What follows belongs to an exercise in optimizing a design on an open flow for small area, a short achievable clock period and few clock cycles; a production flow would make more cautious choices. RTL that was checked went through simulation tests only; none was proved equivalent to the original. Not every run is shown, and edits may drop behaviour that the tests do not exercise. Function not checked in runs 4 to 6 and 9: the RTL went through the layout flow alone. Power is estimated from default activity; no workload was simulated.

**flow/design.v**
```verilog
module projectCPU2022(
  clk,
  rst,
  wrEn,
  data_fromRAM,
  addr_toRAM,
  data_toRAM,
  PC,
  W
);
input clk, rst;
input wire [15:0] data_fromRAM;
output reg [15:0] data_toRAM;
output reg wrEn;
output reg [12:0] addr_toRAM;
output reg [12:0] PC;  
output reg [15:0] W;  
reg [12:0] PCNext;
reg [2:0] opcode, opcodeNext;
reg [12:0] operand, operandNext;
reg [15:0] num, numNext;
reg [2:0] state, stateNext;
reg [15:0] WNext;
always @(posedge clk)begin
	state    <= stateNext;
	PC       <= PCNext;
	opcode   <= opcodeNext;
	operand  <= operandNext;
	W        <= WNext;
	num      <= numNext;
end
always @*begin
	stateNext    = state;
	PCNext       = PC;
	opcodeNext   = opcode;
	operandNext  = operand;
	numNext      = num;
	WNext        = W;
	addr_toRAM   = 0;
	wrEn         = 0;
	data_toRAM   = 0;
if(rst)
	begin
	stateNext    = 0;
	PCNext       = 0;
	opcodeNext   = 0;
	operandNext  = 0;
	WNext        = 0;
	numNext      = 0;
	addr_toRAM   = 0;
	wrEn         = 0;
	data_toRAM   = 0;
	end
else 
	case(state)
		0: begin
			PCNext      = PC;
			opcodeNext  = opcode;
			operandNext = 0;
			addr_toRAM  = PC;
			numNext     = 0;
			WNext       = W;
			wrEn        = 0;
			data_toRAM  = 0;
			stateNext   = 1;
		end
		1: begin
			PCNext      = PC;
			opcodeNext  = data_fromRAM[15:13];
			operandNext = data_fromRAM[12:0];
			numNext     = num;
			WNext       = W;
			wrEn        = 0;
			addr_toRAM  = data_fromRAM[12:0];
			stateNext   = 3;
			if(operandNext == 0) begin
				addr_toRAM  = 4;
				stateNext   = 2;
			end
		end
		2: begin
			PCNext      = PC;
			opcodeNext  = opcode;
			operandNext = data_fromRAM;
			WNext       = W;
			addr_toRAM  = data_fromRAM;
			numNext     = 0;
			wrEn        = 0;
			data_toRAM  = 0;
			stateNext   = 3;
		end 
		3: begin
			PCNext      = PC;
			opcodeNext  = opcode;
			operandNext = operand;
			addr_toRAM  = operand;
			numNext     = 0;
			WNext       = W;
			wrEn        = 0;
			data_toRAM  = 0;
			if(opcodeNext == 3'b000) begin
				stateNext = 4;
			end
			if(opcodeNext == 3'b001) begin
				stateNext = 4;
			end
			if(opcodeNext == 3'b010) begin
				stateNext = 4;
			end
			if(opcodeNext == 3'b011) begin
				stateNext = 4;
			end
			if(opcodeNext == 3'b100) begin
				stateNext = 4;
			end
			if(opcodeNext == 3'b101) begin
				stateNext = 4;
			end
			if(opcodeNext == 3'b110) begin
				stateNext = 4;
			end
			if(opcodeNext == 3'b111) begin
				stateNext = 4;
			end	
		end
		4: begin
			PCNext       = PC + 1;
			opcodeNext   = opcode;
			operandNext  = operand;
			addr_toRAM   = operand;
			numNext      = data_fromRAM;
			wrEn         = 1;
			WNext        = W;
			if(opcode == 3'b000) begin
				wrEn      = 0;
				WNext     = W + data_fromRAM;
				stateNext = 0;
			end
			if(opcode == 3'b001) begin
				wrEn      = 0;
				WNext     = ~(W | data_fromRAM);
				stateNext = 0;
			end
			if(opcode == 3'b010) begin
				wrEn      = 0;
				stateNext = 0;
				if(data_fromRAM < 16) begin
					WNext = W >> data_fromRAM;
				end
				else begin
					WNext = W << data_fromRAM[3:0];
				end
			end 
			if(opcode == 3'b011) begin
				wrEn        = 0;
				stateNext   = 0;
				if(data_fromRAM < 16) begin
					WNext = (W >> data_fromRAM) | (W << (16-data_fromRAM));
				end
				else begin
					WNext = (W << data_fromRAM[3:0]) | (W >> (16-data_fromRAM[3:0]));
				end
			end
			if(opcode == 3'b100) begin
				wrEn      = 0;
				stateNext = 0;
				if(W < data_fromRAM) begin
					WNext  = 16'hFFFF; 
				end
				else if (W == data_fromRAM) begin
					WNext  = 16'h0000;
				end
				else begin
					WNext  = 16'h0001;
				end
			end
			if(opcode == 3'b101) begin
				stateNext = 0;
				if(data_fromRAM == 0) begin
					wrEn   = 0;
					PCNext = W;
				end
				else begin
					wrEn   = 0;
					PCNext = PC + 1;
				end
			end
			if(opcode == 3'b110) begin
				wrEn      = 0;
				stateNext = 0;
				WNext     = data_fromRAM;
			end
			if(opcode == 3'b111) begin
				data_toRAM = W;
				stateNext  = 0;
			end
		end
		default: begin
			stateNext    = 0;
			PCNext       = 0;
			opcodeNext   = 0;
			operandNext  = 0;
			WNext        = 0;
			numNext      = 0;
			addr_toRAM   = 0;
			wrEn         = 0; 
			data_toRAM   = 0;
		end
	endcase
end
endmodule
```
**flow/run.sh**
```bash
#!/bin/bash
# synth_recipe.tcl (not shown) runs the flow's synth.tcl, then flattens the netlist and writes it again
# the make line also repeats each setting of config.mk as NAME=value (left out here)
make -C /OpenROAD-flow-scripts/flow DESIGN_CONFIG=/design/flow/config.mk WORK_HOME=/design/flow/orfs CLKGATE_MAP_FILE= SYNTH_SCRIPT=/design/flow/synth_recipe.tcl finish
```
**flow/config.mk**
```make
export PLATFORM = sky130hd
export DESIGN_NAME = projectCPU2022
export DESIGN_NICKNAME = projectCPU2022
export VERILOG_FILES = /design/flow/design.v
export SDC_FILE = /design/flow/constraint.sdc
export NUM_CORES = 4
export LEC_CHECK = 0
export CAP_MARGIN = 20
export CORE_MARGIN = 2
export CORE_UTILIZATION = 40
export SLEW_MARGIN = 20
```
**flow/constraint.sdc**
```tcl
create_clock -name core_clock -period 5.0 [get_ports {clk}]
set_input_delay 1.0000 -clock core_clock [delete_from_list [all_inputs] [get_ports {clk}]]
set_output_delay 1.0000 -clock core_clock [all_outputs]
set_load 0.01 [all_outputs]
```
Figure 1. Supply network (run 1).
Pins as bars on the die edge.
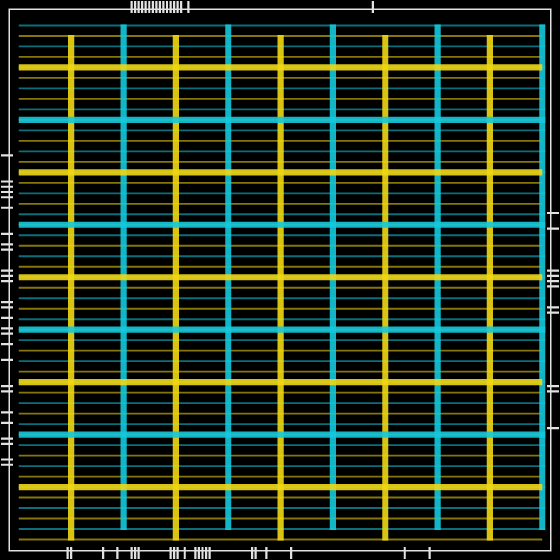
legend:
  VDD:
    color: cyan
  VSS:
    color: yellow
met1 rails: 50
met4 straps: 10

Figure 2. Cell outlines without signal wires (run 1).
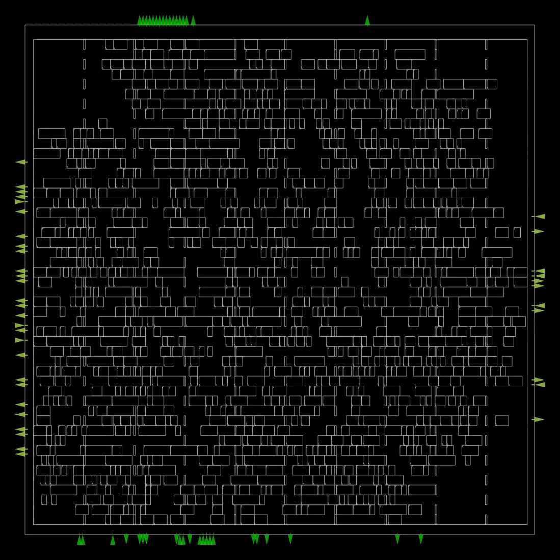
tap cell count: 229
Final Non-Filler Cells: 1,323
Fill cells: 1,844

Figure 3. Wiring by layer (run 1).
Scale bar: 50 um.
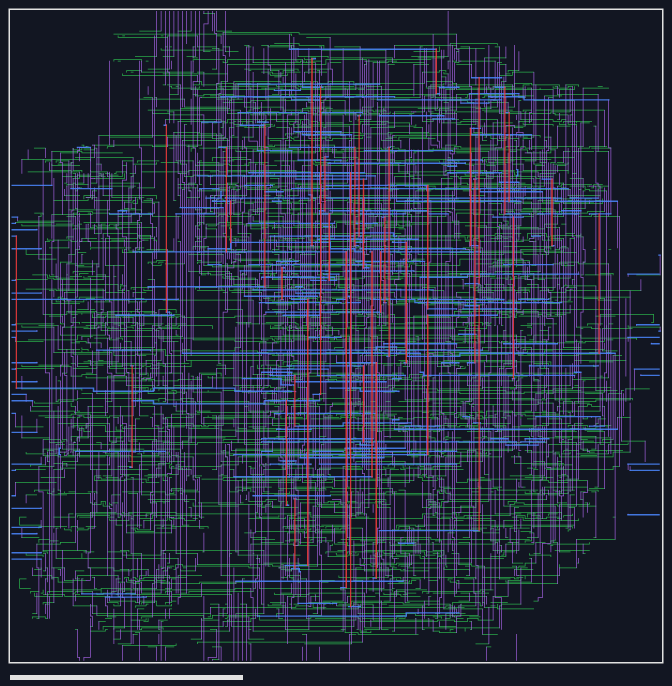
legend:
  metal 1:
    color: green
    wire_length: 13,300 um
  metal 4:
    color: red
    wire_length: 1,200 um
  metal 3:
    color: blue
    wire_length: 2,700 um
  metal 2:
    color: purple
    wire_length: 14,500 um

Figure 4. The whole layout, all layers (run 1).
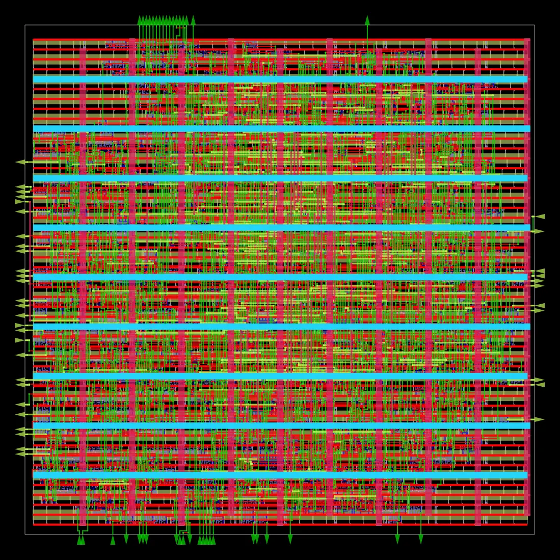
Die H: 140 um
die area: 19,600 um2
Placement Rows: 49

==> summary.txt, run 1 <==
status complete, no violations; I/O Buffers 76; XOR/XNOR share of the synthesized area 2.01%; async set or reset register ratio after synthesis 0%; Buf/Inv on CP 3; clk buf depth 2; Biggest register W; Netlist cell types 76; Sum Neg Setup Slack 0 ns; proportion of cell area occupied by registers 11.3%; Top delay family on crit path buffers and inverters; top-count cell post-synth nor2_1; internal power 0.837 mW; switching share of power 38.5%; Mapped Nets 1,127; Final Util a little under half; Hold WS 0.519 ns; Multi-Input Combinational roughly 870; Psw 0.525 mW; Initial Utilization 40.9%; synthesis-to-layout area growth 15.3%; PnR worst setup slack 0.275 ns; metal2 WL approximately 14,000 um; Placed Area 8350 um2; Slew headroom between 40% and 50%; flip-flop count of the largest register after layout 16; met1 wire length 13,300 um; power share of the clock group 30.7%; cts bufs inserted 5; CP endpoint addr_toRAM[6]; fin. max-slew vios 0; clock network power between 0.4 and 0.5 mW; Compound-Gate Fraction of Synth Area 28.8%; adder-cell area share of the yosys netlist 8.73%; Area contributors post-synth dfxtp_1, ha_1, nor2_1, a21oi_1, nand2_1; fin crit period between 4 and 5 ns; ratio of cells with drive above 1 in the final layout approximately a tenth; Antenna Nets Post-Route 0; nets between 1,000 and 1,500; commonest non-fill, non-tap cell in the layout nor2_1; DP HPWL 23,000 um; Reg clk slew, reported paths 0.07 ns; initial DRC count 851; Synthesis Warnings 1; fraction of area in multi-input gates 68.9%; Final Hold Vio Count 0; main flop type after synthesis dfxtp_1; Synth Instances ~1,100; dominant power group combinational cells; most frequent cells in the layout nor2_1, nand2_1, a21oi_1, clkdlybuf4s50_1, ha_1; most used routing layer met2; vias in the first global route between 7,000 and 8,000; Slew @ Worst Pin 0.873 ns; remaining global-route overflow 0; Non-clock inverters 50; Crit. End Element output port; share of Yosys cell area claimed by the top area cell type between 10% and 20%; P_seq a little over 0.4 mW; WL met3 2700 um; timing-limited maximum frequency 0.212 GHz; pwr dens 160 nW/um2; Post-CTS Hold Fix Bufs 0; Max-area cell class multi-input combinational cells; power share of the combinational group 38.9%; Worst EP arrival 3.72 ns; Hold WC Path Type reg -> reg; Seq pwr share 30.4%; post-synth top area cell dfxtp_1; clock skew 0.00528 ns; static leakage 3.21 nW; Max IR drop VDD approximately 140 uV; Layout non-clock buf frac 12.2%; Worst EP required 4.00 ns; post-synthesis sequential area ratio 13.0%; Placed Cells 1,315; biggest regs W (16), PC (13), operand (13); TritonRoute pass-1 iters 9; mux contribution to synthesized area between 10% and 20%; crit-path max FO 11; RD Place Congestion 1.01
Testbench counts for the RTL of run 1, summed over its fixed seeds: cycles 95,127.
Figure 5. Layout detail (run 1).
Scale bar: 10 um. Window x 58 to 83, y 58 to 83 um. Cells in gray, sequential cells in the stronger gray; small squares are vias.
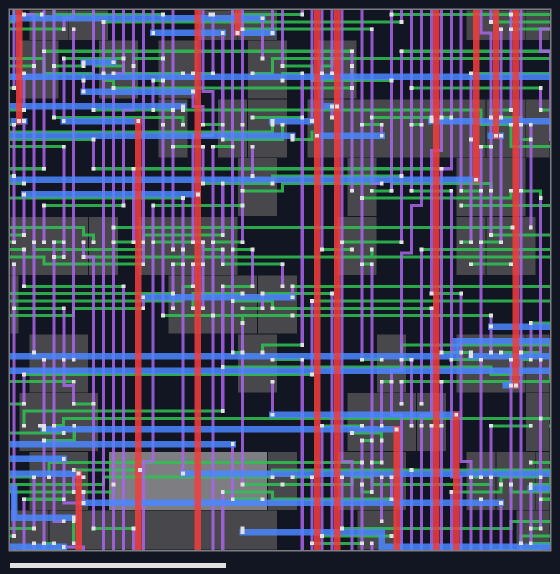

==> inputs of run 2 (changes only) <==
==> flow/design.v (replaced) <==
module projectCPU2022(
  clk,
  rst,
  wrEn,
  data_fromRAM,
  addr_toRAM,
  data_toRAM,
  PC,
  W
);
input clk, rst;
input wire [15:0] data_fromRAM;
output reg [15:0] data_toRAM;
output reg wrEn;
output reg [12:0] addr_toRAM;
output reg [12:0] PC;
output reg [15:0] W;
localparam [1:0] S_FETCH = 2'd0,   
                 S_DEC   = 2'd1,   
                 S_IND   = 2'd2,   
                 S_EXE   = 2'd3;   
reg [1:0]  state, stateNext;
reg [2:0]  opcode, opcodeNext;
reg [12:0] PCNext;
reg [15:0] WNext;
wire [15:0] D      = data_fromRAM;
wire [12:0] PCinc  = PC + 13'd1;
wire        opd0   = (D[12:0] == 13'd0);
wire        isST   = (opcode == 3'd7);
wire        left   = |D[15:4];
wire [3:0]  k      = D[3:0];
wire [3:0]  r      = left ? (4'd0 - k) : k;
wire [31:0] WW     = {W, W};
wire [15:0] rot    = WW >> r;
wire [15:0] mask   = left ? (16'hFFFF << k) : (16'hFFFF >> k);
reg [15:0] alu;
always @* begin
  case (opcode)
    3'd0: alu = W + D;
    3'd1: alu = ~(W | D);
    3'd2: alu = rot & mask;
    3'd3: alu = rot;
    3'd4: alu = (W < D) ? 16'hFFFF : ((W == D) ? 16'h0000 : 16'h0001);
    3'd6: alu = D;
    default: alu = W;
  endcase
end
always @(posedge clk) begin
  state  <= stateNext;
  opcode <= opcodeNext;
  PC     <= PCNext;
  W      <= WNext;
end
always @* begin
  stateNext  = state;
  opcodeNext = opcode;
  PCNext     = PC;
  WNext      = W;
  addr_toRAM = PC;
  wrEn       = 1'b0;
  data_toRAM = W;
  if (rst) begin
    stateNext  = S_FETCH;
    opcodeNext = 3'd0;
    PCNext     = 13'd0;
    WNext      = 16'd0;
  end else begin
    case (state)
      S_FETCH: begin
        addr_toRAM = PC;
        stateNext  = S_DEC;
      end
      S_DEC: begin
        opcodeNext = D[15:13];
        if (opd0) begin
          addr_toRAM = 13'd4;
          stateNext  = S_IND;
        end else begin
          addr_toRAM = D[12:0];
          if (D[15:13] == 3'd7) begin
            wrEn      = 1'b1;
            PCNext    = PCinc;
            stateNext = S_FETCH;
          end else begin
            stateNext = S_EXE;
          end
        end
      end
      S_IND: begin
        addr_toRAM = D[12:0];
        if (isST) begin
          wrEn      = 1'b1;
          PCNext    = PCinc;
          stateNext = S_FETCH;
        end else begin
          stateNext = S_EXE;
        end
      end
      S_EXE: begin
        WNext = alu;
        if (opcode == 3'd5 && D == 16'd0)
          PCNext = W[12:0];
        else
          PCNext = PCinc;
        addr_toRAM = PCNext;
        stateNext  = S_DEC;
      end
    endcase
  end
end
endmodule
--- a/flow/config.mk
+++ b/flow/config.mk
@@ -10,2 +10,3 @@
 export CORE_UTILIZATION = 40
+export SETUP_SLACK_MARGIN = 2.3
 export SLEW_MARGIN = 20
Figure 6. Layout detail (run 2).
Scale bar: 10 um. Window x 48 to 73, y 48 to 73 um. Cells in gray, sequential cells in the stronger gray; small squares are vias.
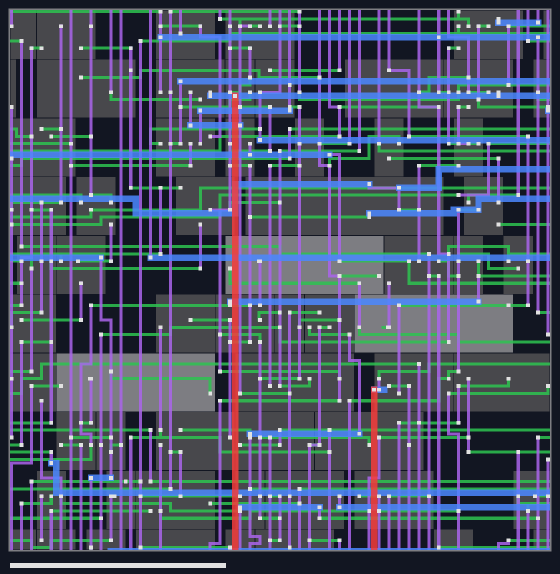
legend:
  metal 2:
    color: purple
  metal 4:
    color: red
  metal 1:
    color: green
  metal 3:
    color: blue
netlist names of flops here include: W (3)
sequential cells in the window: 3
most frequent: nor2_1 (10), mux2i_1 (5), a221oi_1 (4)
cells with their middle in the window: 51

Figure 7. Placement by cell class (run 2).
Scale bar: 20 um. Fill, decap, tap and diode cells in gray.
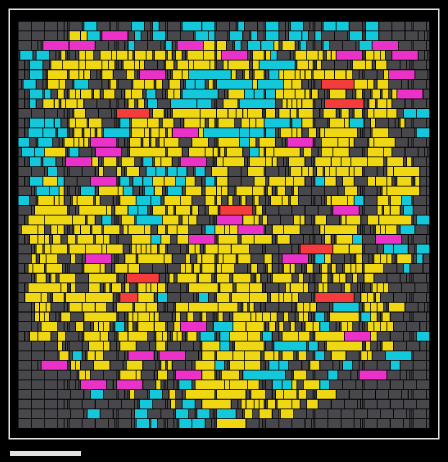
legend:
  sequential cells:
    color: magenta
    cells: 34
  remaining buffers and delay cells:
    color: cyan
    cells: 169
  clock drivers and dummy loads:
    color: red
    cells: 8
  combinational and other logic:
    color: yellow
    cells: 653

==> run 2 against run 1 <==
  * Combinational power is 110% higher
  * Via count is 25% lower
  * Sequential power is 7.7% lower
  * Cell count is 21% lower
  * Synthesized area is 27% lower
  * Sequential share of layout area is 2.6 points lower
  * Critical path type unchanged
==> summary.txt, run 2 <==
Sum Neg Setup Slack 0 ns (unchanged); Worst EP arrival 2.98 ns (-0.74 ns); Placed Area 6460 um2 (-23%); Max-area cell class multi-input combinational cells; WL met3 1730 um (-36%); status complete, no violations; reg-to-reg endpoint W[12]; hold endpoint PC[11]; Top delay family on crit path simple AND/OR/NAND/NOR gates; power share of the combinational group 57.0% (+18 points); Min-Delay Path Depth 2; Max IR drop VDD 122 uV (-13%); mux contribution to synthesized area 10.9% (-4.3 points); Synth Instances 757 (-28%); global-route wire length before repair 34,500 um; tap cell count 176 (-23%); I/O Buffers 76 (unchanged); Hold WS 0.574 ns (+0.0549 ns); dominant power group combinational cells; most used routing layer met2; Compound-Gate Fraction of Synth Area 28.8% (-0.066 points); largest net degree at the start of global routing 37; Non-Clock Buffer Count roughly 170; clock network power 0.448 mW (+7.2%); Antenna Nets Post-Route 0 (unchanged); async set or reset register ratio after synthesis 0% (unchanged); P_seq 0.382 mW (-7.7%); initial DRC count 623 (-27%); Die X 120 um; Critical Path Max Stage Delay 0.52 ns; Fill cells 1,179 (-36%); commonest non-fill, non-tap cell in the layout nor2_1; internal power 1.08 mW (+29%); GR Util met2 47.5%; vias in the first global route 5,898 (-25%); met1 wire length 9940 um (-25%); power share of the clock group 23.2% (-7.5 points); Slew headroom 22.5% (-19 points); metal2 WL 10,400 um (-28%); clk buf depth 2 (unchanged); fin crit period 3.98 ns (-0.741 ns); Synthesis Warnings 1 (unchanged); flip-flop count of the largest register after layout 16 (unchanged); ratio of cells with drive above 1 in the final layout 30.6% (+20 points); Crit. End Element output port; Placed Cells 971 (-26%); post-synth top area cell ha_1; post-synthesis sequential area ratio 12.6% (-0.37 points); largest family of logic cells by synthesized area compound AO/OA/AOI/OAI gates; core footprint 13,200 um2; crit-path max FO 7 (-4); Final Hold Vio Count 0 (unchanged); top sig layer met4; pre-CTS setup slack 0.175 ns; top-count cell post-synth nor2_1; # DRC 0; Comb. pwr around 1.1 mW; Initial Utilization 40.9% (about the same); Finish-stage setup viols 0; Post-CTS Hold Fix Bufs 0 (unchanged); switching share of power 44.0% (+5.5 points); remaining global-route overflow 0 (unchanged); Reg clk slew, reported paths 0.06 ns (about the same); Biggest register W; CTS H-tree depth 2; post-synthesis simple-gate area fraction a little over a fifth; clock skew 0.00343 ns (-0.00186 ns); Slew @ Worst Pin 1.15 ns (+0.277 ns); crit path from data_fromRAM[6]; XOR/XNOR share of the synthesized area 2.92% (+0.91 points); Worst EP required 4.00 ns (about the same); Non-Filler Cell Area, Final 7860 um2; pwr dens 245 nW/um2 (+54%); Netlist cell types 67 (-12%); Vias between 6,000 and 7,000; Hold WC Path Type reg -> reg; sink count of the clock tree 34; Multi-Input Combinational 604 (-31%); DR vias/cell 6.14; Non-clock inverters 49 (-2.0%); biggest regs W (16), PC (13), opcode (3); Mapped Nets 834 (-26%); Avg WL per Cell 21.7 um; RD Place Congestion 0.948 (-6.2%); share of Yosys cell area claimed by the top area cell type 13.5% (+0.47 points); adder-cell area share of the yosys netlist 13.8% (+5.1 points); cts bufs inserted 5 (unchanged); synthesis-to-layout area growth 45.8%; FFs & Latches 34; Layout non-clock buf frac 21.2% (+9.1 points); number of synthesized flops with an enable pin 0; fraction of area in multi-input gates 62.1% (-6.8 points); TritonRoute pass-1 iters 5 (-4); Post-CTS Setup Bufs around 40; DP HPWL 15,100 um (-34%); initial antenna violation count 0; Final Non-Filler Cells 1,040 (-21%); Area contributors post-synth ha_1, dfxtp_1, mux2i_1, a21oi_1, nor2_1; timing-limited maximum frequency 0.251 GHz (+19%); most frequent cells in the layout nor2_1, buf_4, nand2_1, ha_1, a21oi_1; main flop type after synthesis dfxtp_1; Clock buffer cells 6; CTS resizes a little under 200; Seq pwr share 19.8% (-11 points); static leakage 3.07 nW (-4.3%); CP endpoint addr_toRAM[2]; crit path max-delay cell type or4_4; Buf/Inv on CP 4 (+1); Psw 0.850 mW (+62%); PnR worst setup slack 1.02 ns (+0.741 ns); syn avg cell area ~7.1 um2; nets 940 (-19%); fin. max-slew vios 0 (unchanged); proportion of cell area occupied by registers 8.67% (-2.6 points)
Testbench counts for the RTL of run 2, summed over its fixed seeds: cycles 48,579.
Figure 8. The whole layout, all layers (run 2).
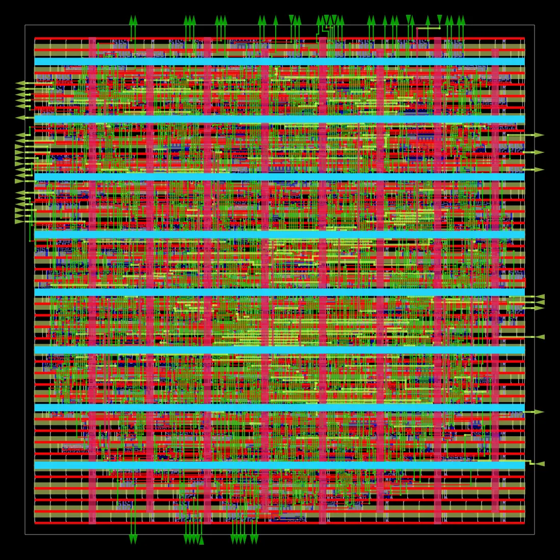
I/O pin count: 77
Final Util: 59.6%
Placement Rows: 42
die area: 14,400 um2
Die H: 120 um

Figure 9. Supply network (run 2).
Pins as bars on the die edge.
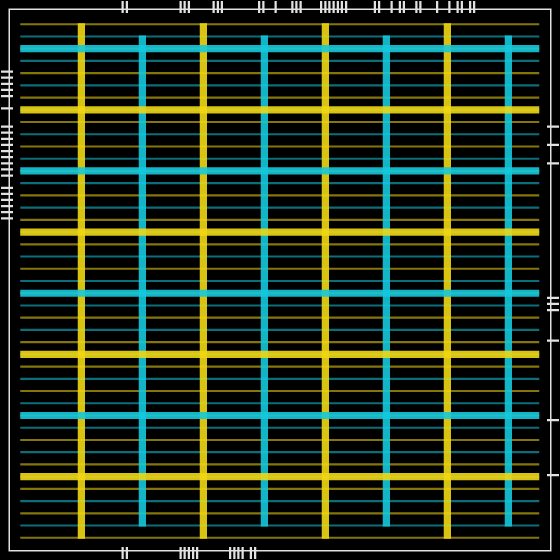
legend:
  VSS:
    color: yellow
  VDD:
    color: cyan
met1 rails: 43
signal pins: 77
rows: 42
met5 straps: 8
met4 straps: 8

Figure 10. Wiring by layer (run 2).
Scale bar: 20 um.
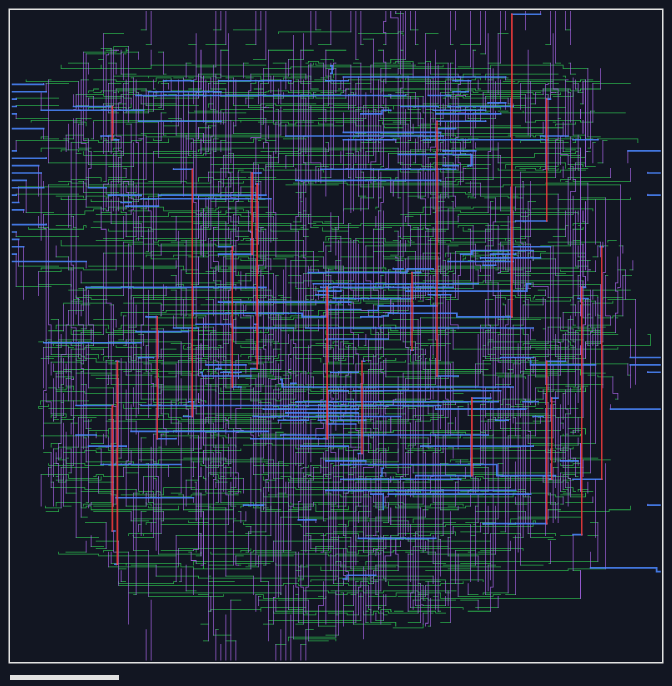

==> inputs of run 3 (changes only) <==
--- a/flow/config.mk
+++ b/flow/config.mk
@@ -10,3 +10,2 @@
 export CORE_UTILIZATION = 40
-export SETUP_SLACK_MARGIN = 2.3
 export SLEW_MARGIN = 20
Figure 11. Wiring by layer (run 3).
Scale bar: 20 um.
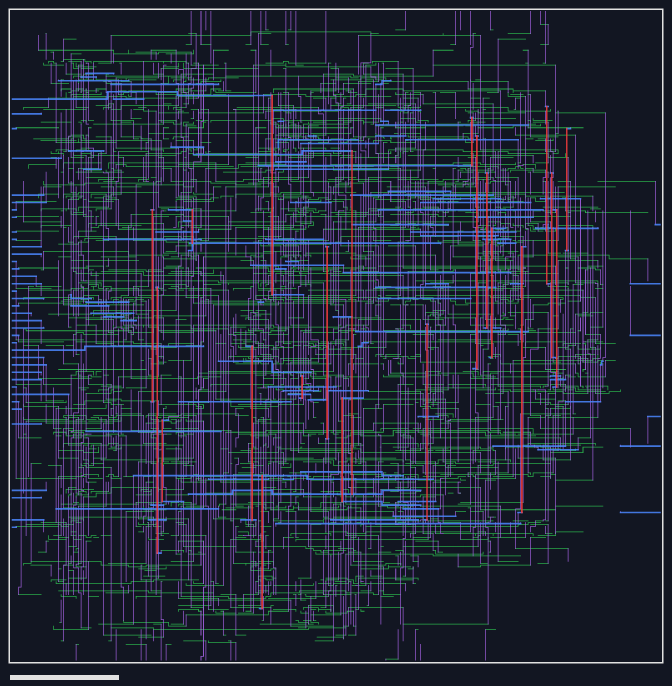
legend:
  metal 2:
    color: purple
    wire_length: 9,790 um
  metal 4:
    color: red
    wire_length: 631 um
  metal 1:
    color: green
    wire_length: 8,550 um
  metal 3:
    color: blue
    wire_length: 1,420 um

Figure 12. Cell outlines without signal wires (run 3).
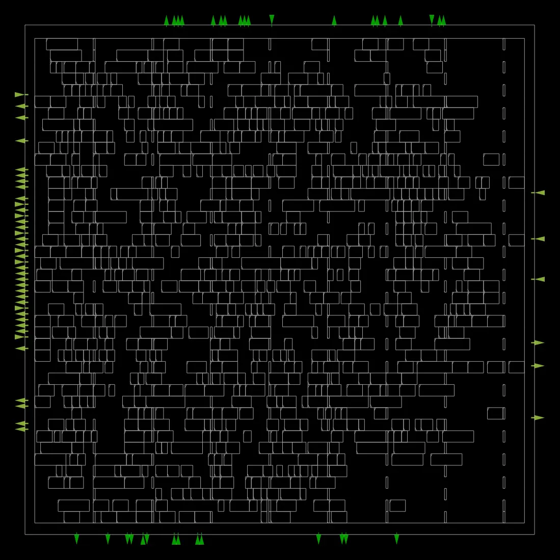
core footprint: 13,200 um2
Final Non-Filler Cells: 983
proportion of cell area occupied by registers: 10.6%
tap cell count: 176

Figure 13. Placement by cell class (run 3).
Scale bar: 20 um. Fill, decap, tap and diode cells in gray.
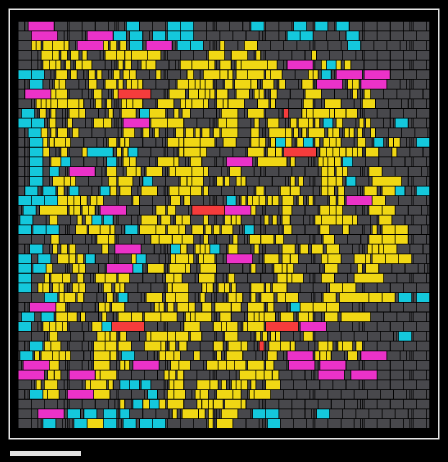
legend:
  combinational and other logic:
    color: yellow
    cells: 653
  clock drivers and dummy loads:
    color: red
    cells: 7
  sequential cells:
    color: magenta
    cells: 34
  remaining buffers and delay cells:
    color: cyan
    cells: 113

Figure 14. Layout detail (run 3).
Scale bar: 10 um. Window x 48 to 73, y 48 to 73 um. Cells in gray, sequential cells in the stronger gray; small squares are vias.
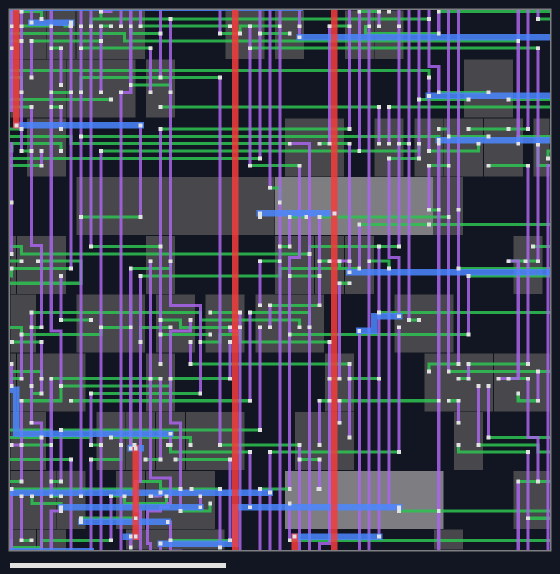
legend:
  metal 2:
    color: purple
  metal 1:
    color: green
  metal 4:
    color: red
  metal 3:
    color: blue
netlist names of flops here include: W (2)
most frequent: nor2_1 (14)
cells with their middle in the window: 50
sequential cells in the window: 2

==> run 3 against run 2 <==
  * Largest power group unchanged
  * Still clean on timing, DRC and antenna
  * Register-to-register slack got worse by 0.28 ns
  * Die area unchanged
  * Synthesized area unchanged
  * Hold slack about the same
  * Cell count decreased by 5.5%
  * Synthesized cell count unchanged
  * Sequential share of layout area increased by 1.9 points
  * Critical endpoint is now addr_toRAM[0]
==> summary.txt, run 3 <==
Cell Chain, Critical Path clkdlybuf4s50_1, nor4_4, nand4_1, or4_1, buf_4, nor2_4, nand2_1, nand2_1, nand2_1, o31ai_1, clkdlybuf4s50_1; Layout non-clock buf frac 16.3% (-4.9 points); Yosys reg bits 34; switching share of power 45.3% (+1.3 points); sink count of the clock tree 34 (unchanged); Clock buffer cells 7 (+1); Hold WC Path Type reg -> reg; # DRC 0 (unchanged); dominant power group combinational cells; reg-to-reg endpoint W[0]; DP HPWL 15,000 um (-0.65%); Die X 120 um (unchanged); clk root buf clkbuf_16; Netlist cell types 67 (unchanged); Worst EP required 4.00 ns (about the same); drt total wl 20,400 um; Min-Delay Path Depth 2 (unchanged); RD Place Congestion 0.943 (-0.49%); most frequent CP cell nand2_1; min-delay src PC[11]; Mapped Nets 834 (unchanged); Compound-Gate Fraction of Synth Area 28.8% (unchanged); XOR/XNOR share of the synthesized area 2.92% (unchanged); pwr dens 250 nW/um2 (+1.9%); Die H 120 um (unchanged); met3 usage 5.04%; TritonCTS clock tree built; Multi-Input Combinational 604 (unchanged); async set or reset register ratio after synthesis 0% (unchanged); ratio of cells with drive above 1 in the final layout 7.68% (-23 points); vias in the first global route 5,763 (-2.3%); Final Util 48.8% (-11 points); CTS H-tree depth 2 (unchanged); Psw 0.730 mW (-14%); Crit path depth 11; Placed Cells 976 (+0.51%); initial antenna violation count 0 (unchanged); Area contributors post-synth ha_1, dfxtp_1, mux2i_1, a21oi_1, nor2_1; syn avg cell area 7.13 um2 (unchanged); Crit Path Class in -> out; clk buf depth 2 (unchanged); Post-CTS Setup Bufs 0 (-100%); Antenna Nets Post-Route 0 (unchanged); CTS resizes 0 (-100%); Seq pwr share 23.7% (+3.9 points); timing-limited maximum frequency 0.206 GHz (-18%); crit path from data_fromRAM[6]; number of synthesized flops with an enable pin 0 (unchanged); post-synth top area cell ha_1; Finish-stage setup viols 0 (unchanged); Hold WS 0.574 ns (+0.000373 ns); P_seq 0.382 mW (about the same); clock skew 0.00611 ns (+0.00268 ns); Comb. pwr 0.912 mW (-17%); Non-Clock Buffer Count 113 (-33%); Fill cells 1,333 (+13%); Placed Area 6300 um2 (-2.4%); nets 884 (-6.0%); most frequent cells in the layout nor2_1, clkdlybuf4s50_1, a21oi_1, nand2_1, ha_1; status complete, no violations; fraction of area in multi-input gates 64.8% (+2.6 points); global-route wire length before repair 31,500 um (-8.9%); met1 wire length 8550 um (-14%); static leakage 2.53 nW (-18%); cts bufs inserted 5 (unchanged); main flop type after synthesis dfxtp_1; TritonRoute pass-1 iters 6 (+1); crit-path max FO 6 (-1); most used routing layer met2; Slew headroom 38.3% (+16 points); PnR worst setup slack 0.154 ns (-0.862 ns); CP endpoint addr_toRAM[0]; Clock Network Area Fraction 2.06%; Crit. End Element output port; Reg clk slew, reported paths 0.06 ns (about the same); RSZ-0062 raised after global routing no; DR vias/cell 6.08 (-1.0%); commonest non-fill, non-tap cell in the layout nor2_1; Max IR drop VDD 114 uV (-7.2%); Sum Neg Setup Slack 0 ns (unchanged); synthesis-to-layout area growth 19.3%; largest net degree at the start of global routing 37 (unchanged); FFs & Latches 34 (unchanged); Avg WL per Cell 20.7 um (-4.6%); internal power 0.881 mW (-18%); flip-flop count of the largest register after layout 16 (unchanged); reg2reg path depth 11; I/O pin count 77 (unchanged); initial DRC count 496 (-20%); clock latency on the worst-skew pair 0.30 ns; adder-cell area share of the yosys netlist 13.8% (unchanged); CP startpoint kind primary input; grt met1 use 34.9%; max-cap violation count 0; die area 14,400 um2 (unchanged); Vias 5,974 (-6.4%); Slew @ Worst Pin 0.925 ns (-0.225 ns); R2R setup slack 1.66 ns; Top delay family on crit path simple AND/OR/NAND/NOR gates; Non-clock inverters 49 (unchanged); launching point of the worst reg2reg path W[3]; Post-CTS Hold Fix Bufs 0 (unchanged); top sig layer met4; pre-CTS setup slack 0.129 ns (-0.0458 ns); I/O Buffers 76 (unchanged); Critical Path Max Stage Delay 0.61 ns (+0.09 ns); Synthesis Warnings 1 (unchanged); mux contribution to synthesized area 10.9% (unchanged); synth cell count leaders nor2_1, a21oi_1, nand2_1; clock network power 0.316 mW (-29%); largest family of logic cells by synthesized area compound AO/OA/AOI/OAI gates; share of Yosys cell area claimed by the top area cell type 13.5% (unchanged); power share of the combinational group 56.6% (-0.4 points); top-count cell post-synth nor2_1; Non-Filler Cell Area, Final 6440 um2 (-18%); biggest regs W (16), PC (13), opcode (3); multi-input combinational cell area 4170 um2; ant diodes 0; Buf/Inv on CP 3 (-1); WL met3 1420 um (-18%); post-synthesis cell area 5390 um2; hold endpoint PC[11]; Final Hold Vio Count 0 (unchanged); overall power 1.61 mW; Worst EP arrival 3.85 ns (+0.87 ns); crit path max-delay cell type or4_1; Synth Instances 757 (unchanged); fin crit period 4.85 ns (+0.862 ns); power share of the clock group 19.6% (-3.6 points); remaining global-route overflow 0 (unchanged); GR Util met2 48.0% (+0.46 points); metal2 WL 9790 um (-5.9%); post-synthesis sequential area ratio 12.6% (unchanged); Biggest register W; Max-area cell class multi-input combinational cells; Global Route Usage Sum 28.0%; fin. max-slew vios 0 (unchanged); post-synthesis simple-gate area fraction 20.8% (unchanged); fin crit share 96.9%; Initial Utilization 40.9% (unchanged); register area 681 um2; Placement Rows 42 (unchanged)
Figure 15. The whole layout, all layers (run 3).
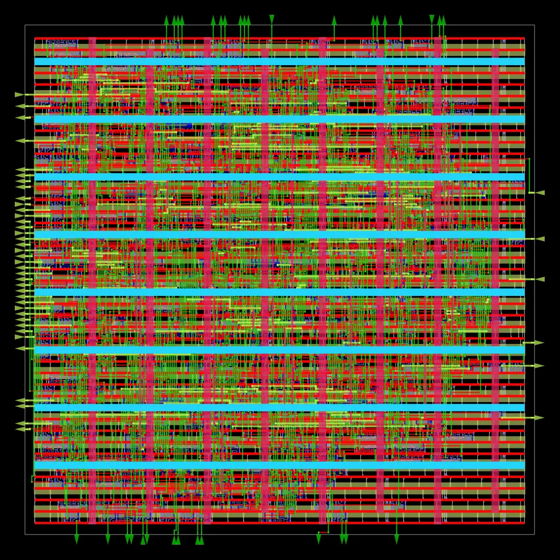

==> inputs of run 4 (changes only) <==
==> flow/design.v (replaced) <==
module projectCPU2022(
  clk,
  rst,
  wrEn,
  data_fromRAM,
  addr_toRAM,
  data_toRAM,
  PC,
  W
);
input clk, rst;
input wire [15:0] data_fromRAM;
output reg [15:0] data_toRAM;
output reg wrEn;
output reg [12:0] addr_toRAM;
output reg [12:0] PC;
output reg [15:0] W;
localparam [2:0] S_FET = 3'd0,   
                 S_DEC = 3'd1,   
                 S_PTR = 3'd2,   
                 S_IND = 3'd3,   
                 S_EXE = 3'd4,   
                 S_WR  = 3'd5;   
reg [2:0]  state;
reg [2:0]  opcode;
reg [15:0] M;         
reg        exe;       
wire [15:0] D     = data_fromRAM;
wire [12:0] PCinc = PC + 13'd1;
wire        opd0  = (D[12:0] == 13'd0);
wire        left  = |M[15:4];
wire [3:0]  k     = M[3:0];
wire [3:0]  r     = left ? (4'd0 - k) : k;
wire [31:0] WW    = {W, W};
wire [15:0] rot   = WW >> r;
wire [15:0] mask  = left ? (16'hFFFF << k) : (16'hFFFF >> k);
reg [15:0] alu;
always @* begin
  case (opcode)
    3'd0: alu = W + M;
    3'd1: alu = ~(W | M);
    3'd2: alu = rot & mask;
    3'd3: alu = rot;
    3'd4: alu = (W < M) ? 16'hFFFF : ((W == M) ? 16'h0000 : 16'h0001);
    default: alu = M;
  endcase
end
always @* begin
  case (state)
    S_DEC, S_IND: addr_toRAM = D[12:0];
    S_PTR:        addr_toRAM = 13'd4;
    S_EXE:        addr_toRAM = PCinc;
    S_WR:         addr_toRAM = M[12:0];
    default:      addr_toRAM = PC;
  endcase
  wrEn       = (state == S_WR);
  data_toRAM = W;
end
always @(posedge clk)
  M <= D;
always @(posedge clk) begin
  if (rst) begin
    state <= S_FET;
    PC    <= 13'd0;
    W     <= 16'd0;
    exe   <= 1'b0;
  end else begin
    exe <= 1'b0;
    if (exe)
      W <= alu;
    case (state)
      S_FET: state <= S_DEC;
      S_DEC: begin
        opcode <= D[15:13];
        if (opd0)
          state <= S_PTR;
        else if (D[15:13] == 3'd7)
          state <= S_WR;
        else
          state <= S_EXE;
      end
      S_PTR: state <= S_IND;
      S_IND: begin
        if (opcode == 3'd7)
          state <= S_WR;
        else
          state <= S_EXE;
      end
      S_EXE: begin
        exe <= (opcode != 3'd5);
        if (opcode == 3'd5 && D == 16'd0) begin
          PC    <= W[12:0];
          state <= S_FET;
        end else begin
          PC    <= PCinc;
          state <= S_DEC;
        end
      end
      S_WR: begin
        PC    <= PCinc;
        state <= S_FET;
      end
      default: state <= S_FET;
    endcase
  end
end
endmodule
Figure 16. The whole layout, all layers (run 4).
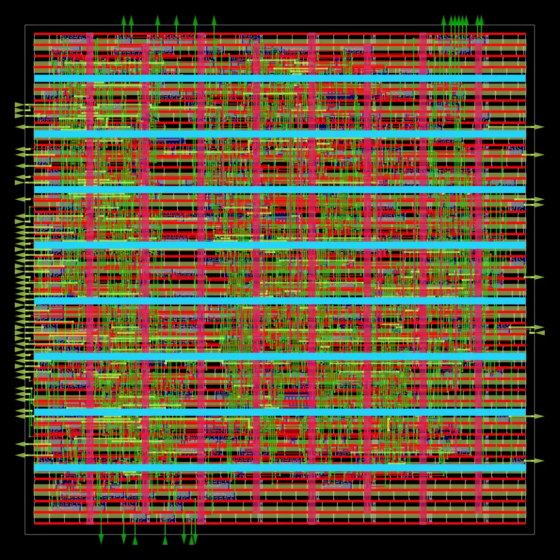
drt total wl: 20,600 um
Placement Rows: 44
die area: 15,500 um2
Non-Filler Cell Area, Final: 6770 um2

Figure 17. Cell outlines without signal wires (run 4).
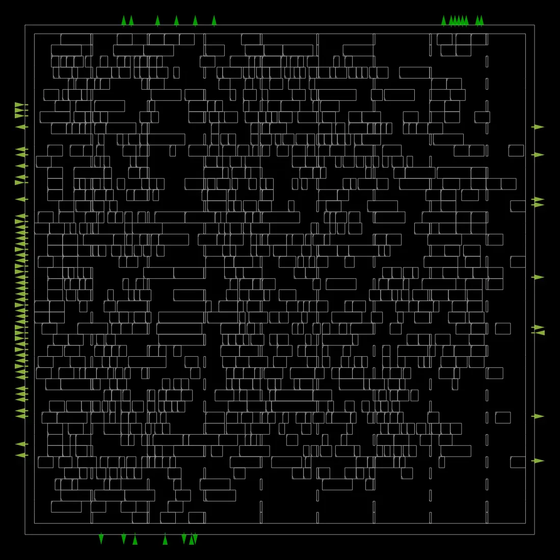
Final Non-Filler Cells: 1,007
proportion of cell area occupied by registers: 15.8%
Final Util: 47.1%

==> run 4 against run 3 <==
  * Clock skew rose by 0.0062 ns
  * Synthesized area is 7.8% higher
  * Final area is 5.2% higher
  * Worst setup slack better by 0.81 ns
  * Clock power is 32% higher
  * First-iteration DRC count fell by 2.8%
  * Via count increased by 1.8%
  * Combinational power decreased by 58%
  * Critical path depth shrank 2
  * Synthesized cell count grew 4.5%
  * Critical endpoint is now addr_toRAM[10]
==> summary.txt, run 4 <==
ant diodes 0 (unchanged); RSZ-0062 raised after global routing no; pre-CTS setup slack 1.20 ns (+1.07 ns); fin crit period 4.04 ns (-0.808 ns); Comb. pwr 0.380 mW (-58%); power share of the clock group 32.9% (+13 points); most used routing layer met2; clk buf depth 2 (unchanged); min-delay src PC[12]; CTS H-tree depth 2 (unchanged); Vias 6,084 (+1.8%); Buf/Inv on CP 1 (-2); Clock Network Area Fraction 2.48% (+0.41 points); Hold WS 0.525 ns (-0.0491 ns); crit-path max FO 9 (+3); remaining global-route overflow 0 (unchanged); clock latency on the worst-skew pair 0.32 ns (+0.02 ns); initial antenna violation count 0 (unchanged); met3 usage 4.85% (-0.18 points); biggest regs M (16), W (16), PC (13); synth cell count leaders nor2_1, nand2_1, a21oi_1; Worst EP arrival 3.04 ns (-0.81 ns); fin crit share 80.8% (-16 points); Netlist cell types 61 (-9.0%); syn avg cell area 7.35 um2 (+3.1%); Critical Path Max Stage Delay 0.54 ns (-0.07 ns); CP startpoint kind register; TritonCTS clock tree built; DR vias/cell 6.04 (-0.59%); reg2reg path depth 9 (-2); FFs & Latches 52 (+53%); Sum Neg Setup Slack 0 ns (unchanged); Initial Utilization 40.5% (-0.44 points); Post-CTS Setup Bufs 0 (unchanged); Compound-Gate Fraction of Synth Area 28.4% (-0.33 points); Psw 0.430 mW (-41%); fraction of area in multi-input gates 62.8% (-2.0 points); largest net degree at the start of global routing 38 (+2.7%); Final Hold Vio Count 0 (unchanged); post-synthesis sequential area ratio 18.4% (+5.8 points); Slew headroom 30.3% (-8.1 points); clock network power 0.416 mW (+32%); async set or reset register ratio after synthesis 0% (unchanged); switching share of power 34.0% (-11 points); clock skew 0.0123 ns (+0.00615 ns); sink count of the clock tree 52 (+53%); Worst EP required 4.00 ns (about the same); timing-limited maximum frequency 0.248 GHz (+20%); static leakage 2.62 nW (+3.3%); P_seq 0.469 mW (+23%); XOR/XNOR share of the synthesized area 2.54% (-0.38 points); Crit Path Class reg -> out; Die X 125 um (+3.7%); Max-area cell class multi-input combinational cells; Clock buffer cells 5 (-2); status complete, no violations; global-route wire length before repair 32,300 um (+2.7%); PnR worst setup slack 0.962 ns (+0.808 ns); Crit path depth 9 (-2); largest family of logic cells by synthesized area compound AO/OA/AOI/OAI gates; CTS resizes 0 (unchanged); Cell Chain, Critical Path ha_1, and3_1, nand3_1, nor2_1, nand3_1, mux2i_1, a21oi_1, nor2_1, clkdlybuf4s50_1; number of synthesized flops with an enable pin 3 (+3); Yosys reg bits 52 (+53%); core footprint 14,400 um2 (+8.9%); Post-CTS Hold Fix Bufs 0 (unchanged); top sig layer met4; Placed Area 6610 um2 (+4.8%); commonest non-fill, non-tap cell in the layout nor2_1; Finish-stage setup viols 0 (unchanged); register area 1070 um2 (+57%); Max IR drop VDD 191 uV (+68%); Non-clock inverters 48 (-2.0%); reg-to-reg endpoint W[14]; GR Util met2 42.7% (-5.3 points); initial DRC count 482 (-2.8%); Placed Cells 999 (+2.4%); TritonRoute pass-1 iters 7 (+1); # DRC 0 (unchanged); vias in the first global route 5,848 (+1.5%); pwr dens 187 nW/um2 (-25%); Top delay family on crit path simple AND/OR/NAND/NOR gates; I/O pin count 77 (unchanged)
Figure 18. Placement by cell class (run 4).
Scale bar: 20 um. Fill, decap, tap and diode cells in gray.
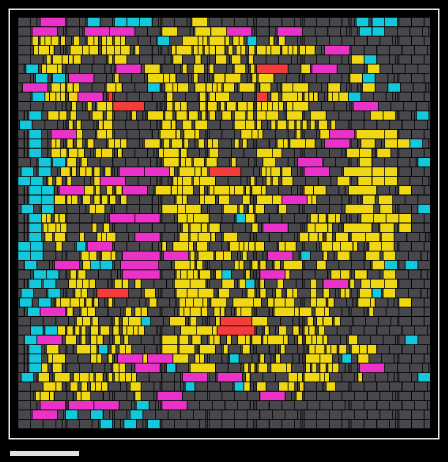
legend:
  sequential cells:
    color: magenta
    cells: 52
  clock drivers and dummy loads:
    color: red
    cells: 8
  combinational and other logic:
    color: yellow
    cells: 672
  remaining buffers and delay cells:
    color: cyan
    cells: 91

Figure 19. Wiring by layer (run 4).
Scale bar: 20 um.
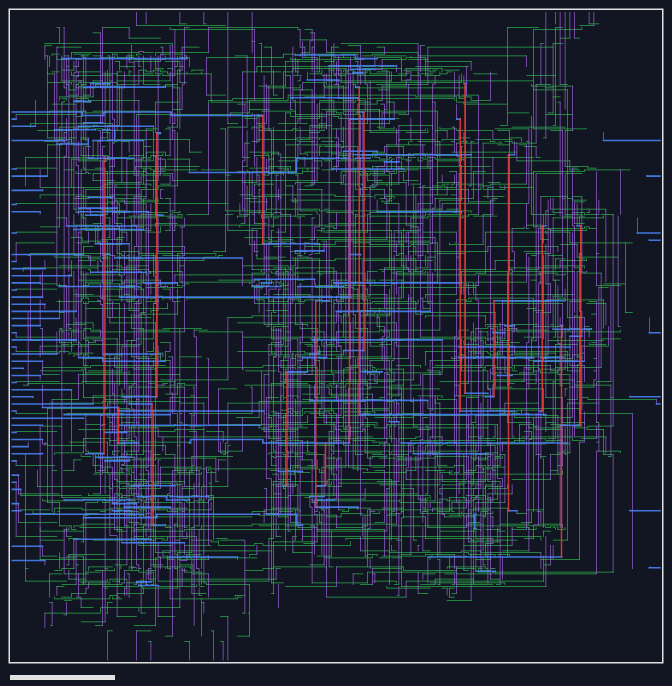
legend:
  metal 2:
    color: purple
    wire_length: 9,510 um
  metal 1:
    color: green
    wire_length: 8,830 um
  metal 3:
    color: blue
    wire_length: 1,500 um
  metal 4:
    color: red
    wire_length: 719 um

Figure 20. Supply network (run 4).
Pins as bars on the die edge.
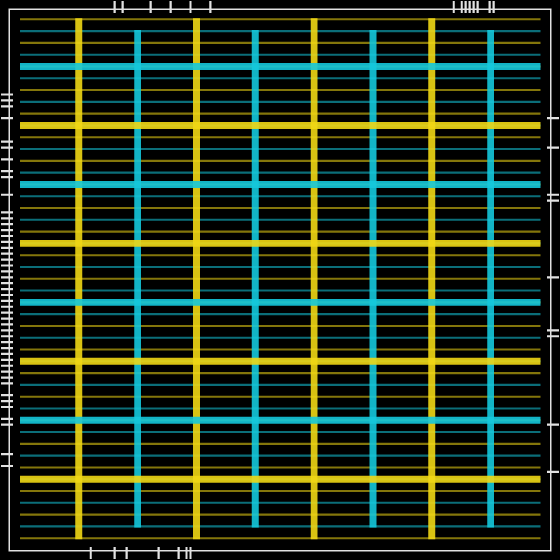

==> inputs of run 5 (changes only) <==
--- a/flow/design.v
+++ b/flow/design.v
@@ -30,19 +30,46 @@
 wire        opd0  = (D[12:0] == 13'd0);
+wire        sub   = (opcode == 3'd4);
+wire        isADD = (opcode == 3'd0);
+wire        isNOR = (opcode == 3'd1);
+wire        isSRL = (opcode == 3'd2);
+wire        isRRL = (opcode == 3'd3);
+wire        isLD  = (opcode == 3'd6);
+wire [15:0] p = W ^ M;
+wire [15:0] g = W & M;
+reg  [15:0] G, P;
+integer j, s;
+always @* begin
+  G = g; P = p;
+  G[0] = g[0] | (p[0] & sub);
+  for (s = 1; s < 16; s = s * 2)
+    for (j = 2 * s - 1; j < 16; j = j + 2 * s) begin
+      G[j] = G[j] | (P[j] & G[j - s]);
+      P[j] = P[j] & P[j - s];
+    end
+  for (s = 4; s >= 1; s = s / 2)
+    for (j = 3 * s - 1; j < 16; j = j + 2 * s) begin
+      G[j] = G[j] | (P[j] & G[j - s]);
+      P[j] = P[j] & P[j - s];
+    end
+end
+wire [15:0] sum = p ^ {G[14:0], sub};
+wire        lt  = ~G[15];        
+wire        eq  = &p;            
 wire        left  = |M[15:4];
 wire [3:0]  k     = M[3:0];
-wire [3:0]  r     = left ? (4'd0 - k) : k;
-wire [31:0] WW    = {W, W};
-wire [15:0] rot   = WW >> r;
-wire [15:0] mask  = left ? (16'hFFFF << k) : (16'hFFFF >> k);
-reg [15:0] alu;
-always @* begin
-  case (opcode)
-    3'd0: alu = W + M;
-    3'd1: alu = ~(W | M);
-    3'd2: alu = rot & mask;
-    3'd3: alu = rot;
-    3'd4: alu = (W < M) ? 16'hFFFF : ((W == M) ? 16'h0000 : 16'h0001);
-    default: alu = M;
-  endcase
-end
+wire        fill  = isRRL;
+reg  [15:0] Wrev, frev;
+integer q;
+always @* for (q = 0; q < 16; q = q + 1) Wrev[q] = W[15 - q];
+wire [15:0] x0 = left ? Wrev : W;
+wire [15:0] x1 = k[0] ? {x0[0]   & fill,       x0[15:1]} : x0;
+wire [15:0] x2 = k[1] ? {x1[1:0] & {2{fill}},  x1[15:2]} : x1;
+wire [15:0] x3 = k[2] ? {x2[3:0] & {4{fill}},  x2[15:4]} : x2;
+wire [15:0] x4 = k[3] ? {x3[7:0] & {8{fill}},  x3[15:8]} : x3;
+always @* for (q = 0; q < 16; q = q + 1) frev[q] = x4[15 - q];
+wire [15:0] shres = left ? frev : x4;
+wire        isSH  = isSRL | isRRL;
+wire [15:0] cmpres = {{15{lt}}, ~eq};
+wire [15:0] alu = ({16{isADD}} & sum) | ({16{sub}} & cmpres) | ({16{isNOR}} & ~(W | M)) |
+                  ({16{isSH}} & shres) | ({16{isLD}} & M);
 always @* begin
@@ -50,4 +77,4 @@
     S_DEC, S_IND: addr_toRAM = D[12:0];
+    S_EXE, S_FET: addr_toRAM = PC;
     S_PTR:        addr_toRAM = 13'd4;
-    S_EXE:        addr_toRAM = PCinc;
     S_WR:         addr_toRAM = M[12:0];
@@ -59,3 +86,3 @@
 always @(posedge clk)
-  M <= D;
+  M <= D ^ {16{state == S_EXE && opcode == 3'd4}};
 always @(posedge clk) begin
@@ -74,2 +101,4 @@
         opcode <= D[15:13];
+        if (D[15:13] != 3'd7)
+          PC <= PCinc;
         if (opd0)
@@ -82,8 +111,3 @@
       S_PTR: state <= S_IND;
-      S_IND: begin
-        if (opcode == 3'd7)
-          state <= S_WR;
-        else
-          state <= S_EXE;
-      end
+      S_IND: state <= (opcode == 3'd7) ? S_WR : S_EXE;
       S_EXE: begin
@@ -94,3 +118,2 @@
         end else begin
-          PC    <= PCinc;
           state <= S_DEC;
--- a/flow/config.mk
+++ b/flow/config.mk
@@ -7,2 +7,3 @@
 export LEC_CHECK = 0
+export ABC_AREA = 1
 export CAP_MARGIN = 20
@@ -10,2 +11,3 @@
 export CORE_UTILIZATION = 40
+export SETUP_SLACK_MARGIN = 2.0
 export SLEW_MARGIN = 20
Figure 21. Supply network (run 5).
Pins as bars on the die edge.
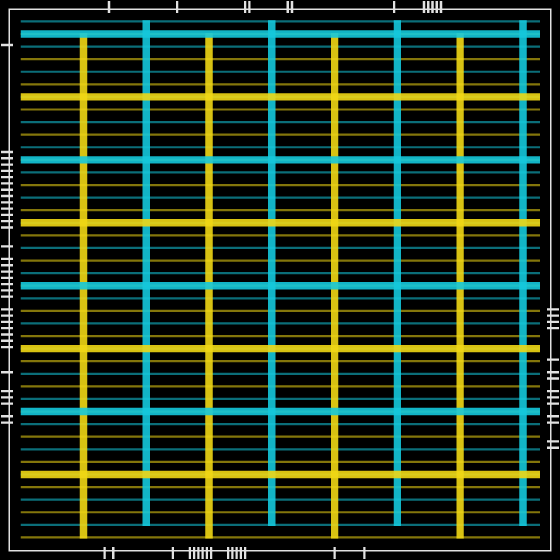
legend:
  VSS:
    color: yellow
  VDD:
    color: cyan
met4 straps: 8
met1 rails: 42

Figure 22. Wiring by layer (run 5).
Scale bar: 20 um.
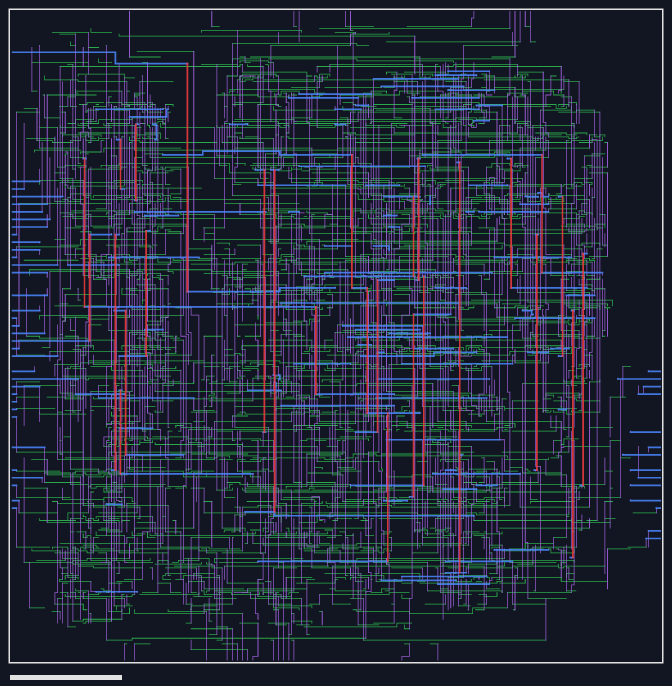
legend:
  metal 1:
    color: green
    wire_length: 8,880 um
  metal 4:
    color: red
    wire_length: 818 um
  metal 3:
    color: blue
    wire_length: 1,330 um
  metal 2:
    color: purple
    wire_length: 9,260 um

==> run 5 against run 4 <==
  * Still clean
  * Critical path depth is 5 higher
  * Cell count is 0.50% lower
  * Count of clock-buffer cells in the layout stayed put
  * Non-clock buffer count is 3 higher
  * Worst setup slack better by 1.0 ns
  * Register-to-register slack better by 0.59 ns
  * Combinational power is 5% higher
==> summary.txt, run 5 <==
status complete, no violations; ant diodes 0 (unchanged); hold endpoint PC[1]; pre-CTS setup slack 1.30 ns (+0.103 ns); reg2reg path depth 14 (+5); Max IR drop VDD 144 uV (-25%); Clock buffer cells 5 (unchanged); global-route wire length before repair 30,900 um (-4.4%); I/O pin count 77 (unchanged); clock network power 0.369 mW (-11%); power share of the clock group 29.6% (-3.3 points); overall power 1.25 mW; Slew headroom 38.7% (+8.4 points); register area 1080 um2 (+0.58%); Die H 117 um; Synthesis Warnings 1; async set or reset register ratio after synthesis 0% (unchanged); # DRC 0 (unchanged); TritonCTS clock tree built; Compound-Gate Fraction of Synth Area 13.4% (-15 points); CP endpoint W[10]; Multi-Input Combinational about 610; Crit path depth 14 (+5); metal2 WL 9260 um; Worst EP required 5.20 ns (+1.20 ns); CP startpoint kind register; proportion of cell area occupied by registers 17.5% (+1.6 points); Critical Path Max Stage Delay 0.49 ns (-0.05 ns); Antenna Nets Post-Route 0; main flop type after synthesis dfxtp_1; static leakage 2.66 nW (+1.7%); Mapped Nets 839; clock latency on the worst-skew pair 0.32 ns (about the same); die area 13,600 um2 (-12%); fin crit share 60.6% (-20 points); ratio of cells with drive above 1 in the final layout 9.16%; max-cap violation count 0; drt total wl 20,300 um (-1.3%); met1 wire length 8880 um; sink count of the clock tree 52 (unchanged); Top delay family on crit path adder cells; switching share of power 37.5% (+3.4 points); Post-CTS Setup Bufs 6 (+6); internal power 0.780 mW; syn avg cell area 6.51 um2 (-11%); Final Util 49.3% (+2.2 points); Finish-stage setup viols 0 (unchanged); initial antenna violation count 0 (unchanged); crit path max-delay cell type fa_1; Synth Instances 781; fin. max-slew vios 0; commonest non-fill, non-tap cell in the layout nand3_1; crit-path max FO 3 (-6); DR vias/cell 5.89 (-2.6%); Non-Filler Cell Area, Final 6170 um2 (-8.9%); Initial Utilization 40.6% (+0.14 points); Clock Network Area Fraction 2.31% (-0.16 points); Hold WC Path Type reg -> reg; Fill cells around 1,400; most used routing layer met2; remaining global-route overflow 0 (unchanged); Comb. pwr 0.399 mW (+5%); Area contributors post-synth nand3_1, dfxtp_1, nand2_1, ha_1, inv_1; core footprint 12,500 um2 (-13%); Placement Rows 41 (-6.8%); reg-to-reg endpoint W[10]; Max-area cell class multi-input combinational cells; initial DRC count 594 (+23%); dominant power group registers; clock skew 0.0103 ns (-0.00198 ns); clk root buf clkbuf_16; Post-CTS Hold Fix Bufs 0 (unchanged); timing-limited maximum frequency 0.330 GHz (+33%); WL met3 1330 um; Cell Chain, Critical Path nor3_4, fa_2, inv_2, fa_2, nand3b_1, nand2_1, nand2_1, o211ai_1, a31oi_1, fa_1, nor4_1, a221o_1, nor2_1, a21oi_1; I/O Buffers 76; GR Util met2 48.4% (+5.7 points); synth cell count leaders nand3_1, nand2_1, inv_1; fraction of area in multi-input gates 58.7% (-4.1 points); RSZ-0062 raised after global routing yes; largest net degree at the start of global routing 39 (+2.6%); top sig layer met4; PnR worst setup slack 1.97 ns (+1.01 ns); share of Yosys cell area claimed by the top area cell type 21.2%; adder-cell area share of the yosys netlist 11.2%; Reg clk slew, reported paths 0.08 ns; Sum Neg Setup Slack 0 ns (unchanged); Crit Path Class reg -> reg; P_seq 0.479 mW (+2%); grt met1 use just over 40%; Worst EP arrival 3.23 ns (+0.19 ns); Hold WS 0.516 ns (-0.00953 ns); Min-Delay Path Depth 2; vias in the first global route 5,412 (-7.5%); number of synthesized flops with an enable pin 3 (unchanged); synthesis-to-layout area growth 21.4%; Global Route Usage Sum 30.0%; Non-clock inverters 69 (+44%); DP HPWL 15,100 um; CTS H-tree depth 2 (unchanged); crit path from opcode[1]; Die X 117 um (-6.3%); fin crit period 3.03 ns (-1.01 ns); CTS resizes 54 (+54); Netlist cell types 44 (-28%); met3 usage 4.36% (-0.49 points); TritonRoute pass-1 iters 5 (-2); Buf/Inv on CP 1 (unchanged); tap cell count between 150 and 200; XOR/XNOR share of the synthesized area 4.31% (+1.8 points); Seq pwr share between 30% and 40%; Non-Clock Buffer Count 94; clk buf depth 2 (unchanged); Vias 5,897 (-3.1%); mux contribution to synthesized area 0%; nets 887; Placed Cells 983 (-1.6%); biggest regs M (16), W (16), PC (13); post-synthesis simple-gate area fraction between 30% and 40%; largest family of logic cells by synthesized area simple AND/OR/NAND/NOR gates; Placed Area 5820 um2 (-12%); multi-input combinational cell area 3620 um2; Final Hold Vio Count 0 (unchanged); post-synthesis sequential area ratio 21.1% (+2.7 points); Psw 0.467 mW (+8.6%); pwr dens 202 nW/um2 (+8.3%); min-delay src PC[1]; Yosys reg bits 52 (unchanged)
Figure 23. Cell outlines without signal wires (run 5).
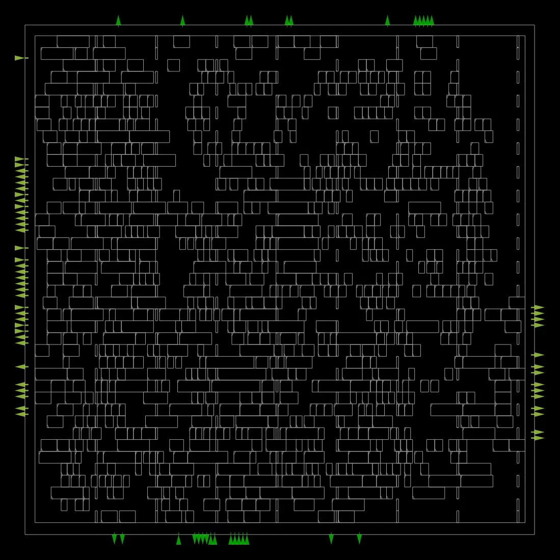
FFs & Latches: 52
Final Non-Filler Cells: 1,002

Figure 24. Placement by cell class (run 5).
Scale bar: 20 um. Fill, decap, tap and diode cells in gray.
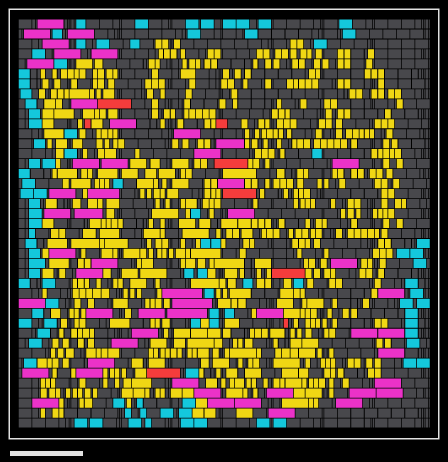
legend:
  clock drivers and dummy loads:
    color: red
    cells: 8
  sequential cells:
    color: magenta
    cells: 52
  remaining buffers and delay cells:
    color: cyan
    cells: 94
  combinational and other logic:
    color: yellow
    cells: 676

Figure 25. Layout detail (run 5).
Scale bar: 10 um. Window x 46 to 71, y 46 to 71 um. Cells in gray, sequential cells in the stronger gray; small squares are vias.
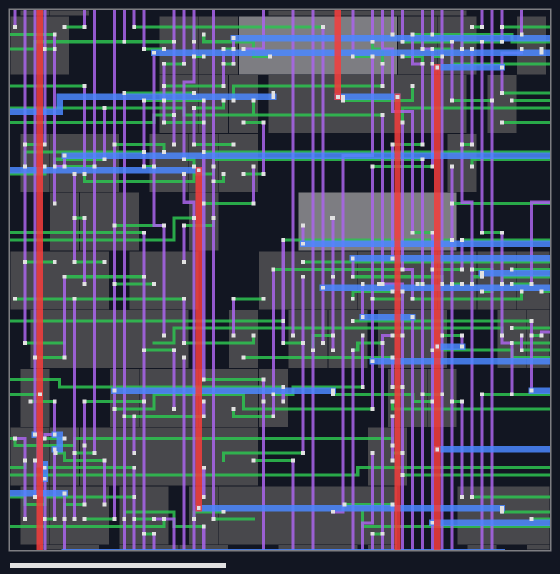

==> inputs of run 6 (changes only) <==
--- a/flow/config.mk
+++ b/flow/config.mk
@@ -11,3 +11,3 @@
 export CORE_UTILIZATION = 40
-export SETUP_SLACK_MARGIN = 2.0
+export SETUP_SLACK_MARGIN = 2.4
 export SLEW_MARGIN = 20
Figure 26. Layout detail (run 6).
Scale bar: 10 um. Window x 46 to 71, y 46 to 71 um. Cells in gray, sequential cells in the stronger gray; small squares are vias.
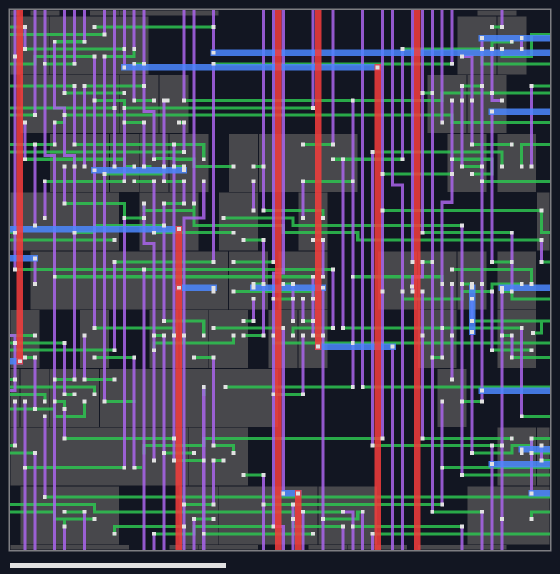
legend:
  metal 3:
    color: blue
  metal 4:
    color: red
  metal 2:
    color: purple
  metal 1:
    color: green
cells with their middle in the window: 49
most frequent: nand3_1 (12), nand2_1 (11), ha_1 (5)
sequential cells in the window: 0

Figure 27. Placement by cell class (run 6).
Scale bar: 20 um. Fill, decap, tap and diode cells in gray.
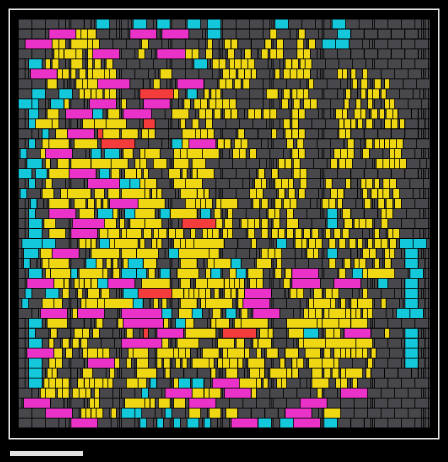
legend:
  sequential cells:
    color: magenta
    cells: 52
  combinational and other logic:
    color: yellow
    cells: 681
  clock drivers and dummy loads:
    color: red
    cells: 8
  remaining buffers and delay cells:
    color: cyan
    cells: 112

==> run 6 against run 5 <==
  * Still clean on timing, DRC and antenna
  * Final area up 5.9%
  * Sequential share of layout area shrank 0.82 points
  * Wire length increased by 0.80%
  * Largest power group unchanged
  * Critical endpoint is now W[14]
==> summary.txt, run 6 <==
crit path from opcode[1]; CTS resizes 147 (+170%); Mapped Nets 839 (unchanged); XOR/XNOR share of the synthesized area 4.31% (unchanged); Seq pwr share 38.5% (about the same); largest family of logic cells by synthesized area simple AND/OR/NAND/NOR gates; P_seq 0.483 mW (+0.8%); Non-clock inverters 70 (+1.4%); Die H 117 um (unchanged); I/O Buffers 76 (unchanged); clk buf depth 2 (unchanged); Hold WC Path Type reg -> reg; Placement Rows 41 (unchanged); met3 usage 3.22% (-1.1 points); crit-path max FO 2 (-1); GR Util met2 50.5% (+2.1 points); Area contributors post-synth nand3_1, dfxtp_1, nand2_1, ha_1, inv_1; Avg WL per Cell 19.9 um; Final Non-Filler Cells 1,025 (+2.3%); clock skew 0.0118 ns (+0.00156 ns); metal2 WL 9900 um (+6.9%); PnR worst setup slack 2.00 ns (+0.0279 ns); proportion of cell area occupied by registers 16.6% (-0.82 points); Synthesis Warnings 1 (unchanged); Final Hold Vio Count 0 (unchanged); post-synthesis simple-gate area fraction 38.6% (unchanged); Crit path depth 18 (+4); Vias 6,057 (+2.7%); Post-CTS Hold Fix Bufs 0 (unchanged); Die X 117 um (unchanged); Compound-Gate Fraction of Synth Area 13.4% (unchanged); reg2reg path depth 18 (+4); synthesis-to-layout area growth 28.6%; timing-limited maximum frequency 0.333 GHz (+0.93%); clock latency on the worst-skew pair 0.30 ns (-0.02 ns); adder-cell area share of the yosys netlist 11.2% (unchanged); Slew headroom 37.1% (-1.6 points); Netlist cell types 44 (unchanged); top sig layer met4; Reg clk slew, reported paths 0.07 ns (about the same); fin crit share 60.1% (-0.56 points); ratio of cells with drive above 1 in the final layout 18.8% (+9.6 points); nets 910 (+2.6%); Synth Instances 781 (unchanged); Antenna Nets Post-Route 0 (unchanged); I/O pin count 77 (unchanged); Crit Path Class reg -> reg; async set or reset register ratio after synthesis 0% (unchanged); Psw 0.465 mW (-0.51%); Sum Neg Setup Slack 0 ns (unchanged); largest net degree at the start of global routing 39 (unchanged); initial antenna violation count 0 (unchanged); main flop type after synthesis dfxtp_1; Placed Area 5830 um2 (+0.13%); TritonCTS clock tree built; CP endpoint W[14]; switching share of power 37.0% (-0.47 points); status complete, no violations; clk root buf clkbuf_16; die area 13,600 um2 (unchanged); Finish-stage setup viols 0 (unchanged); DP HPWL 14,400 um (-4.7%); remaining global-route overflow 0 (unchanged); Critical Path Max Stage Delay 0.44 ns (-0.05 ns); mux contribution to synthesized area 0% (unchanged); FFs & Latches 52 (unchanged); DR vias/cell 5.91 (+0.41%); share of Yosys cell area claimed by the top area cell type 21.2% (unchanged); RSZ-0062 raised after global routing yes; vias in the first global route 5,630 (+4.0%); reg-to-reg endpoint W[14]; overall power 1.26 mW (+0.76%); core footprint 12,500 um2 (unchanged); Max IR drop VDD 130 uV (-9.4%); register area 1090 um2 (+0.93%); syn avg cell area 6.51 um2 (unchanged); Worst EP arrival 3.19 ns (-0.04 ns); Non-Clock Buffer Count 112 (+19%); Max-area cell class multi-input combinational cells; Non-Filler Cell Area, Final 6540 um2 (+5.9%); max-cap violation count 0 (unchanged); Cell Chain, Critical Path nor3_4, fa_2, inv_2, fa_2, nand3b_1, nand2_1, nand2_1, o211ai_1, buf_4, nand2_2, nand2_2, nand3_2, nand2_2, fa_2, nand2_1, nand3_1, nor2_1, a21oi_1; crit path max-delay cell type edfxtp_1; Clock Network Area Fraction 2.16% (-0.15 points); Post-CTS Setup Bufs 13 (+7); Comb. pwr 0.423 mW (+6.0%); global-route wire length before repair 31,300 um (+1.4%); Worst EP required 5.19 ns (about the same); post-synthesis cell area a little over 5000 um2; pwr dens 192 nW/um2 (-4.9%); Initial Utilization 40.6% (unchanged); commonest non-fill, non-tap cell in the layout nand3_1; Min-Delay Path Depth 2 (unchanged); grt met1 use 39.5% (-1.3 points); clock network power 0.350 mW (-5%); hold endpoint PC[10]; WL met3 1110 um (-16%); ant diodes 0 (unchanged); static leakage 2.77 nW (+4.1%); multi-input combinational cell area 3850 um2 (+6.4%); fin. max-slew vios 0 (unchanged); Fill cells 1,291 (-4.4%); dominant power group registers; internal power 0.792 mW (+1.5%); number of synthesized flops with an enable pin 3 (unchanged); Buf/Inv on CP 2 (+1); Global Route Usage Sum 30.2% (+0.24 points); initial DRC count 538 (-9.4%); cts bufs inserted 5; # DRC 0 (unchanged); fin crit period 3.00 ns (-0.0279 ns); fraction of area in multi-input gates 59.0% (+0.29 points); synth cell count leaders nand3_1, nand2_1, inv_1; Clock buffer cells 7 (+2); Final Util 52.2% (+2.9 points); sink count of the clock tree 52 (unchanged); met1 wire length 8450 um (-4.8%); drt total wl 20,400 um (+0.80%); CP startpoint kind register; CTS H-tree depth 2 (unchanged); pre-CTS setup slack 1.26 ns (-0.0452 ns); min-delay src PC[10]; Yosys reg bits 52 (unchanged); tap cell count 172 (unchanged); post-synthesis sequential area ratio 21.1% (unchanged); power share of the combinational group 33.7%; Placed Cells 981 (-0.20%); Multi-Input Combinational 611 (+0.66%); biggest regs M (16), W (16), PC (13); most used routing layer met2; Hold WS 0.551 ns (+0.0353 ns); power share of the clock group 27.9% (-1.7 points); Top delay family on crit path simple AND/OR/NAND/NOR gates; R2R setup slack 2.00 ns; TritonRoute pass-1 iters 5 (unchanged)
Figure 28. Supply network (run 6).
Pins as bars on the die edge.
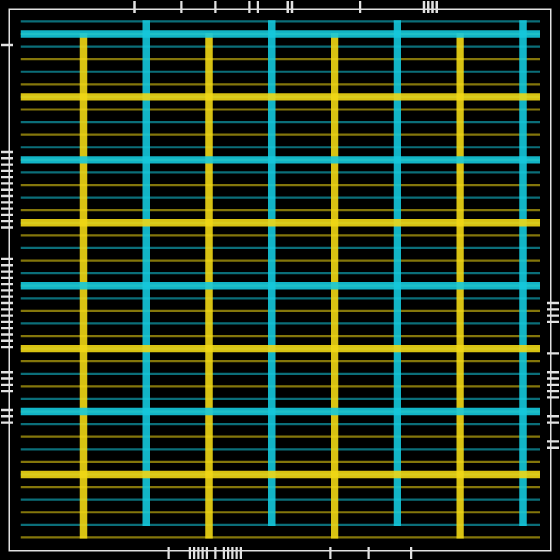
legend:
  VSS:
    color: yellow
  VDD:
    color: cyan
met5 straps: 8
signal pins: 77
met1 rails: 42
met4 straps: 8

Figure 29. Wiring by layer (run 6).
Scale bar: 20 um.
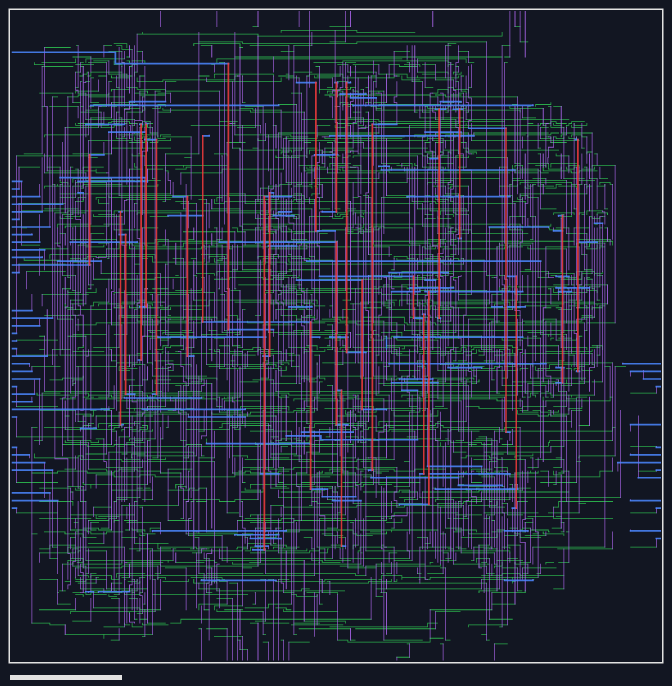
legend:
  metal 2:
    color: purple
    wire_length: 9,900 um
  metal 3:
    color: blue
    wire_length: 1,110 um
  metal 4:
    color: red
    wire_length: 984 um
  metal 1:
    color: green
    wire_length: 8,450 um

Figure 30. Cell outlines without signal wires (run 6).
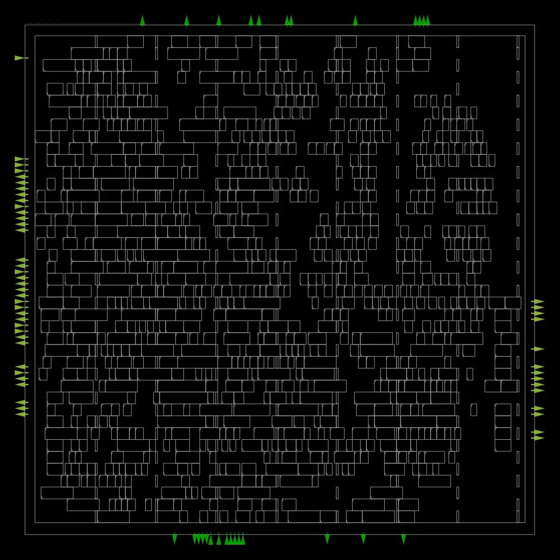

==> inputs of run 7 (changes only) <==
--- a/flow/design.v
+++ b/flow/design.v
@@ -26,3 +26,5 @@
 reg [15:0] M;         
+reg [15:0] Px;        
 reg        exe;       
+reg        sub;       
 wire [15:0] D     = data_fromRAM;
@@ -30,4 +32,4 @@
 wire        opd0  = (D[12:0] == 13'd0);
-wire        sub   = (opcode == 3'd4);
 wire        isADD = (opcode == 3'd0);
+wire        isCMP = (opcode == 3'd4);
 wire        isNOR = (opcode == 3'd1);
@@ -36,3 +38,3 @@
 wire        isLD  = (opcode == 3'd6);
-wire [15:0] p = W ^ M;
+wire [15:0] p = Px;
 wire [15:0] g = W & M;
@@ -44,11 +46,7 @@
   for (s = 1; s < 16; s = s * 2)
-    for (j = 2 * s - 1; j < 16; j = j + 2 * s) begin
-      G[j] = G[j] | (P[j] & G[j - s]);
-      P[j] = P[j] & P[j - s];
-    end
-  for (s = 4; s >= 1; s = s / 2)
-    for (j = 3 * s - 1; j < 16; j = j + 2 * s) begin
-      G[j] = G[j] | (P[j] & G[j - s]);
-      P[j] = P[j] & P[j - s];
-    end
+    for (j = 0; j < 16; j = j + 1)
+      if (j & s) begin
+        G[j] = G[j] | (P[j] & G[(j & ~(s - 1)) - 1]);
+        P[j] = P[j] & P[(j & ~(s - 1)) - 1];
+      end
 end
@@ -72,3 +70,3 @@
 wire [15:0] cmpres = {{15{lt}}, ~eq};
-wire [15:0] alu = ({16{isADD}} & sum) | ({16{sub}} & cmpres) | ({16{isNOR}} & ~(W | M)) |
+wire [15:0] alu = ({16{isADD}} & sum) | ({16{isCMP}} & cmpres) | ({16{isNOR}} & ~(W | M)) |
                   ({16{isSH}} & shres) | ({16{isLD}} & M);
@@ -85,4 +83,8 @@
 end
-always @(posedge clk)
-  M <= D ^ {16{state == S_EXE && opcode == 3'd4}};
+wire        cmpx  = (state == S_EXE) && (opcode == 3'd4);
+always @(posedge clk) begin
+  M   <= D ^ {16{cmpx}};
+  Px  <= D ^ {16{cmpx}} ^ W;
+  sub <= cmpx;
+end
 always @(posedge clk) begin
--- a/flow/config.mk
+++ b/flow/config.mk
@@ -11,3 +11,3 @@
 export CORE_UTILIZATION = 40
-export SETUP_SLACK_MARGIN = 2.4
+export SETUP_SLACK_MARGIN = 2.5
 export SLEW_MARGIN = 20
Figure 31. Cell outlines without signal wires (run 7).
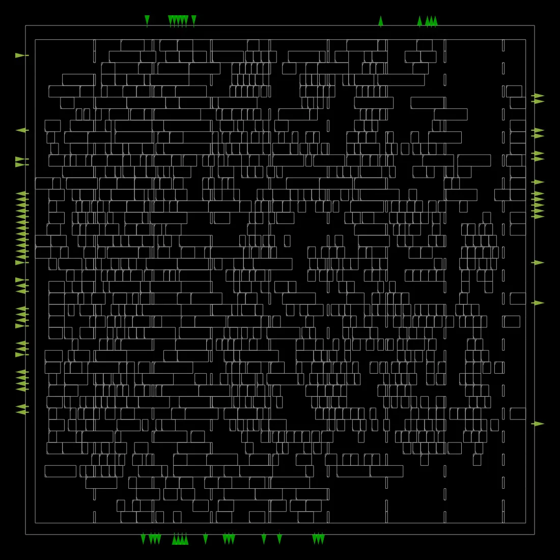
Placement Rows: 42
core footprint: 13,200 um2
Final Non-Filler Cells: 1,093
Fill cells: 1,354
Final Util: 52.2%

Figure 32. Layout detail (run 7).
Scale bar: 10 um. Window x 48 to 73, y 48 to 73 um. Cells in gray, sequential cells in the stronger gray; small squares are vias.
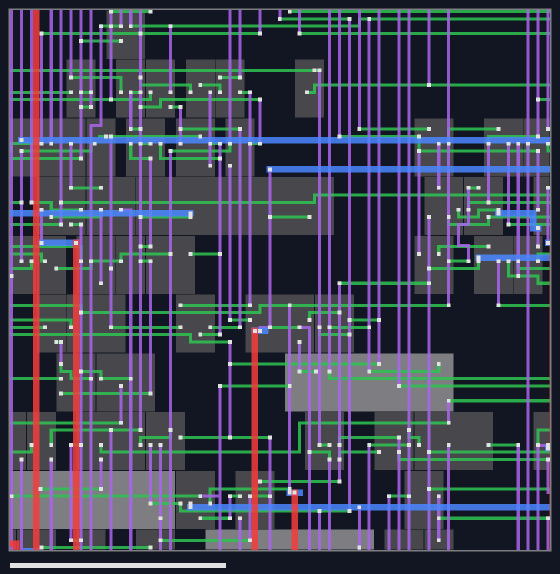
legend:
  metal 3:
    color: blue
  metal 4:
    color: red
  metal 2:
    color: purple
  metal 1:
    color: green
cells with their middle in the window: 45
sequential cells in the window: 2
most frequent: nand3_1 (13), nand2_1 (6), inv_1 (4)
netlist names of flops here include: W (2)

==> run 7 against run 6 <==
  * Combinational power increased by 24%
  * Power increased by 46%
  * Critical path depth decreased by 10
  * Synthesized cell count increased by 7.9%
  * Still clean on timing, DRC and antenna
==> summary.txt, run 7 <==
Max IR drop VDD 131 uV (+0.32%); tap cell count 176 (+2.3%); CTS resizes 147 (unchanged); global-route wire length before repair 31,900 um (+1.8%); I/O Buffers 76 (unchanged); clock network power 0.634 mW (+81%); Antenna Nets Post-Route 0 (unchanged); status complete, no violations; internal power 1.22 mW (+54%); biggest regs M (16), Px (16), W (16); Reg clk slew, reported paths 0.06 ns (about the same); TritonCTS clock tree built; Buf/Inv on CP 5 (+3); post-synthesis sequential area ratio 26.1% (+5.0 points); fin crit period 2.70 ns (-0.307 ns); crit path max-delay cell type dfxtp_4; number of synthesized flops with an enable pin 3 (unchanged); DR vias/cell 5.92 (+0.20%); initial DRC count 724 (+35%); GR Util met2 44.9% (-5.6 points); CP startpoint kind register; Hold WC Path Type reg -> reg; Top delay family on crit path buffers and inverters; hold endpoint PC[1]; synthesis-to-layout area growth 27.7%; reg-to-reg endpoint W[9]; remaining global-route overflow 0 (unchanged); vias in the first global route 5,935 (+5.4%); synth cell count leaders nand3_1, nand2_1, inv_1; Non-Clock Buffer Count 111 (-0.89%); Yosys reg bits 69 (+33%); ratio of cells with drive above 1 in the final layout 18.8% (about the same); I/O pin count 77 (unchanged); Worst EP required 4.00 ns (-1.19 ns); Slew headroom 38.5% (+1.4 points); reg2reg path depth 15 (-3); Initial Utilization 40.9% (+0.26 points); Post-CTS Setup Bufs 21 (+8); Cell Chain, Critical Path inv_2, nand2_2, nor2_2, buf_6, clkinvlp_4, buf_6, o221ai_2, buf_2; power share of the clock group 34.5% (+6.6 points); fin. max-slew vios 0 (unchanged); ant diodes 0 (unchanged); Seq pwr share 37.1% (-1.4 points); overall power 1.84 mW (+46%); multi-input combinational cell area 3590 um2 (-6.8%); Critical Path Max Stage Delay 0.35 ns (-0.09 ns); Crit. End Element output port; commonest non-fill, non-tap cell in the layout nand3_1; Placed Cells 1,036 (+5.6%); max-cap violation count 0 (unchanged); adder-cell area share of the yosys netlist 1.39% (-9.8 points); Clock Network Area Fraction 4.24% (+2.1 points); async set or reset register ratio after synthesis 0% (unchanged); clock skew 0.00510 ns (-0.00674 ns); Min-Delay Path Depth 2 (unchanged); largest net degree at the start of global routing 38 (-2.6%); min-delay src PC[1]; Hold WS 0.515 ns (-0.0359 ns); main flop type after synthesis dfxtp_1; clock latency on the worst-skew pair 0.34 ns (+0.04 ns); clk root buf clkbuf_16; clk buf depth 2 (unchanged); FFs & Latches 69 (+33%); static leakage 2.99 nW (+7.8%); Avg WL per Cell 19.4 um (-3.0%); register area 1450 um2 (+33%); DP HPWL 14,500 um (+0.42%); PnR worst setup slack 2.30 ns (+0.307 ns); Crit Path Class reg -> out; TritonRoute pass-1 iters 5 (unchanged); pre-CTS setup slack 1.37 ns (+0.117 ns); most frequent CP cell buf_6; CP endpoint addr_toRAM[8]; fraction of area in multi-input gates 52.0% (-6.9 points); dominant power group registers; initial antenna violation count 0 (unchanged); Max-area cell class multi-input combinational cells; Comb. pwr 0.523 mW (+24%); cts bufs inserted 9 (+4); Global Route Usage Sum 28.3% (-1.9 points); nets 936 (+2.9%); met1 wire length 8560 um (+1.3%); switching share of power 33.9% (-3.1 points); top-count cell post-synth nand3_1; met3 usage 4.86% (+1.6 points); power share of the combinational group 28.4% (-5.3 points); XOR/XNOR share of the synthesized area 5.67% (+1.4 points); pwr dens 266 nW/um2 (+38%); Non-clock inverters 82 (+17%); P_seq 0.682 mW (+41%); Clock buffer cells 11 (+4); top sig layer met4; Vias 6,472 (+6.9%); crit path from state[1]; Netlist cell types 47 (+6.8%); timing-limited maximum frequency 0.371 GHz (+11%); CTS H-tree depth 3 (+1); Layout non-clock buf frac about 14%; RSZ-0062 raised after global routing yes; crit-path max FO 7 (+5); Synthesis Warnings 1 (unchanged); mux contribution to synthesized area 0% (unchanged); Final Hold Vio Count 0 (unchanged); Post-CTS Hold Fix Bufs 0 (unchanged); Mapped Nets 867 (+3.3%); Placed Area 6020 um2 (+3.4%); # DRC 0 (unchanged); proportion of cell area occupied by registers 21.0% (+4.3 points); Sum Neg Setup Slack 0 ns (unchanged); Psw 0.623 mW (+34%); most used routing layer met2; R2R setup slack 2.58 ns (+0.58 ns); fin crit share 53.9% (-6.1 points); largest family of logic cells by synthesized area simple AND/OR/NAND/NOR gates; RD Place Congestion 0.937; post-synthesis simple-gate area fraction 40.2% (+1.6 points); Finish-stage setup viols 0 (unchanged); Area contributors post-synth dfxtp_1, nand3_1, nand2_1, xor2_1, inv_1; Multi-Input Combinational 639 (+4.6%); metal2 WL 9820 um (-0.79%); Crit path depth 8 (-10); share of Yosys cell area claimed by the top area cell type 24.4% (+3.2 points); sink count of the clock tree 69 (+33%); syn avg cell area 6.42 um2 (-1.4%); grt met1 use 37.1% (-2.4 points); most frequent cells in the layout nand3_1, nand2_1, inv_1, clkdlybuf4s50_1; WL met3 1840 um (+65%); Compound-Gate Fraction of Synth Area 14.2% (+0.78 points); Synth Instances 843 (+7.9%); post-synthesis cell area 5410 um2 (+6.5%); Worst EP arrival 1.70 ns (-1.49 ns)
Testbench counts for the RTL of run 7, summed over its fixed seeds: cycles 57,384.
Figure 33. Supply network (run 7).
Pins as bars on the die edge.
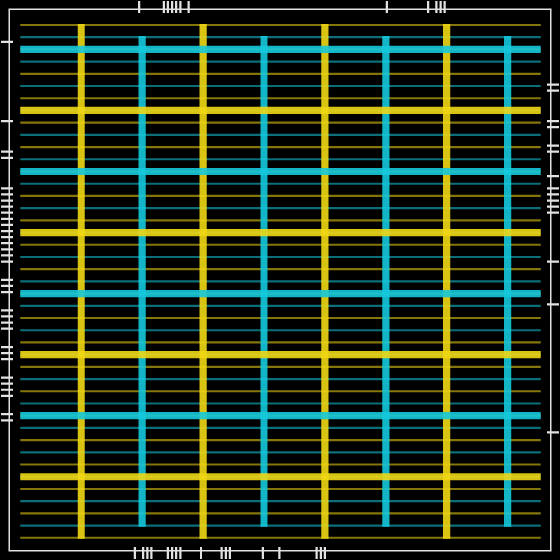
legend:
  VSS:
    color: yellow
  VDD:
    color: cyan
met5 straps: 8
met1 rails: 43
rows: 42

Figure 34. The whole layout, all layers (run 7).
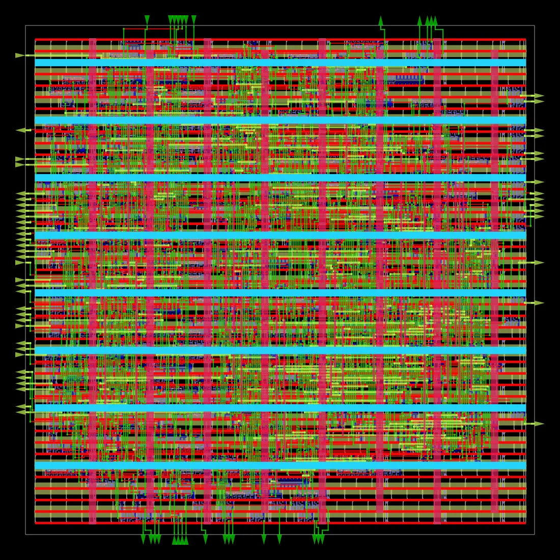
Non-Filler Cell Area, Final: 6910 um2
die area: 14,500 um2
Die X: 120 um
Die H: 120 um
drt total wl: 21,200 um

Figure 35. Placement by cell class (run 7).
Scale bar: 20 um. Fill, decap, tap and diode cells in gray.
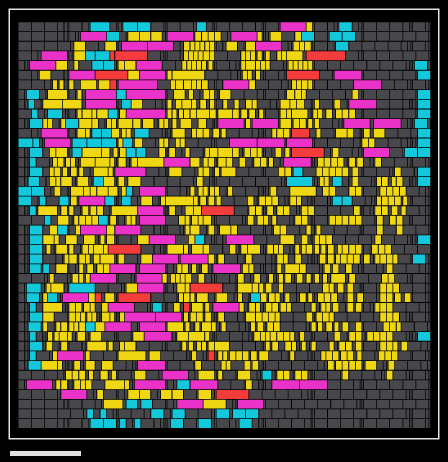

==> inputs of run 8 (changes only) <==
--- a/flow/config.mk
+++ b/flow/config.mk
@@ -11,3 +11,3 @@
 export CORE_UTILIZATION = 40
-export SETUP_SLACK_MARGIN = 2.5
+export SETUP_SLACK_MARGIN = 2.4
 export SLEW_MARGIN = 20
Figure 36. Placement by cell class (run 8).
Scale bar: 20 um. Fill, decap, tap and diode cells in gray.
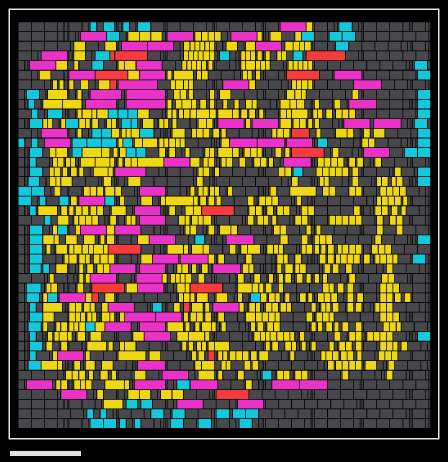
legend:
  remaining buffers and delay cells:
    color: cyan
    cells: 105
  combinational and other logic:
    color: yellow
    cells: 719
  sequential cells:
    color: magenta
    cells: 69
  clock drivers and dummy loads:
    color: red
    cells: 16

Figure 37. The whole layout, all layers (run 8).
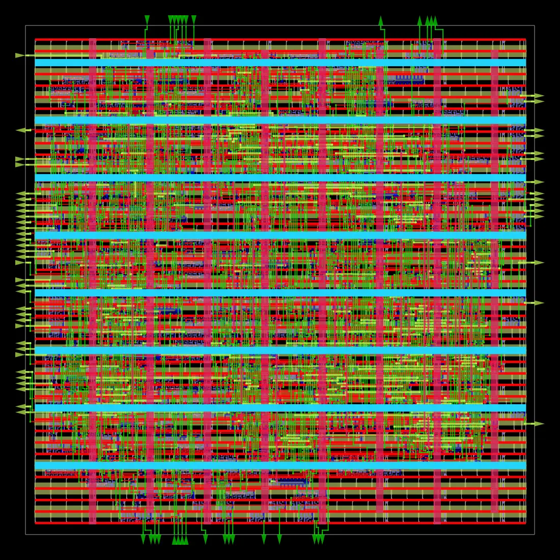
Final Util: 50.4%
Final Non-Filler Cells: 1,085

==> run 8 against run 7 <==
  * Cell count decreased by 0.73%
  * Clock skew about the same
  * Sequential power about the same
  * Core utilization decreased by 1.8 points
  * Largest cell class unchanged
==> summary.txt, run 8 <==
largest net degree at the start of global routing 38 (unchanged); Multi-Input Combinational 638 (-0.16%); GR Util met2 44.4% (-0.50 points); adder-cell area share of the yosys netlist 1.39% (unchanged); PnR worst setup slack 2.30 ns (+0.0000100 ns); reg-to-reg endpoint W[9]; CTS H-tree depth 3 (unchanged); reg2reg path depth 15 (unchanged); synth cell count leaders nand3_1, nand2_1, inv_1; DP HPWL 14,500 um (unchanged); register area 1450 um2 (about the same); Sum Neg Setup Slack 0 ns (unchanged); Placed Area 6020 um2 (unchanged); biggest regs M (16), Px (16), W (16); I/O pin count 77 (unchanged); clk buf depth 2 (unchanged); post-synthesis sequential area ratio 26.1% (unchanged); post-synthesis simple-gate area fraction 40.2% (unchanged); CP endpoint addr_toRAM[8]; Compound-Gate Fraction of Synth Area 14.2% (unchanged); sink count of the clock tree 69 (unchanged); Reg clk slew, reported paths 0.06 ns (about the same); power share of the clock group 35.2% (+0.7 points); Clock Network Area Fraction 4.39% (+0.15 points); Psw 0.614 mW (-1.4%); timing-limited maximum frequency 0.371 GHz (about the same); clock skew 0.00478 ns (-0.000320 ns); commonest non-fill, non-tap cell in the layout nand3_1; remaining global-route overflow 0 (unchanged); Clock buffer cells 11 (unchanged); static leakage 2.90 nW (-2.8%); clock latency on the worst-skew pair 0.34 ns (about the same); clk root buf clkbuf_16; Crit path depth 8 (unchanged); Initial Utilization 40.9% (unchanged); TritonRoute pass-1 iters 6 (+1); Die X 120 um (unchanged); Max-area cell class multi-input combinational cells; top-count cell post-synth nand3_1; Layout non-clock buf frac 13.5% (-0.89 points); Final Hold Vio Count 0 (unchanged); fin crit share 53.9% (about the same); Finish-stage setup viols 0 (unchanged); Non-clock inverters 81 (-1.2%); Placement Rows 42 (unchanged); fin. max-slew vios 0 (unchanged); Antenna Nets Post-Route 0 (unchanged); Hold WS 0.520 ns (+0.00477 ns); Hold WC Path Type reg -> reg; Global Route Usage Sum 28.2% (-0.090 points); Crit. End Element output port; most frequent cells in the layout nand3_1, nand2_1, inv_1, clkdlybuf4s50_1; P_seq 0.680 mW (about the same); min-delay src PC[1]; I/O Buffers 76 (unchanged); core footprint 13,200 um2 (unchanged); Min-Delay Path Depth 2 (unchanged); cts bufs inserted 9 (unchanged); internal power 1.20 mW (-1.3%); die area 14,500 um2 (unchanged); crit path max-delay cell type dfxtp_4; drt total wl 20,500 um (-3.2%); XOR/XNOR share of the synthesized area 5.67% (unchanged); pre-CTS setup slack 1.37 ns (unchanged); Synth Instances 843 (unchanged); nets 928 (-0.85%); top sig layer met4; metal2 WL 9440 um (-3.9%); Synthesis Warnings 1 (unchanged); overall power 1.81 mW (-1.3%); Non-Filler Cell Area, Final 6680 um2 (-3.4%); share of Yosys cell area claimed by the top area cell type 24.4% (unchanged); clock network power 0.638 mW (+0.6%); Netlist cell types 47 (unchanged); max-cap violation count 0 (unchanged); status complete, no violations; main flop type after synthesis dfxtp_1; WL met3 1680 um (-8.3%); async set or reset register ratio after synthesis 0% (unchanged); synthesis-to-layout area growth 23.4%; Avg WL per Cell 18.9 um (-2.5%); vias in the first global route 5,933 (-0.034%); Worst EP required 4.00 ns (about the same); CP startpoint kind register; initial DRC count 808 (+12%); Cell Chain, Critical Path inv_2, nand2_2, nor2_2, buf_6, clkinvlp_4, buf_6, o221ai_2, buf_2; Critical Path Max Stage Delay 0.35 ns (about the same); # DRC 0 (unchanged); crit-path max FO 7 (unchanged); multi-input combinational cell area 3470 um2 (-3.4%); met1 wire length 8470 um (-1.0%); ratio of cells with drive above 1 in the final layout 16.0% (-2.8 points); largest family of logic cells by synthesized area simple AND/OR/NAND/NOR gates; grt met1 use 37.2% (+0.058 points); Top delay family on crit path buffers and inverters; Post-CTS Setup Bufs 17 (-19%); most frequent CP cell buf_6
Figure 38. Layout detail (run 8).
Scale bar: 10 um. Window x 48 to 73, y 48 to 73 um. Cells in gray, sequential cells in the stronger gray; small squares are vias.
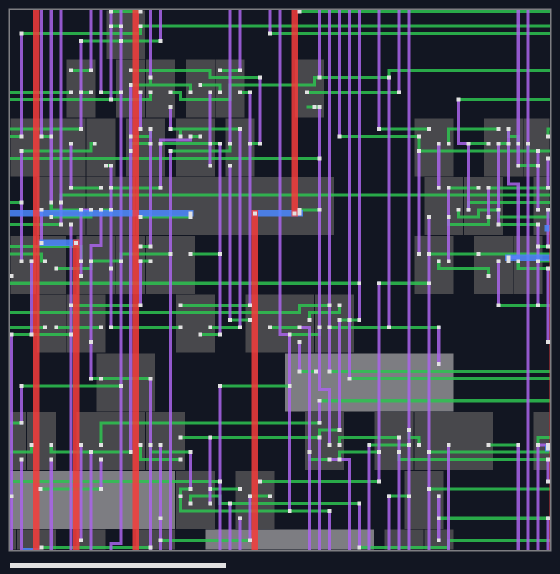
legend:
  metal 4:
    color: red
  metal 2:
    color: purple
  metal 1:
    color: green
  metal 3:
    color: blue
most frequent: nand3_1 (13), nand2_1 (6), inv_1 (4)
sequential cells in the window: 2
cells with their middle in the window: 44
netlist names of flops here include: W (2)

Figure 39. Cell outlines without signal wires (run 8).
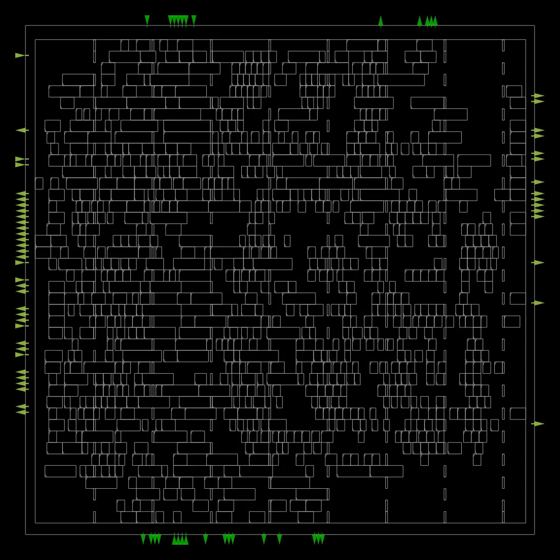
FFs & Latches: 69
Fill cells: 1,390
proportion of cell area occupied by registers: 21.7%

Figure 40. Wiring by layer (run 8).
Scale bar: 20 um.
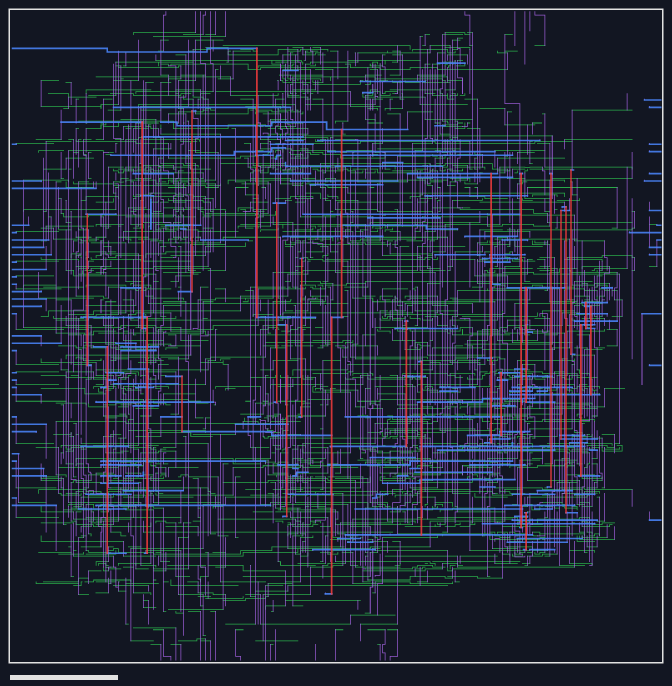

==> inputs of run 9 (changes only) <==
--- a/flow/design.v
+++ b/flow/design.v
@@ -17,9 +17,3 @@
 output reg [15:0] W;
-localparam [2:0] S_FET = 3'd0,   
-                 S_DEC = 3'd1,   
-                 S_PTR = 3'd2,   
-                 S_IND = 3'd3,   
-                 S_EXE = 3'd4,   
-                 S_WR  = 3'd5;   
-reg [2:0]  state;
+reg        stPC, stBus, stPtr, stWr, st2;
 reg [2:0]  opcode;
@@ -72,14 +66,13 @@
                   ({16{isSH}} & shres) | ({16{isLD}} & M);
+wire sFET = stPC & ~st2;
+wire sDEC = stBus & ~st2;
+wire sIND = stBus & st2;
+wire sEXE = stPC & st2;
 always @* begin
-  case (state)
-    S_DEC, S_IND: addr_toRAM = D[12:0];
-    S_EXE, S_FET: addr_toRAM = PC;
-    S_PTR:        addr_toRAM = 13'd4;
-    S_WR:         addr_toRAM = M[12:0];
-    default:      addr_toRAM = PC;
-  endcase
-  wrEn       = (state == S_WR);
+  addr_toRAM = ({13{stBus}} & D[12:0]) | ({13{stPC}} & PC) | ({13{stWr}} & M[12:0]) |
+               {10'd0, stPtr, 2'd0};
+  wrEn       = stWr;
   data_toRAM = W;
 end
-wire        cmpx  = (state == S_EXE) && (opcode == 3'd4);
+wire        cmpx  = sEXE && (opcode == 3'd4);
 always @(posedge clk) begin
@@ -91,3 +84,7 @@
   if (rst) begin
-    state <= S_FET;
+    stPC  <= 1'b1;
+    stBus <= 1'b0;
+    stPtr <= 1'b0;
+    stWr  <= 1'b0;
+    st2   <= 1'b0;
     PC    <= 13'd0;
@@ -99,32 +96,46 @@
       W <= alu;
-    case (state)
-      S_FET: state <= S_DEC;
-      S_DEC: begin
-        opcode <= D[15:13];
-        if (D[15:13] != 3'd7)
-          PC <= PCinc;
-        if (opd0)
-          state <= S_PTR;
-        else if (D[15:13] == 3'd7)
-          state <= S_WR;
-        else
-          state <= S_EXE;
+    stPC  <= 1'b0;
+    stBus <= 1'b0;
+    stPtr <= 1'b0;
+    stWr  <= 1'b0;
+    st2   <= 1'b0;
+    if (sFET)
+      stBus <= 1'b1;                     
+    if (sDEC) begin
+      opcode <= D[15:13];
+      if (D[15:13] != 3'd7)
+        PC <= PCinc;
+      if (opd0)
+        stPtr <= 1'b1;                   
+      else if (D[15:13] == 3'd7)
+        stWr <= 1'b1;                    
+      else begin
+        stPC <= 1'b1;                    
+        st2  <= 1'b1;
       end
-      S_PTR: state <= S_IND;
-      S_IND: state <= (opcode == 3'd7) ? S_WR : S_EXE;
-      S_EXE: begin
-        exe <= (opcode != 3'd5);
-        if (opcode == 3'd5 && D == 16'd0) begin
-          PC    <= W[12:0];
-          state <= S_FET;
-        end else begin
-          state <= S_DEC;
-        end
+    end
+    if (stPtr) begin
+      stBus <= 1'b1;                     
+      st2   <= 1'b1;
+    end
+    if (sIND) begin
+      if (opcode == 3'd7)
+        stWr <= 1'b1;                    
+      else begin
+        stPC <= 1'b1;                    
+        st2  <= 1'b1;
       end
-      S_WR: begin
-        PC    <= PCinc;
-        state <= S_FET;
-      end
-      default: state <= S_FET;
-    endcase
+    end
+    if (sEXE) begin
+      exe <= (opcode != 3'd5);
+      if (opcode == 3'd5 && D == 16'd0) begin
+        PC   <= W[12:0];
+        stPC <= 1'b1;                    
+      end else
+        stBus <= 1'b1;                   
+    end
+    if (stWr) begin
+      PC   <= PCinc;
+      stPC <= 1'b1;                      
+    end
   end
--- a/flow/config.mk
+++ b/flow/config.mk
@@ -11,3 +11,3 @@
 export CORE_UTILIZATION = 40
-export SETUP_SLACK_MARGIN = 2.4
+export SETUP_SLACK_MARGIN = 2.5
 export SLEW_MARGIN = 20
Figure 41. Wiring by layer (run 9).
Scale bar: 20 um.
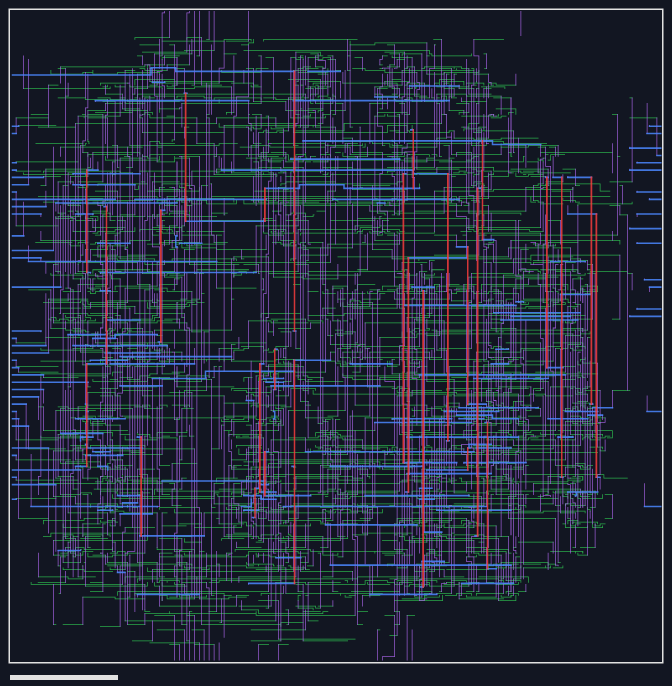
legend:
  metal 2:
    color: purple
    wire_length: 9,760 um
  metal 1:
    color: green
    wire_length: 8,930 um
  metal 4:
    color: red
    wire_length: 813 um
  metal 3:
    color: blue
    wire_length: 1,590 um

Figure 42. Placement by cell class (run 9).
Scale bar: 20 um. Fill, decap, tap and diode cells in gray.
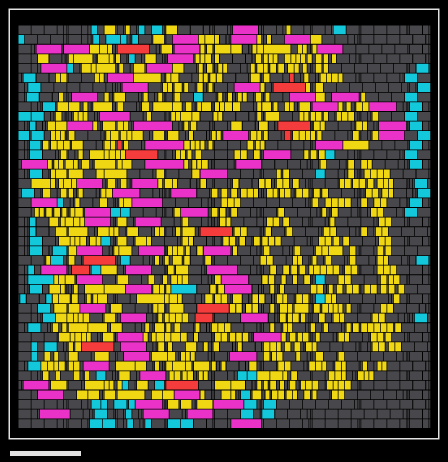
legend:
  sequential cells:
    color: magenta
    cells: 71
  combinational and other logic:
    color: yellow
    cells: 732
  remaining buffers and delay cells:
    color: cyan
    cells: 93
  clock drivers and dummy loads:
    color: red
    cells: 14

==> run 9 against run 8 <==
  * Hold slack improved by 0.0045 ns
  * Register-to-register slack improved by 0.08 ns
  * Synthesized cell count increased by 2.1%
  * Sequential power decreased by 3%
  * Combinational power decreased by 32%
  * Critical endpoint is now addr_toRAM[10]
  * Worst setup slack improved by 0.20 ns
  * Largest cell class unchanged
  * Largest power group unchanged
  * Global-route usage increased by 0.19 points
==> summary.txt, run 9 <==
Vias ~6,400; pre-CTS setup slack 1.49 ns (+0.118 ns); clk root buf clkbuf_16; Hold WS 0.524 ns (+0.00448 ns); internal power 1.09 mW (-9.4%); proportion of cell area occupied by registers 22.2% (+0.48 points); Reg clk slew, reported paths 0.05 ns (about the same); Worst EP required 4.00 ns (about the same); fin crit period ~2.5 ns; RD Place Congestion 0.971; pwr dens 237 nW/um2; Max IR drop VDD 166 uV; Post-CTS Setup Bufs 9 (-8); post-synthesis simple-gate area fraction 40.9% (+0.71 points); reg-to-reg endpoint W[9]; Mapped Nets 885; Crit Path Class in -> out; I/O Buffers 76 (unchanged); most frequent CP cell buf_2; number of synthesized flops with an enable pin 3; clock skew 0.00702 ns (+0.00224 ns); Area contributors post-synth dfxtp_1, nand3_1, nand2_1, xor2_1, inv_1; nets 931 (+0.32%); max-cap violation count 0 (unchanged); remaining global-route overflow 0 (unchanged); Slew headroom 27.4%; grt met1 use 37.1% (about the same); most frequent cells in the layout nand3_1, nand2_1, inv_1, dfxtp_1, clkdlybuf4s50_1; PnR worst setup slack 2.51 ns (+0.202 ns); Crit path depth 4 (-4); Finish-stage setup viols 0 (unchanged); die area 14,700 um2 (+1.5%); clock latency on the worst-skew pair 0.34 ns (about the same); reg2reg path depth 15 (unchanged); Final Hold Vio Count 0 (unchanged); static leakage 2.91 nW (+0.39%); Placed Area 6130 um2 (+1.7%); fin crit share 49.9% (-4.0 points); Comb. pwr approximately 0.34 mW; commonest non-fill, non-tap cell in the layout nand3_1; vias in the first global route 5,928 (-0.084%); Compound-Gate Fraction of Synth Area 12.7% (-1.5 points); fin. max-slew vios 0 (unchanged); TritonRoute pass-1 iters 5 (-1); Crit. End Element output port; WL met3 1590 um (-5.6%); sink count of the clock tree 71 (+2.9%); met1 wire length 8930 um (+5.5%); cts bufs inserted 9 (unchanged); largest family of logic cells by synthesized area simple AND/OR/NAND/NOR gates; status complete, no violations; synthesis-to-layout area growth 22.5%; Non-clock inverters 86 (+6.2%); Synthesis Warnings 1 (unchanged); Min-Delay Path Depth 1 (-1); XOR/XNOR share of the synthesized area 6.37% (+0.71 points); register area 1490 um2 (+3.1%); async set or reset register ratio after synthesis 0% (unchanged); Die X 121 um (+0.77%); Netlist cell types 41 (-13%); multi-input combinational cell area 3610 um2 (+4.2%); Slew @ Worst Pin 1.09 ns; main flop type after synthesis dfxtp_1; overall power 1.60 mW (-12%); timing-limited maximum frequency 0.401 GHz (+8.1%); Antenna Nets Post-Route 0 (unchanged); adder-cell area share of the yosys netlist 1.37% (-0.022 points); Initial Utilization 41.2% (+0.33 points); R2R setup slack 2.64 ns; post-synthesis sequential area ratio 26.4% (+0.32 points); Fill cells 1,391 (+0.072%); P_seq 0.661 mW (-3%); GR Util met2 45.8% (+1.4 points); post-synthesis cell area 5500 um2; initial DRC count 649 (-20%); Multi-Input Combinational 646 (+1.3%); clk buf depth 2 (unchanged); RSZ-0062 raised after global routing yes; share of Yosys cell area claimed by the top area cell type 24.8% (+0.34 points); top sig layer met4; Cell Chain, Critical Path buf_2, nand2_1, o211ai_1, buf_2; Non-Filler Cell Area, Final 6740 um2 (+0.90%); drt total wl 21,100 um (+3.0%); CTS resizes 164; initial antenna violation count 0; DP HPWL 15,100 um (+4.7%); biggest regs M (16), Px (16), W (16); power share of the combinational group around a fifth; I/O pin count 77 (unchanged); global-route wire length before repair 32,200 um; metal2 WL 9760 um (+3.3%); dominant power group registers; clock network power 0.598 mW (-6.3%); crit path from data_fromRAM[10]; Placement Rows 42 (unchanged); launching point of the worst reg2reg path Px[0]; Worst EP arrival 1.49 ns; Clock buffer cells 13 (+2); CP startpoint kind primary input; crit path max-delay cell type buf_2; DR vias/cell 5.93; Buf/Inv on CP 2; synth cell count leaders nand3_1, nand2_1, inv_1; Clock Network Area Fraction 3.94% (-0.45 points); CTS H-tree depth 3 (unchanged); power share of the clock group 37.5% (+2.3 points); Yosys reg bits 71; Sum Neg Setup Slack 0 ns (unchanged); min-delay src W[0]; tap cell count 176; # DRC 0 (unchanged); ratio of cells with drive above 1 in the final layout 15.6% (-0.35 points); Layout non-clock buf frac 11.8% (-1.7 points); post-synth top area cell dfxtp_1; Synth Instances 861 (+2.1%); Avg WL per Cell 19.4 um (+2.9%); Post-CTS Hold Fix Bufs 0; Psw 0.510 mW (-17%); mux contribution to synthesized area 0%; met3 usage 4.70%; Max-area cell class multi-input combinational cells; Global Route Usage Sum 28.4% (+0.19 points); ant diodes 0; Hold WC Path Type reg -> reg; Final Util 50.5% (+0.053 points); Critical Path Max Stage Delay 0.17 ns (-0.18 ns); largest net degree at the start of global routing 39 (+2.6%); Non-Clock Buffer Count 93; CP endpoint addr_toRAM[10]; switching share of power roughly a third; hold endpoint Px[0]; crit-path max FO 3 (-4); Seq pwr share 41.4%; Top delay family on crit path buffers and inverters; top-count cell post-synth nand3_1
Figure 43. Supply network (run 9).
Pins as bars on the die edge.
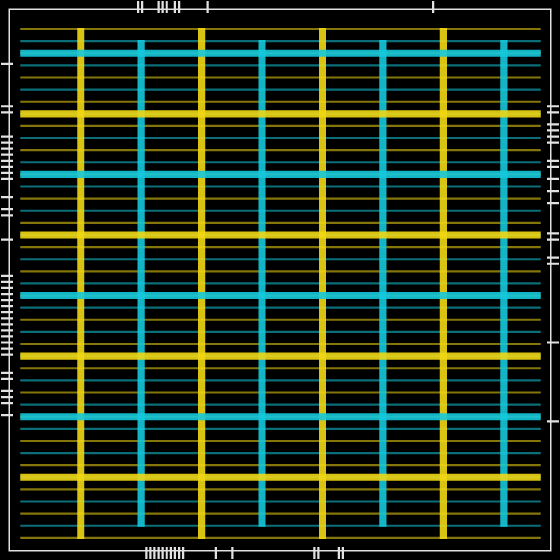
legend:
  VDD:
    color: cyan
  VSS:
    color: yellow
met1 rails: 43
signal pins: 77
met5 straps: 8

Figure 44. Cell outlines without signal wires (run 9).
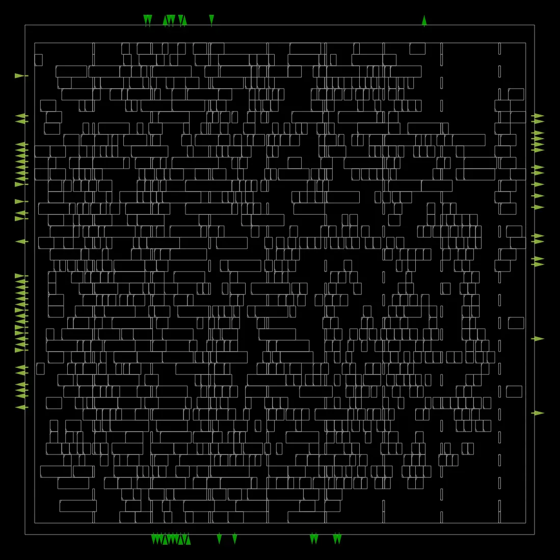
FFs & Latches: 71
core footprint: 13,300 um2
Final Non-Filler Cells: 1,086

Figure 45. Layout detail (run 9).
Scale bar: 10 um. Window x 48 to 73, y 48 to 73 um. Cells in gray, sequential cells in the stronger gray; small squares are vias.
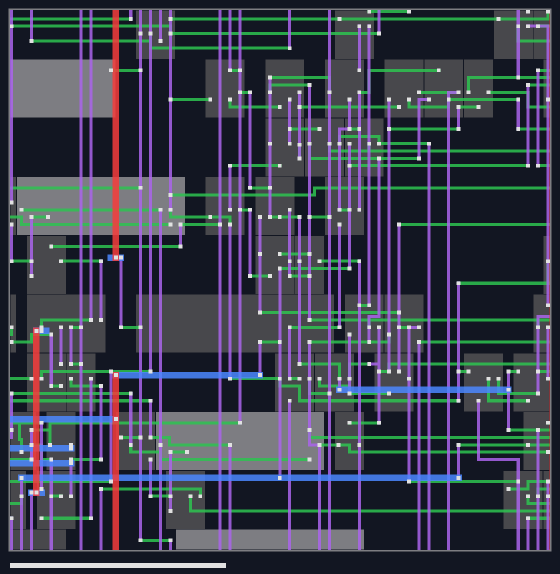

==> inputs of run 10 (changes only) <==
--- a/flow/design.v
+++ b/flow/design.v
@@ -19,4 +19,3 @@
 reg [2:0]  opcode;
-reg [15:0] M;         
-reg [15:0] Px;        
+reg [15:0] M;
 reg        exe;       
@@ -32,4 +31,4 @@
 wire        isLD  = (opcode == 3'd6);
-wire [15:0] p = Px;
-wire [15:0] g = W & M;
+wire [15:0] p = M;
+wire [15:0] g = W & ~M;
 reg  [15:0] G, P;
@@ -77,5 +76,5 @@
 wire        cmpx  = sEXE && (opcode == 3'd4);
+wire        addx  = sEXE && ((opcode == 3'd0) || (opcode == 3'd4));
 always @(posedge clk) begin
-  M   <= D ^ {16{cmpx}};
-  Px  <= D ^ {16{cmpx}} ^ W;
+  M   <= D ^ ({16{addx}} & W) ^ {16{cmpx}};
   sub <= cmpx;
Figure 46. Layout detail (run 10).
Scale bar: 10 um. Window x 46 to 71, y 46 to 71 um. Cells in gray, sequential cells in the stronger gray; small squares are vias.
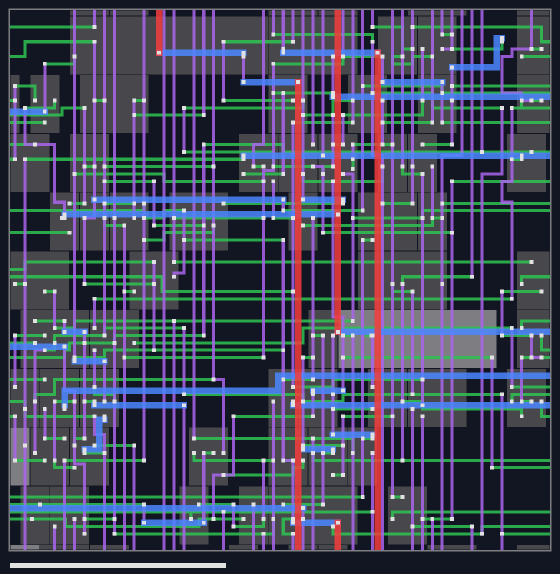
legend:
  metal 4:
    color: red
  metal 3:
    color: blue
  metal 2:
    color: purple
  metal 1:
    color: green
netlist names of flops here include: W (1)
most frequent: nand3_1 (20), nand2_1 (9)
sequential cells in the window: 1
cells with their middle in the window: 56

Figure 47. Cell outlines without signal wires (run 10).
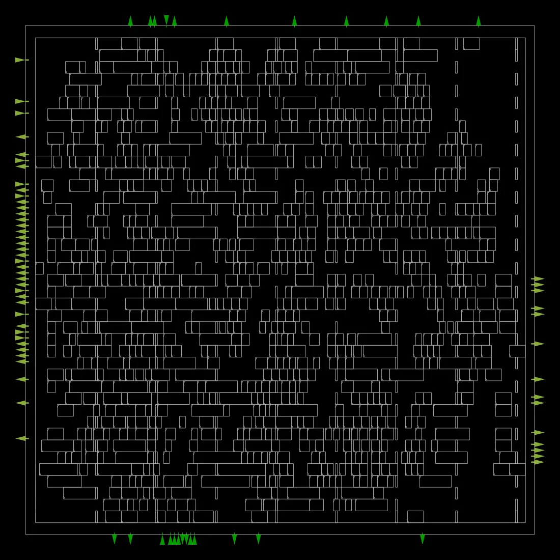
FFs & Latches: 55
Final Non-Filler Cells: 1,075
tap cell count: 172
Placement Rows: 41
proportion of cell area occupied by registers: 18.7%

==> run 10 against run 9 <==
  * Critical path depth unchanged
  * Worst setup slack better by 0.017 ns
  * Flip-flop and latch count decreased by 16
  * Register-to-register slack gained 0.03 ns
  * Non-clock buffer count rose by 6
  * Maximum frequency is 0.70% higher
  * Wire length down 1.3%
  * Combinational power rose by 6.8%
==> summary.txt, run 10 <==
share of Yosys cell area claimed by the top area cell type 21.1% (-3.6 points); CP startpoint kind primary input; Max-area cell class multi-input combinational cells; Yosys reg bits 55 (-23%); Max IR drop VDD 136 uV (-18%); clock latency on the worst-skew pair 0.31 ns (-0.03 ns); mux contribution to synthesized area 0% (unchanged); PnR worst setup slack 2.52 ns (+0.0173 ns); initial DRC count 616 (-5.1%); largest family of logic cells by synthesized area simple AND/OR/NAND/NOR gates; Slew headroom 39.7% (+12 points); Fill cells 1,306 (-6.1%); initial antenna violation count 0 (unchanged); fin crit share 49.5% (-0.35 points); biggest regs M (16), W (16), PC (13); synth cell count leaders nand3_1, nand2_1, inv_1; most frequent CP cell buf_2; DR vias/cell 5.99 (+0.90%); Sum Neg Setup Slack 0 ns (unchanged); Clock Network Area Fraction 2.55% (-1.4 points); max-cap violation count 0 (unchanged); main flop type after synthesis dfxtp_1; Hold WS 0.515 ns (-0.00922 ns); R2R setup slack 2.67 ns (+0.03 ns); fin crit period 2.48 ns (-0.0173 ns); Final Util 49.5% (-0.97 points); RSZ-0062 raised after global routing yes; power share of the combinational group 28.4% (+7.3 points); overall power 1.27 mW (-21%); Synthesis Warnings 1 (unchanged); Non-Clock Buffer Count 99 (+6.5%); launching point of the worst reg2reg path M[5]; crit path from data_fromRAM[11]; GR Util met2 47.6% (+1.8 points); reg-to-reg endpoint W[14]; Post-CTS Hold Fix Bufs 0 (unchanged); crit-path max FO 3 (unchanged); largest net degree at the start of global routing 34 (-13%); pre-CTS setup slack 1.30 ns (-0.190 ns); Crit. End Element output port; CTS resizes 145 (-12%); Post-CTS Setup Bufs 16 (+7); DP HPWL 14,800 um (-2.4%); min-delay src stPtr; most frequent cells in the layout nand3_1, nand2_1, inv_1, nor2_1, clkdlybuf4s50_1; commonest non-fill, non-tap cell in the layout nand3_1; Top delay family on crit path buffers and inverters; internal power 0.793 mW (-27%); dominant power group registers; RD Place Congestion 0.957 (-1.5%); Slew @ Worst Pin 0.904 ns (-0.183 ns); Worst EP arrival 1.48 ns (about the same); remaining global-route overflow 0 (unchanged); Compound-Gate Fraction of Synth Area 15.1% (+2.4 points); adder-cell area share of the yosys netlist 0.245% (-1.1 points); crit path max-delay cell type buf_2; post-synthesis simple-gate area fraction 46.2% (+5.3 points); cts bufs inserted 5 (-4); Psw 0.473 mW (-7.3%); # DRC 0 (unchanged); pwr dens 203 nW/um2 (-14%); vias in the first global route 5,739 (-3.2%); Hold WC Path Type reg -> reg; post-synth top area cell nand3_1; Vias 6,437 (-0.12%); TritonRoute pass-1 iters 5 (unchanged); Worst EP required 4.00 ns (about the same); Cell Chain, Critical Path buf_2, nand2_1, o211ai_1, buf_2; Critical Path Max Stage Delay 0.16 ns (about the same); Non-Filler Cell Area, Final 6220 um2 (-7.7%); clock network power 0.383 mW (-36%); ant diodes 0 (unchanged); Reg clk slew, reported paths 0.08 ns (+0.03 ns); Buf/Inv on CP 2 (unchanged); Global Route Usage Sum 30.1% (+1.7 points); clk root buf clkbuf_16; Avg WL per Cell 19.4 um (-0.33%); post-synthesis sequential area ratio 22.1% (-4.3 points); CP endpoint addr_toRAM[11]; ratio of cells with drive above 1 in the final layout 17.7% (+2.1 points); Crit path depth 4 (unchanged); sink count of the clock tree 55 (-23%); Antenna Nets Post-Route 0 (unchanged); Layout non-clock buf frac 13.3% (+1.5 points); Non-clock inverters 93 (+8.1%); I/O pin count 77 (unchanged); Placed Area 5760 um2 (-6.0%); hold endpoint stBus; nets 921 (-1.1%); Synth Instances 847 (-1.6%); global-route wire length before repair 31,500 um (-1.9%); Mapped Nets 866 (-2.1%); register area 1170 um2 (-22%); met1 wire length 8770 um (-1.9%); reg2reg path depth 17 (+2); Crit Path Class in -> out; CTS H-tree depth 2 (-1); met3 usage 4.58% (-0.12 points); P_seq 0.522 mW (-21%); async set or reset register ratio after synthesis 0% (unchanged); WL met3 1850 um (+17%); TritonCTS clock tree built; XOR/XNOR share of the synthesized area 3.42% (-2.9 points); metal2 WL 9320 um (-4.5%); Min-Delay Path Depth 2 (+1); Finish-stage setup viols 0 (unchanged); clock skew 0.0114 ns (+0.00433 ns); Seq pwr share 41.3% (about the same); I/O Buffers 76 (unchanged); top sig layer met4; clk buf depth 2 (unchanged); multi-input combinational cell area 3460 um2 (-4.2%); Netlist cell types 42 (+2.4%); grt met1 use 40.8% (+3.6 points); Initial Utilization 40.7% (-0.48 points); post-synthesis cell area 5110 um2 (-6.9%); synthesis-to-layout area growth 21.6%; top-count cell post-synth nand3_1; switching share of power 37.3% (+5.4 points); Area contributors post-synth nand3_1, dfxtp_1, nand2_1, inv_1, nor2_1; timing-limited maximum frequency 0.404 GHz (+0.70%); Clock buffer cells 5 (-8); status complete, no violations; static leakage 2.55 nW (-13%); Comb. pwr 0.360 mW (+6.8%); Final Hold Vio Count 0 (unchanged); fin. max-slew vios 0 (unchanged); Multi-Input Combinational 648 (+0.31%); number of synthesized flops with an enable pin 3 (unchanged); core footprint 12,600 um2 (-5.8%); power share of the clock group 30.3% (-7.2 points)
Testbench counts for the RTL of run 10, summed over its fixed seeds: cycles 57,384.
Figure 48. Wiring by layer (run 10).
Scale bar: 20 um.
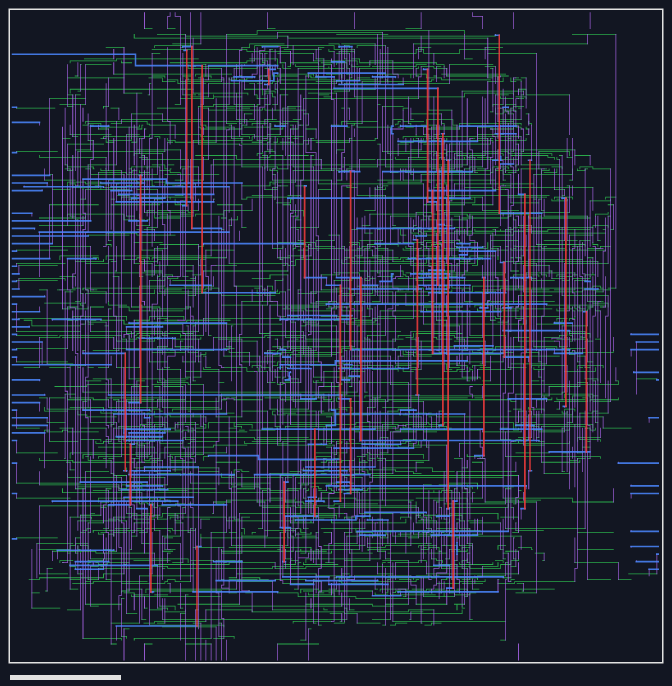
legend:
  metal 4:
    color: red
    wire_length: 872 um
  metal 2:
    color: purple
    wire_length: 9,320 um
  metal 3:
    color: blue
    wire_length: 1,850 um
  metal 1:
    color: green
    wire_length: 8,770 um

Figure 49. The whole layout, all layers (run 10).
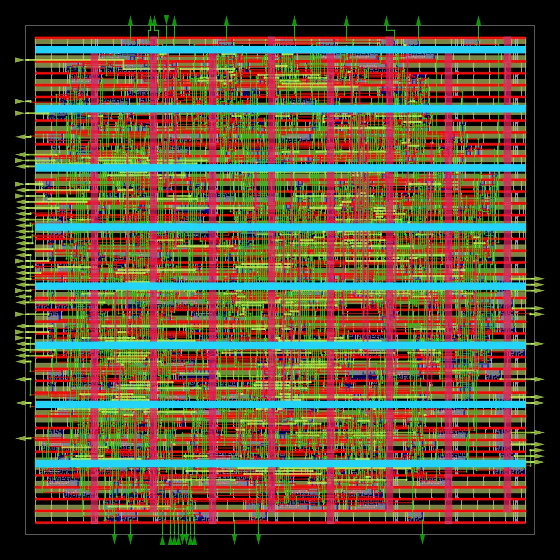
Die X: 117 um
die area: 13,700 um2
drt total wl: 20,800 um


==> gallery <==
The whole layout, all layers.
panel A
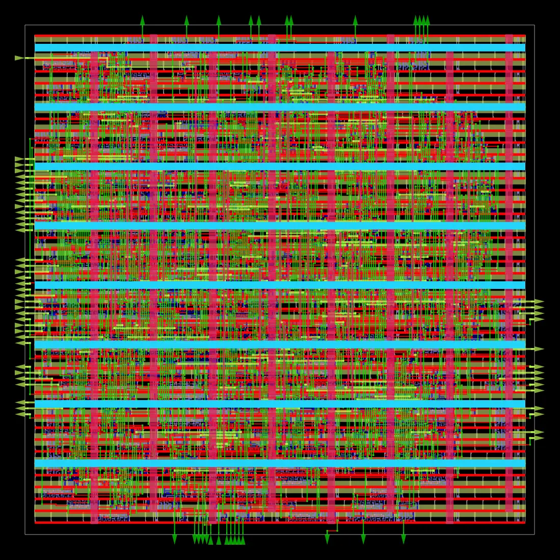
panel B
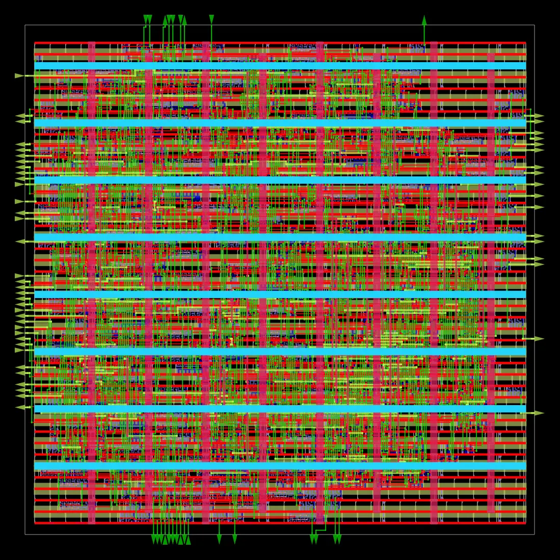
For run 9, see panel B.
For run 6, see panel A.

==> static timing again, ports no longer ideal <==
How much do the figures lean on ideal ports? The routed layouts below were timed once more, with nothing changed but the port constraints. Step 1, drivers: a clkbuf_16 drives clk and a buf_2 each remaining input, both assumed. Step 2 adds t to the input delays and takes it off the output delays; t is the mean of the earliest and latest rising clock arrival at the registers after step 1. Input paths then give back, and output paths get back, about the clock's delay inside the block. Three values: no drivers, after step 1, after step 2; two values: the first two.
run	t, ns	setup WS [ns]	worst slew at a driven data input, ns
run 1	0.335	0.275 / 0.251 / 0.251	0.04
run 2	0.340	1.016 / 0.972 / 0.972	0.06
run 3	0.340	0.154 / 0.132 / 0.132	0.05
run 4	0.348	0.962 / 0.923 / 1.139	0.05
run 5	0.350	1.969 / 1.969 / 1.838	0.03
run 6	0.334	1.997 / 1.997 / 1.997	0.05
run 7	0.381	2.304 / 2.262 / 2.214	0.06
run 8	0.382	2.304 / 2.263 / 2.119	0.05
run 9	0.384	2.506 / 2.459 / 2.225	0.06
run 10	0.340	2.523 / 2.492 / 2.229	0.05
After both steps setup and hold are still met in every run listed. The setup slack of run 10, which loses most, moves by -0.031 ns with the drivers and by -0.294 ns with both steps.
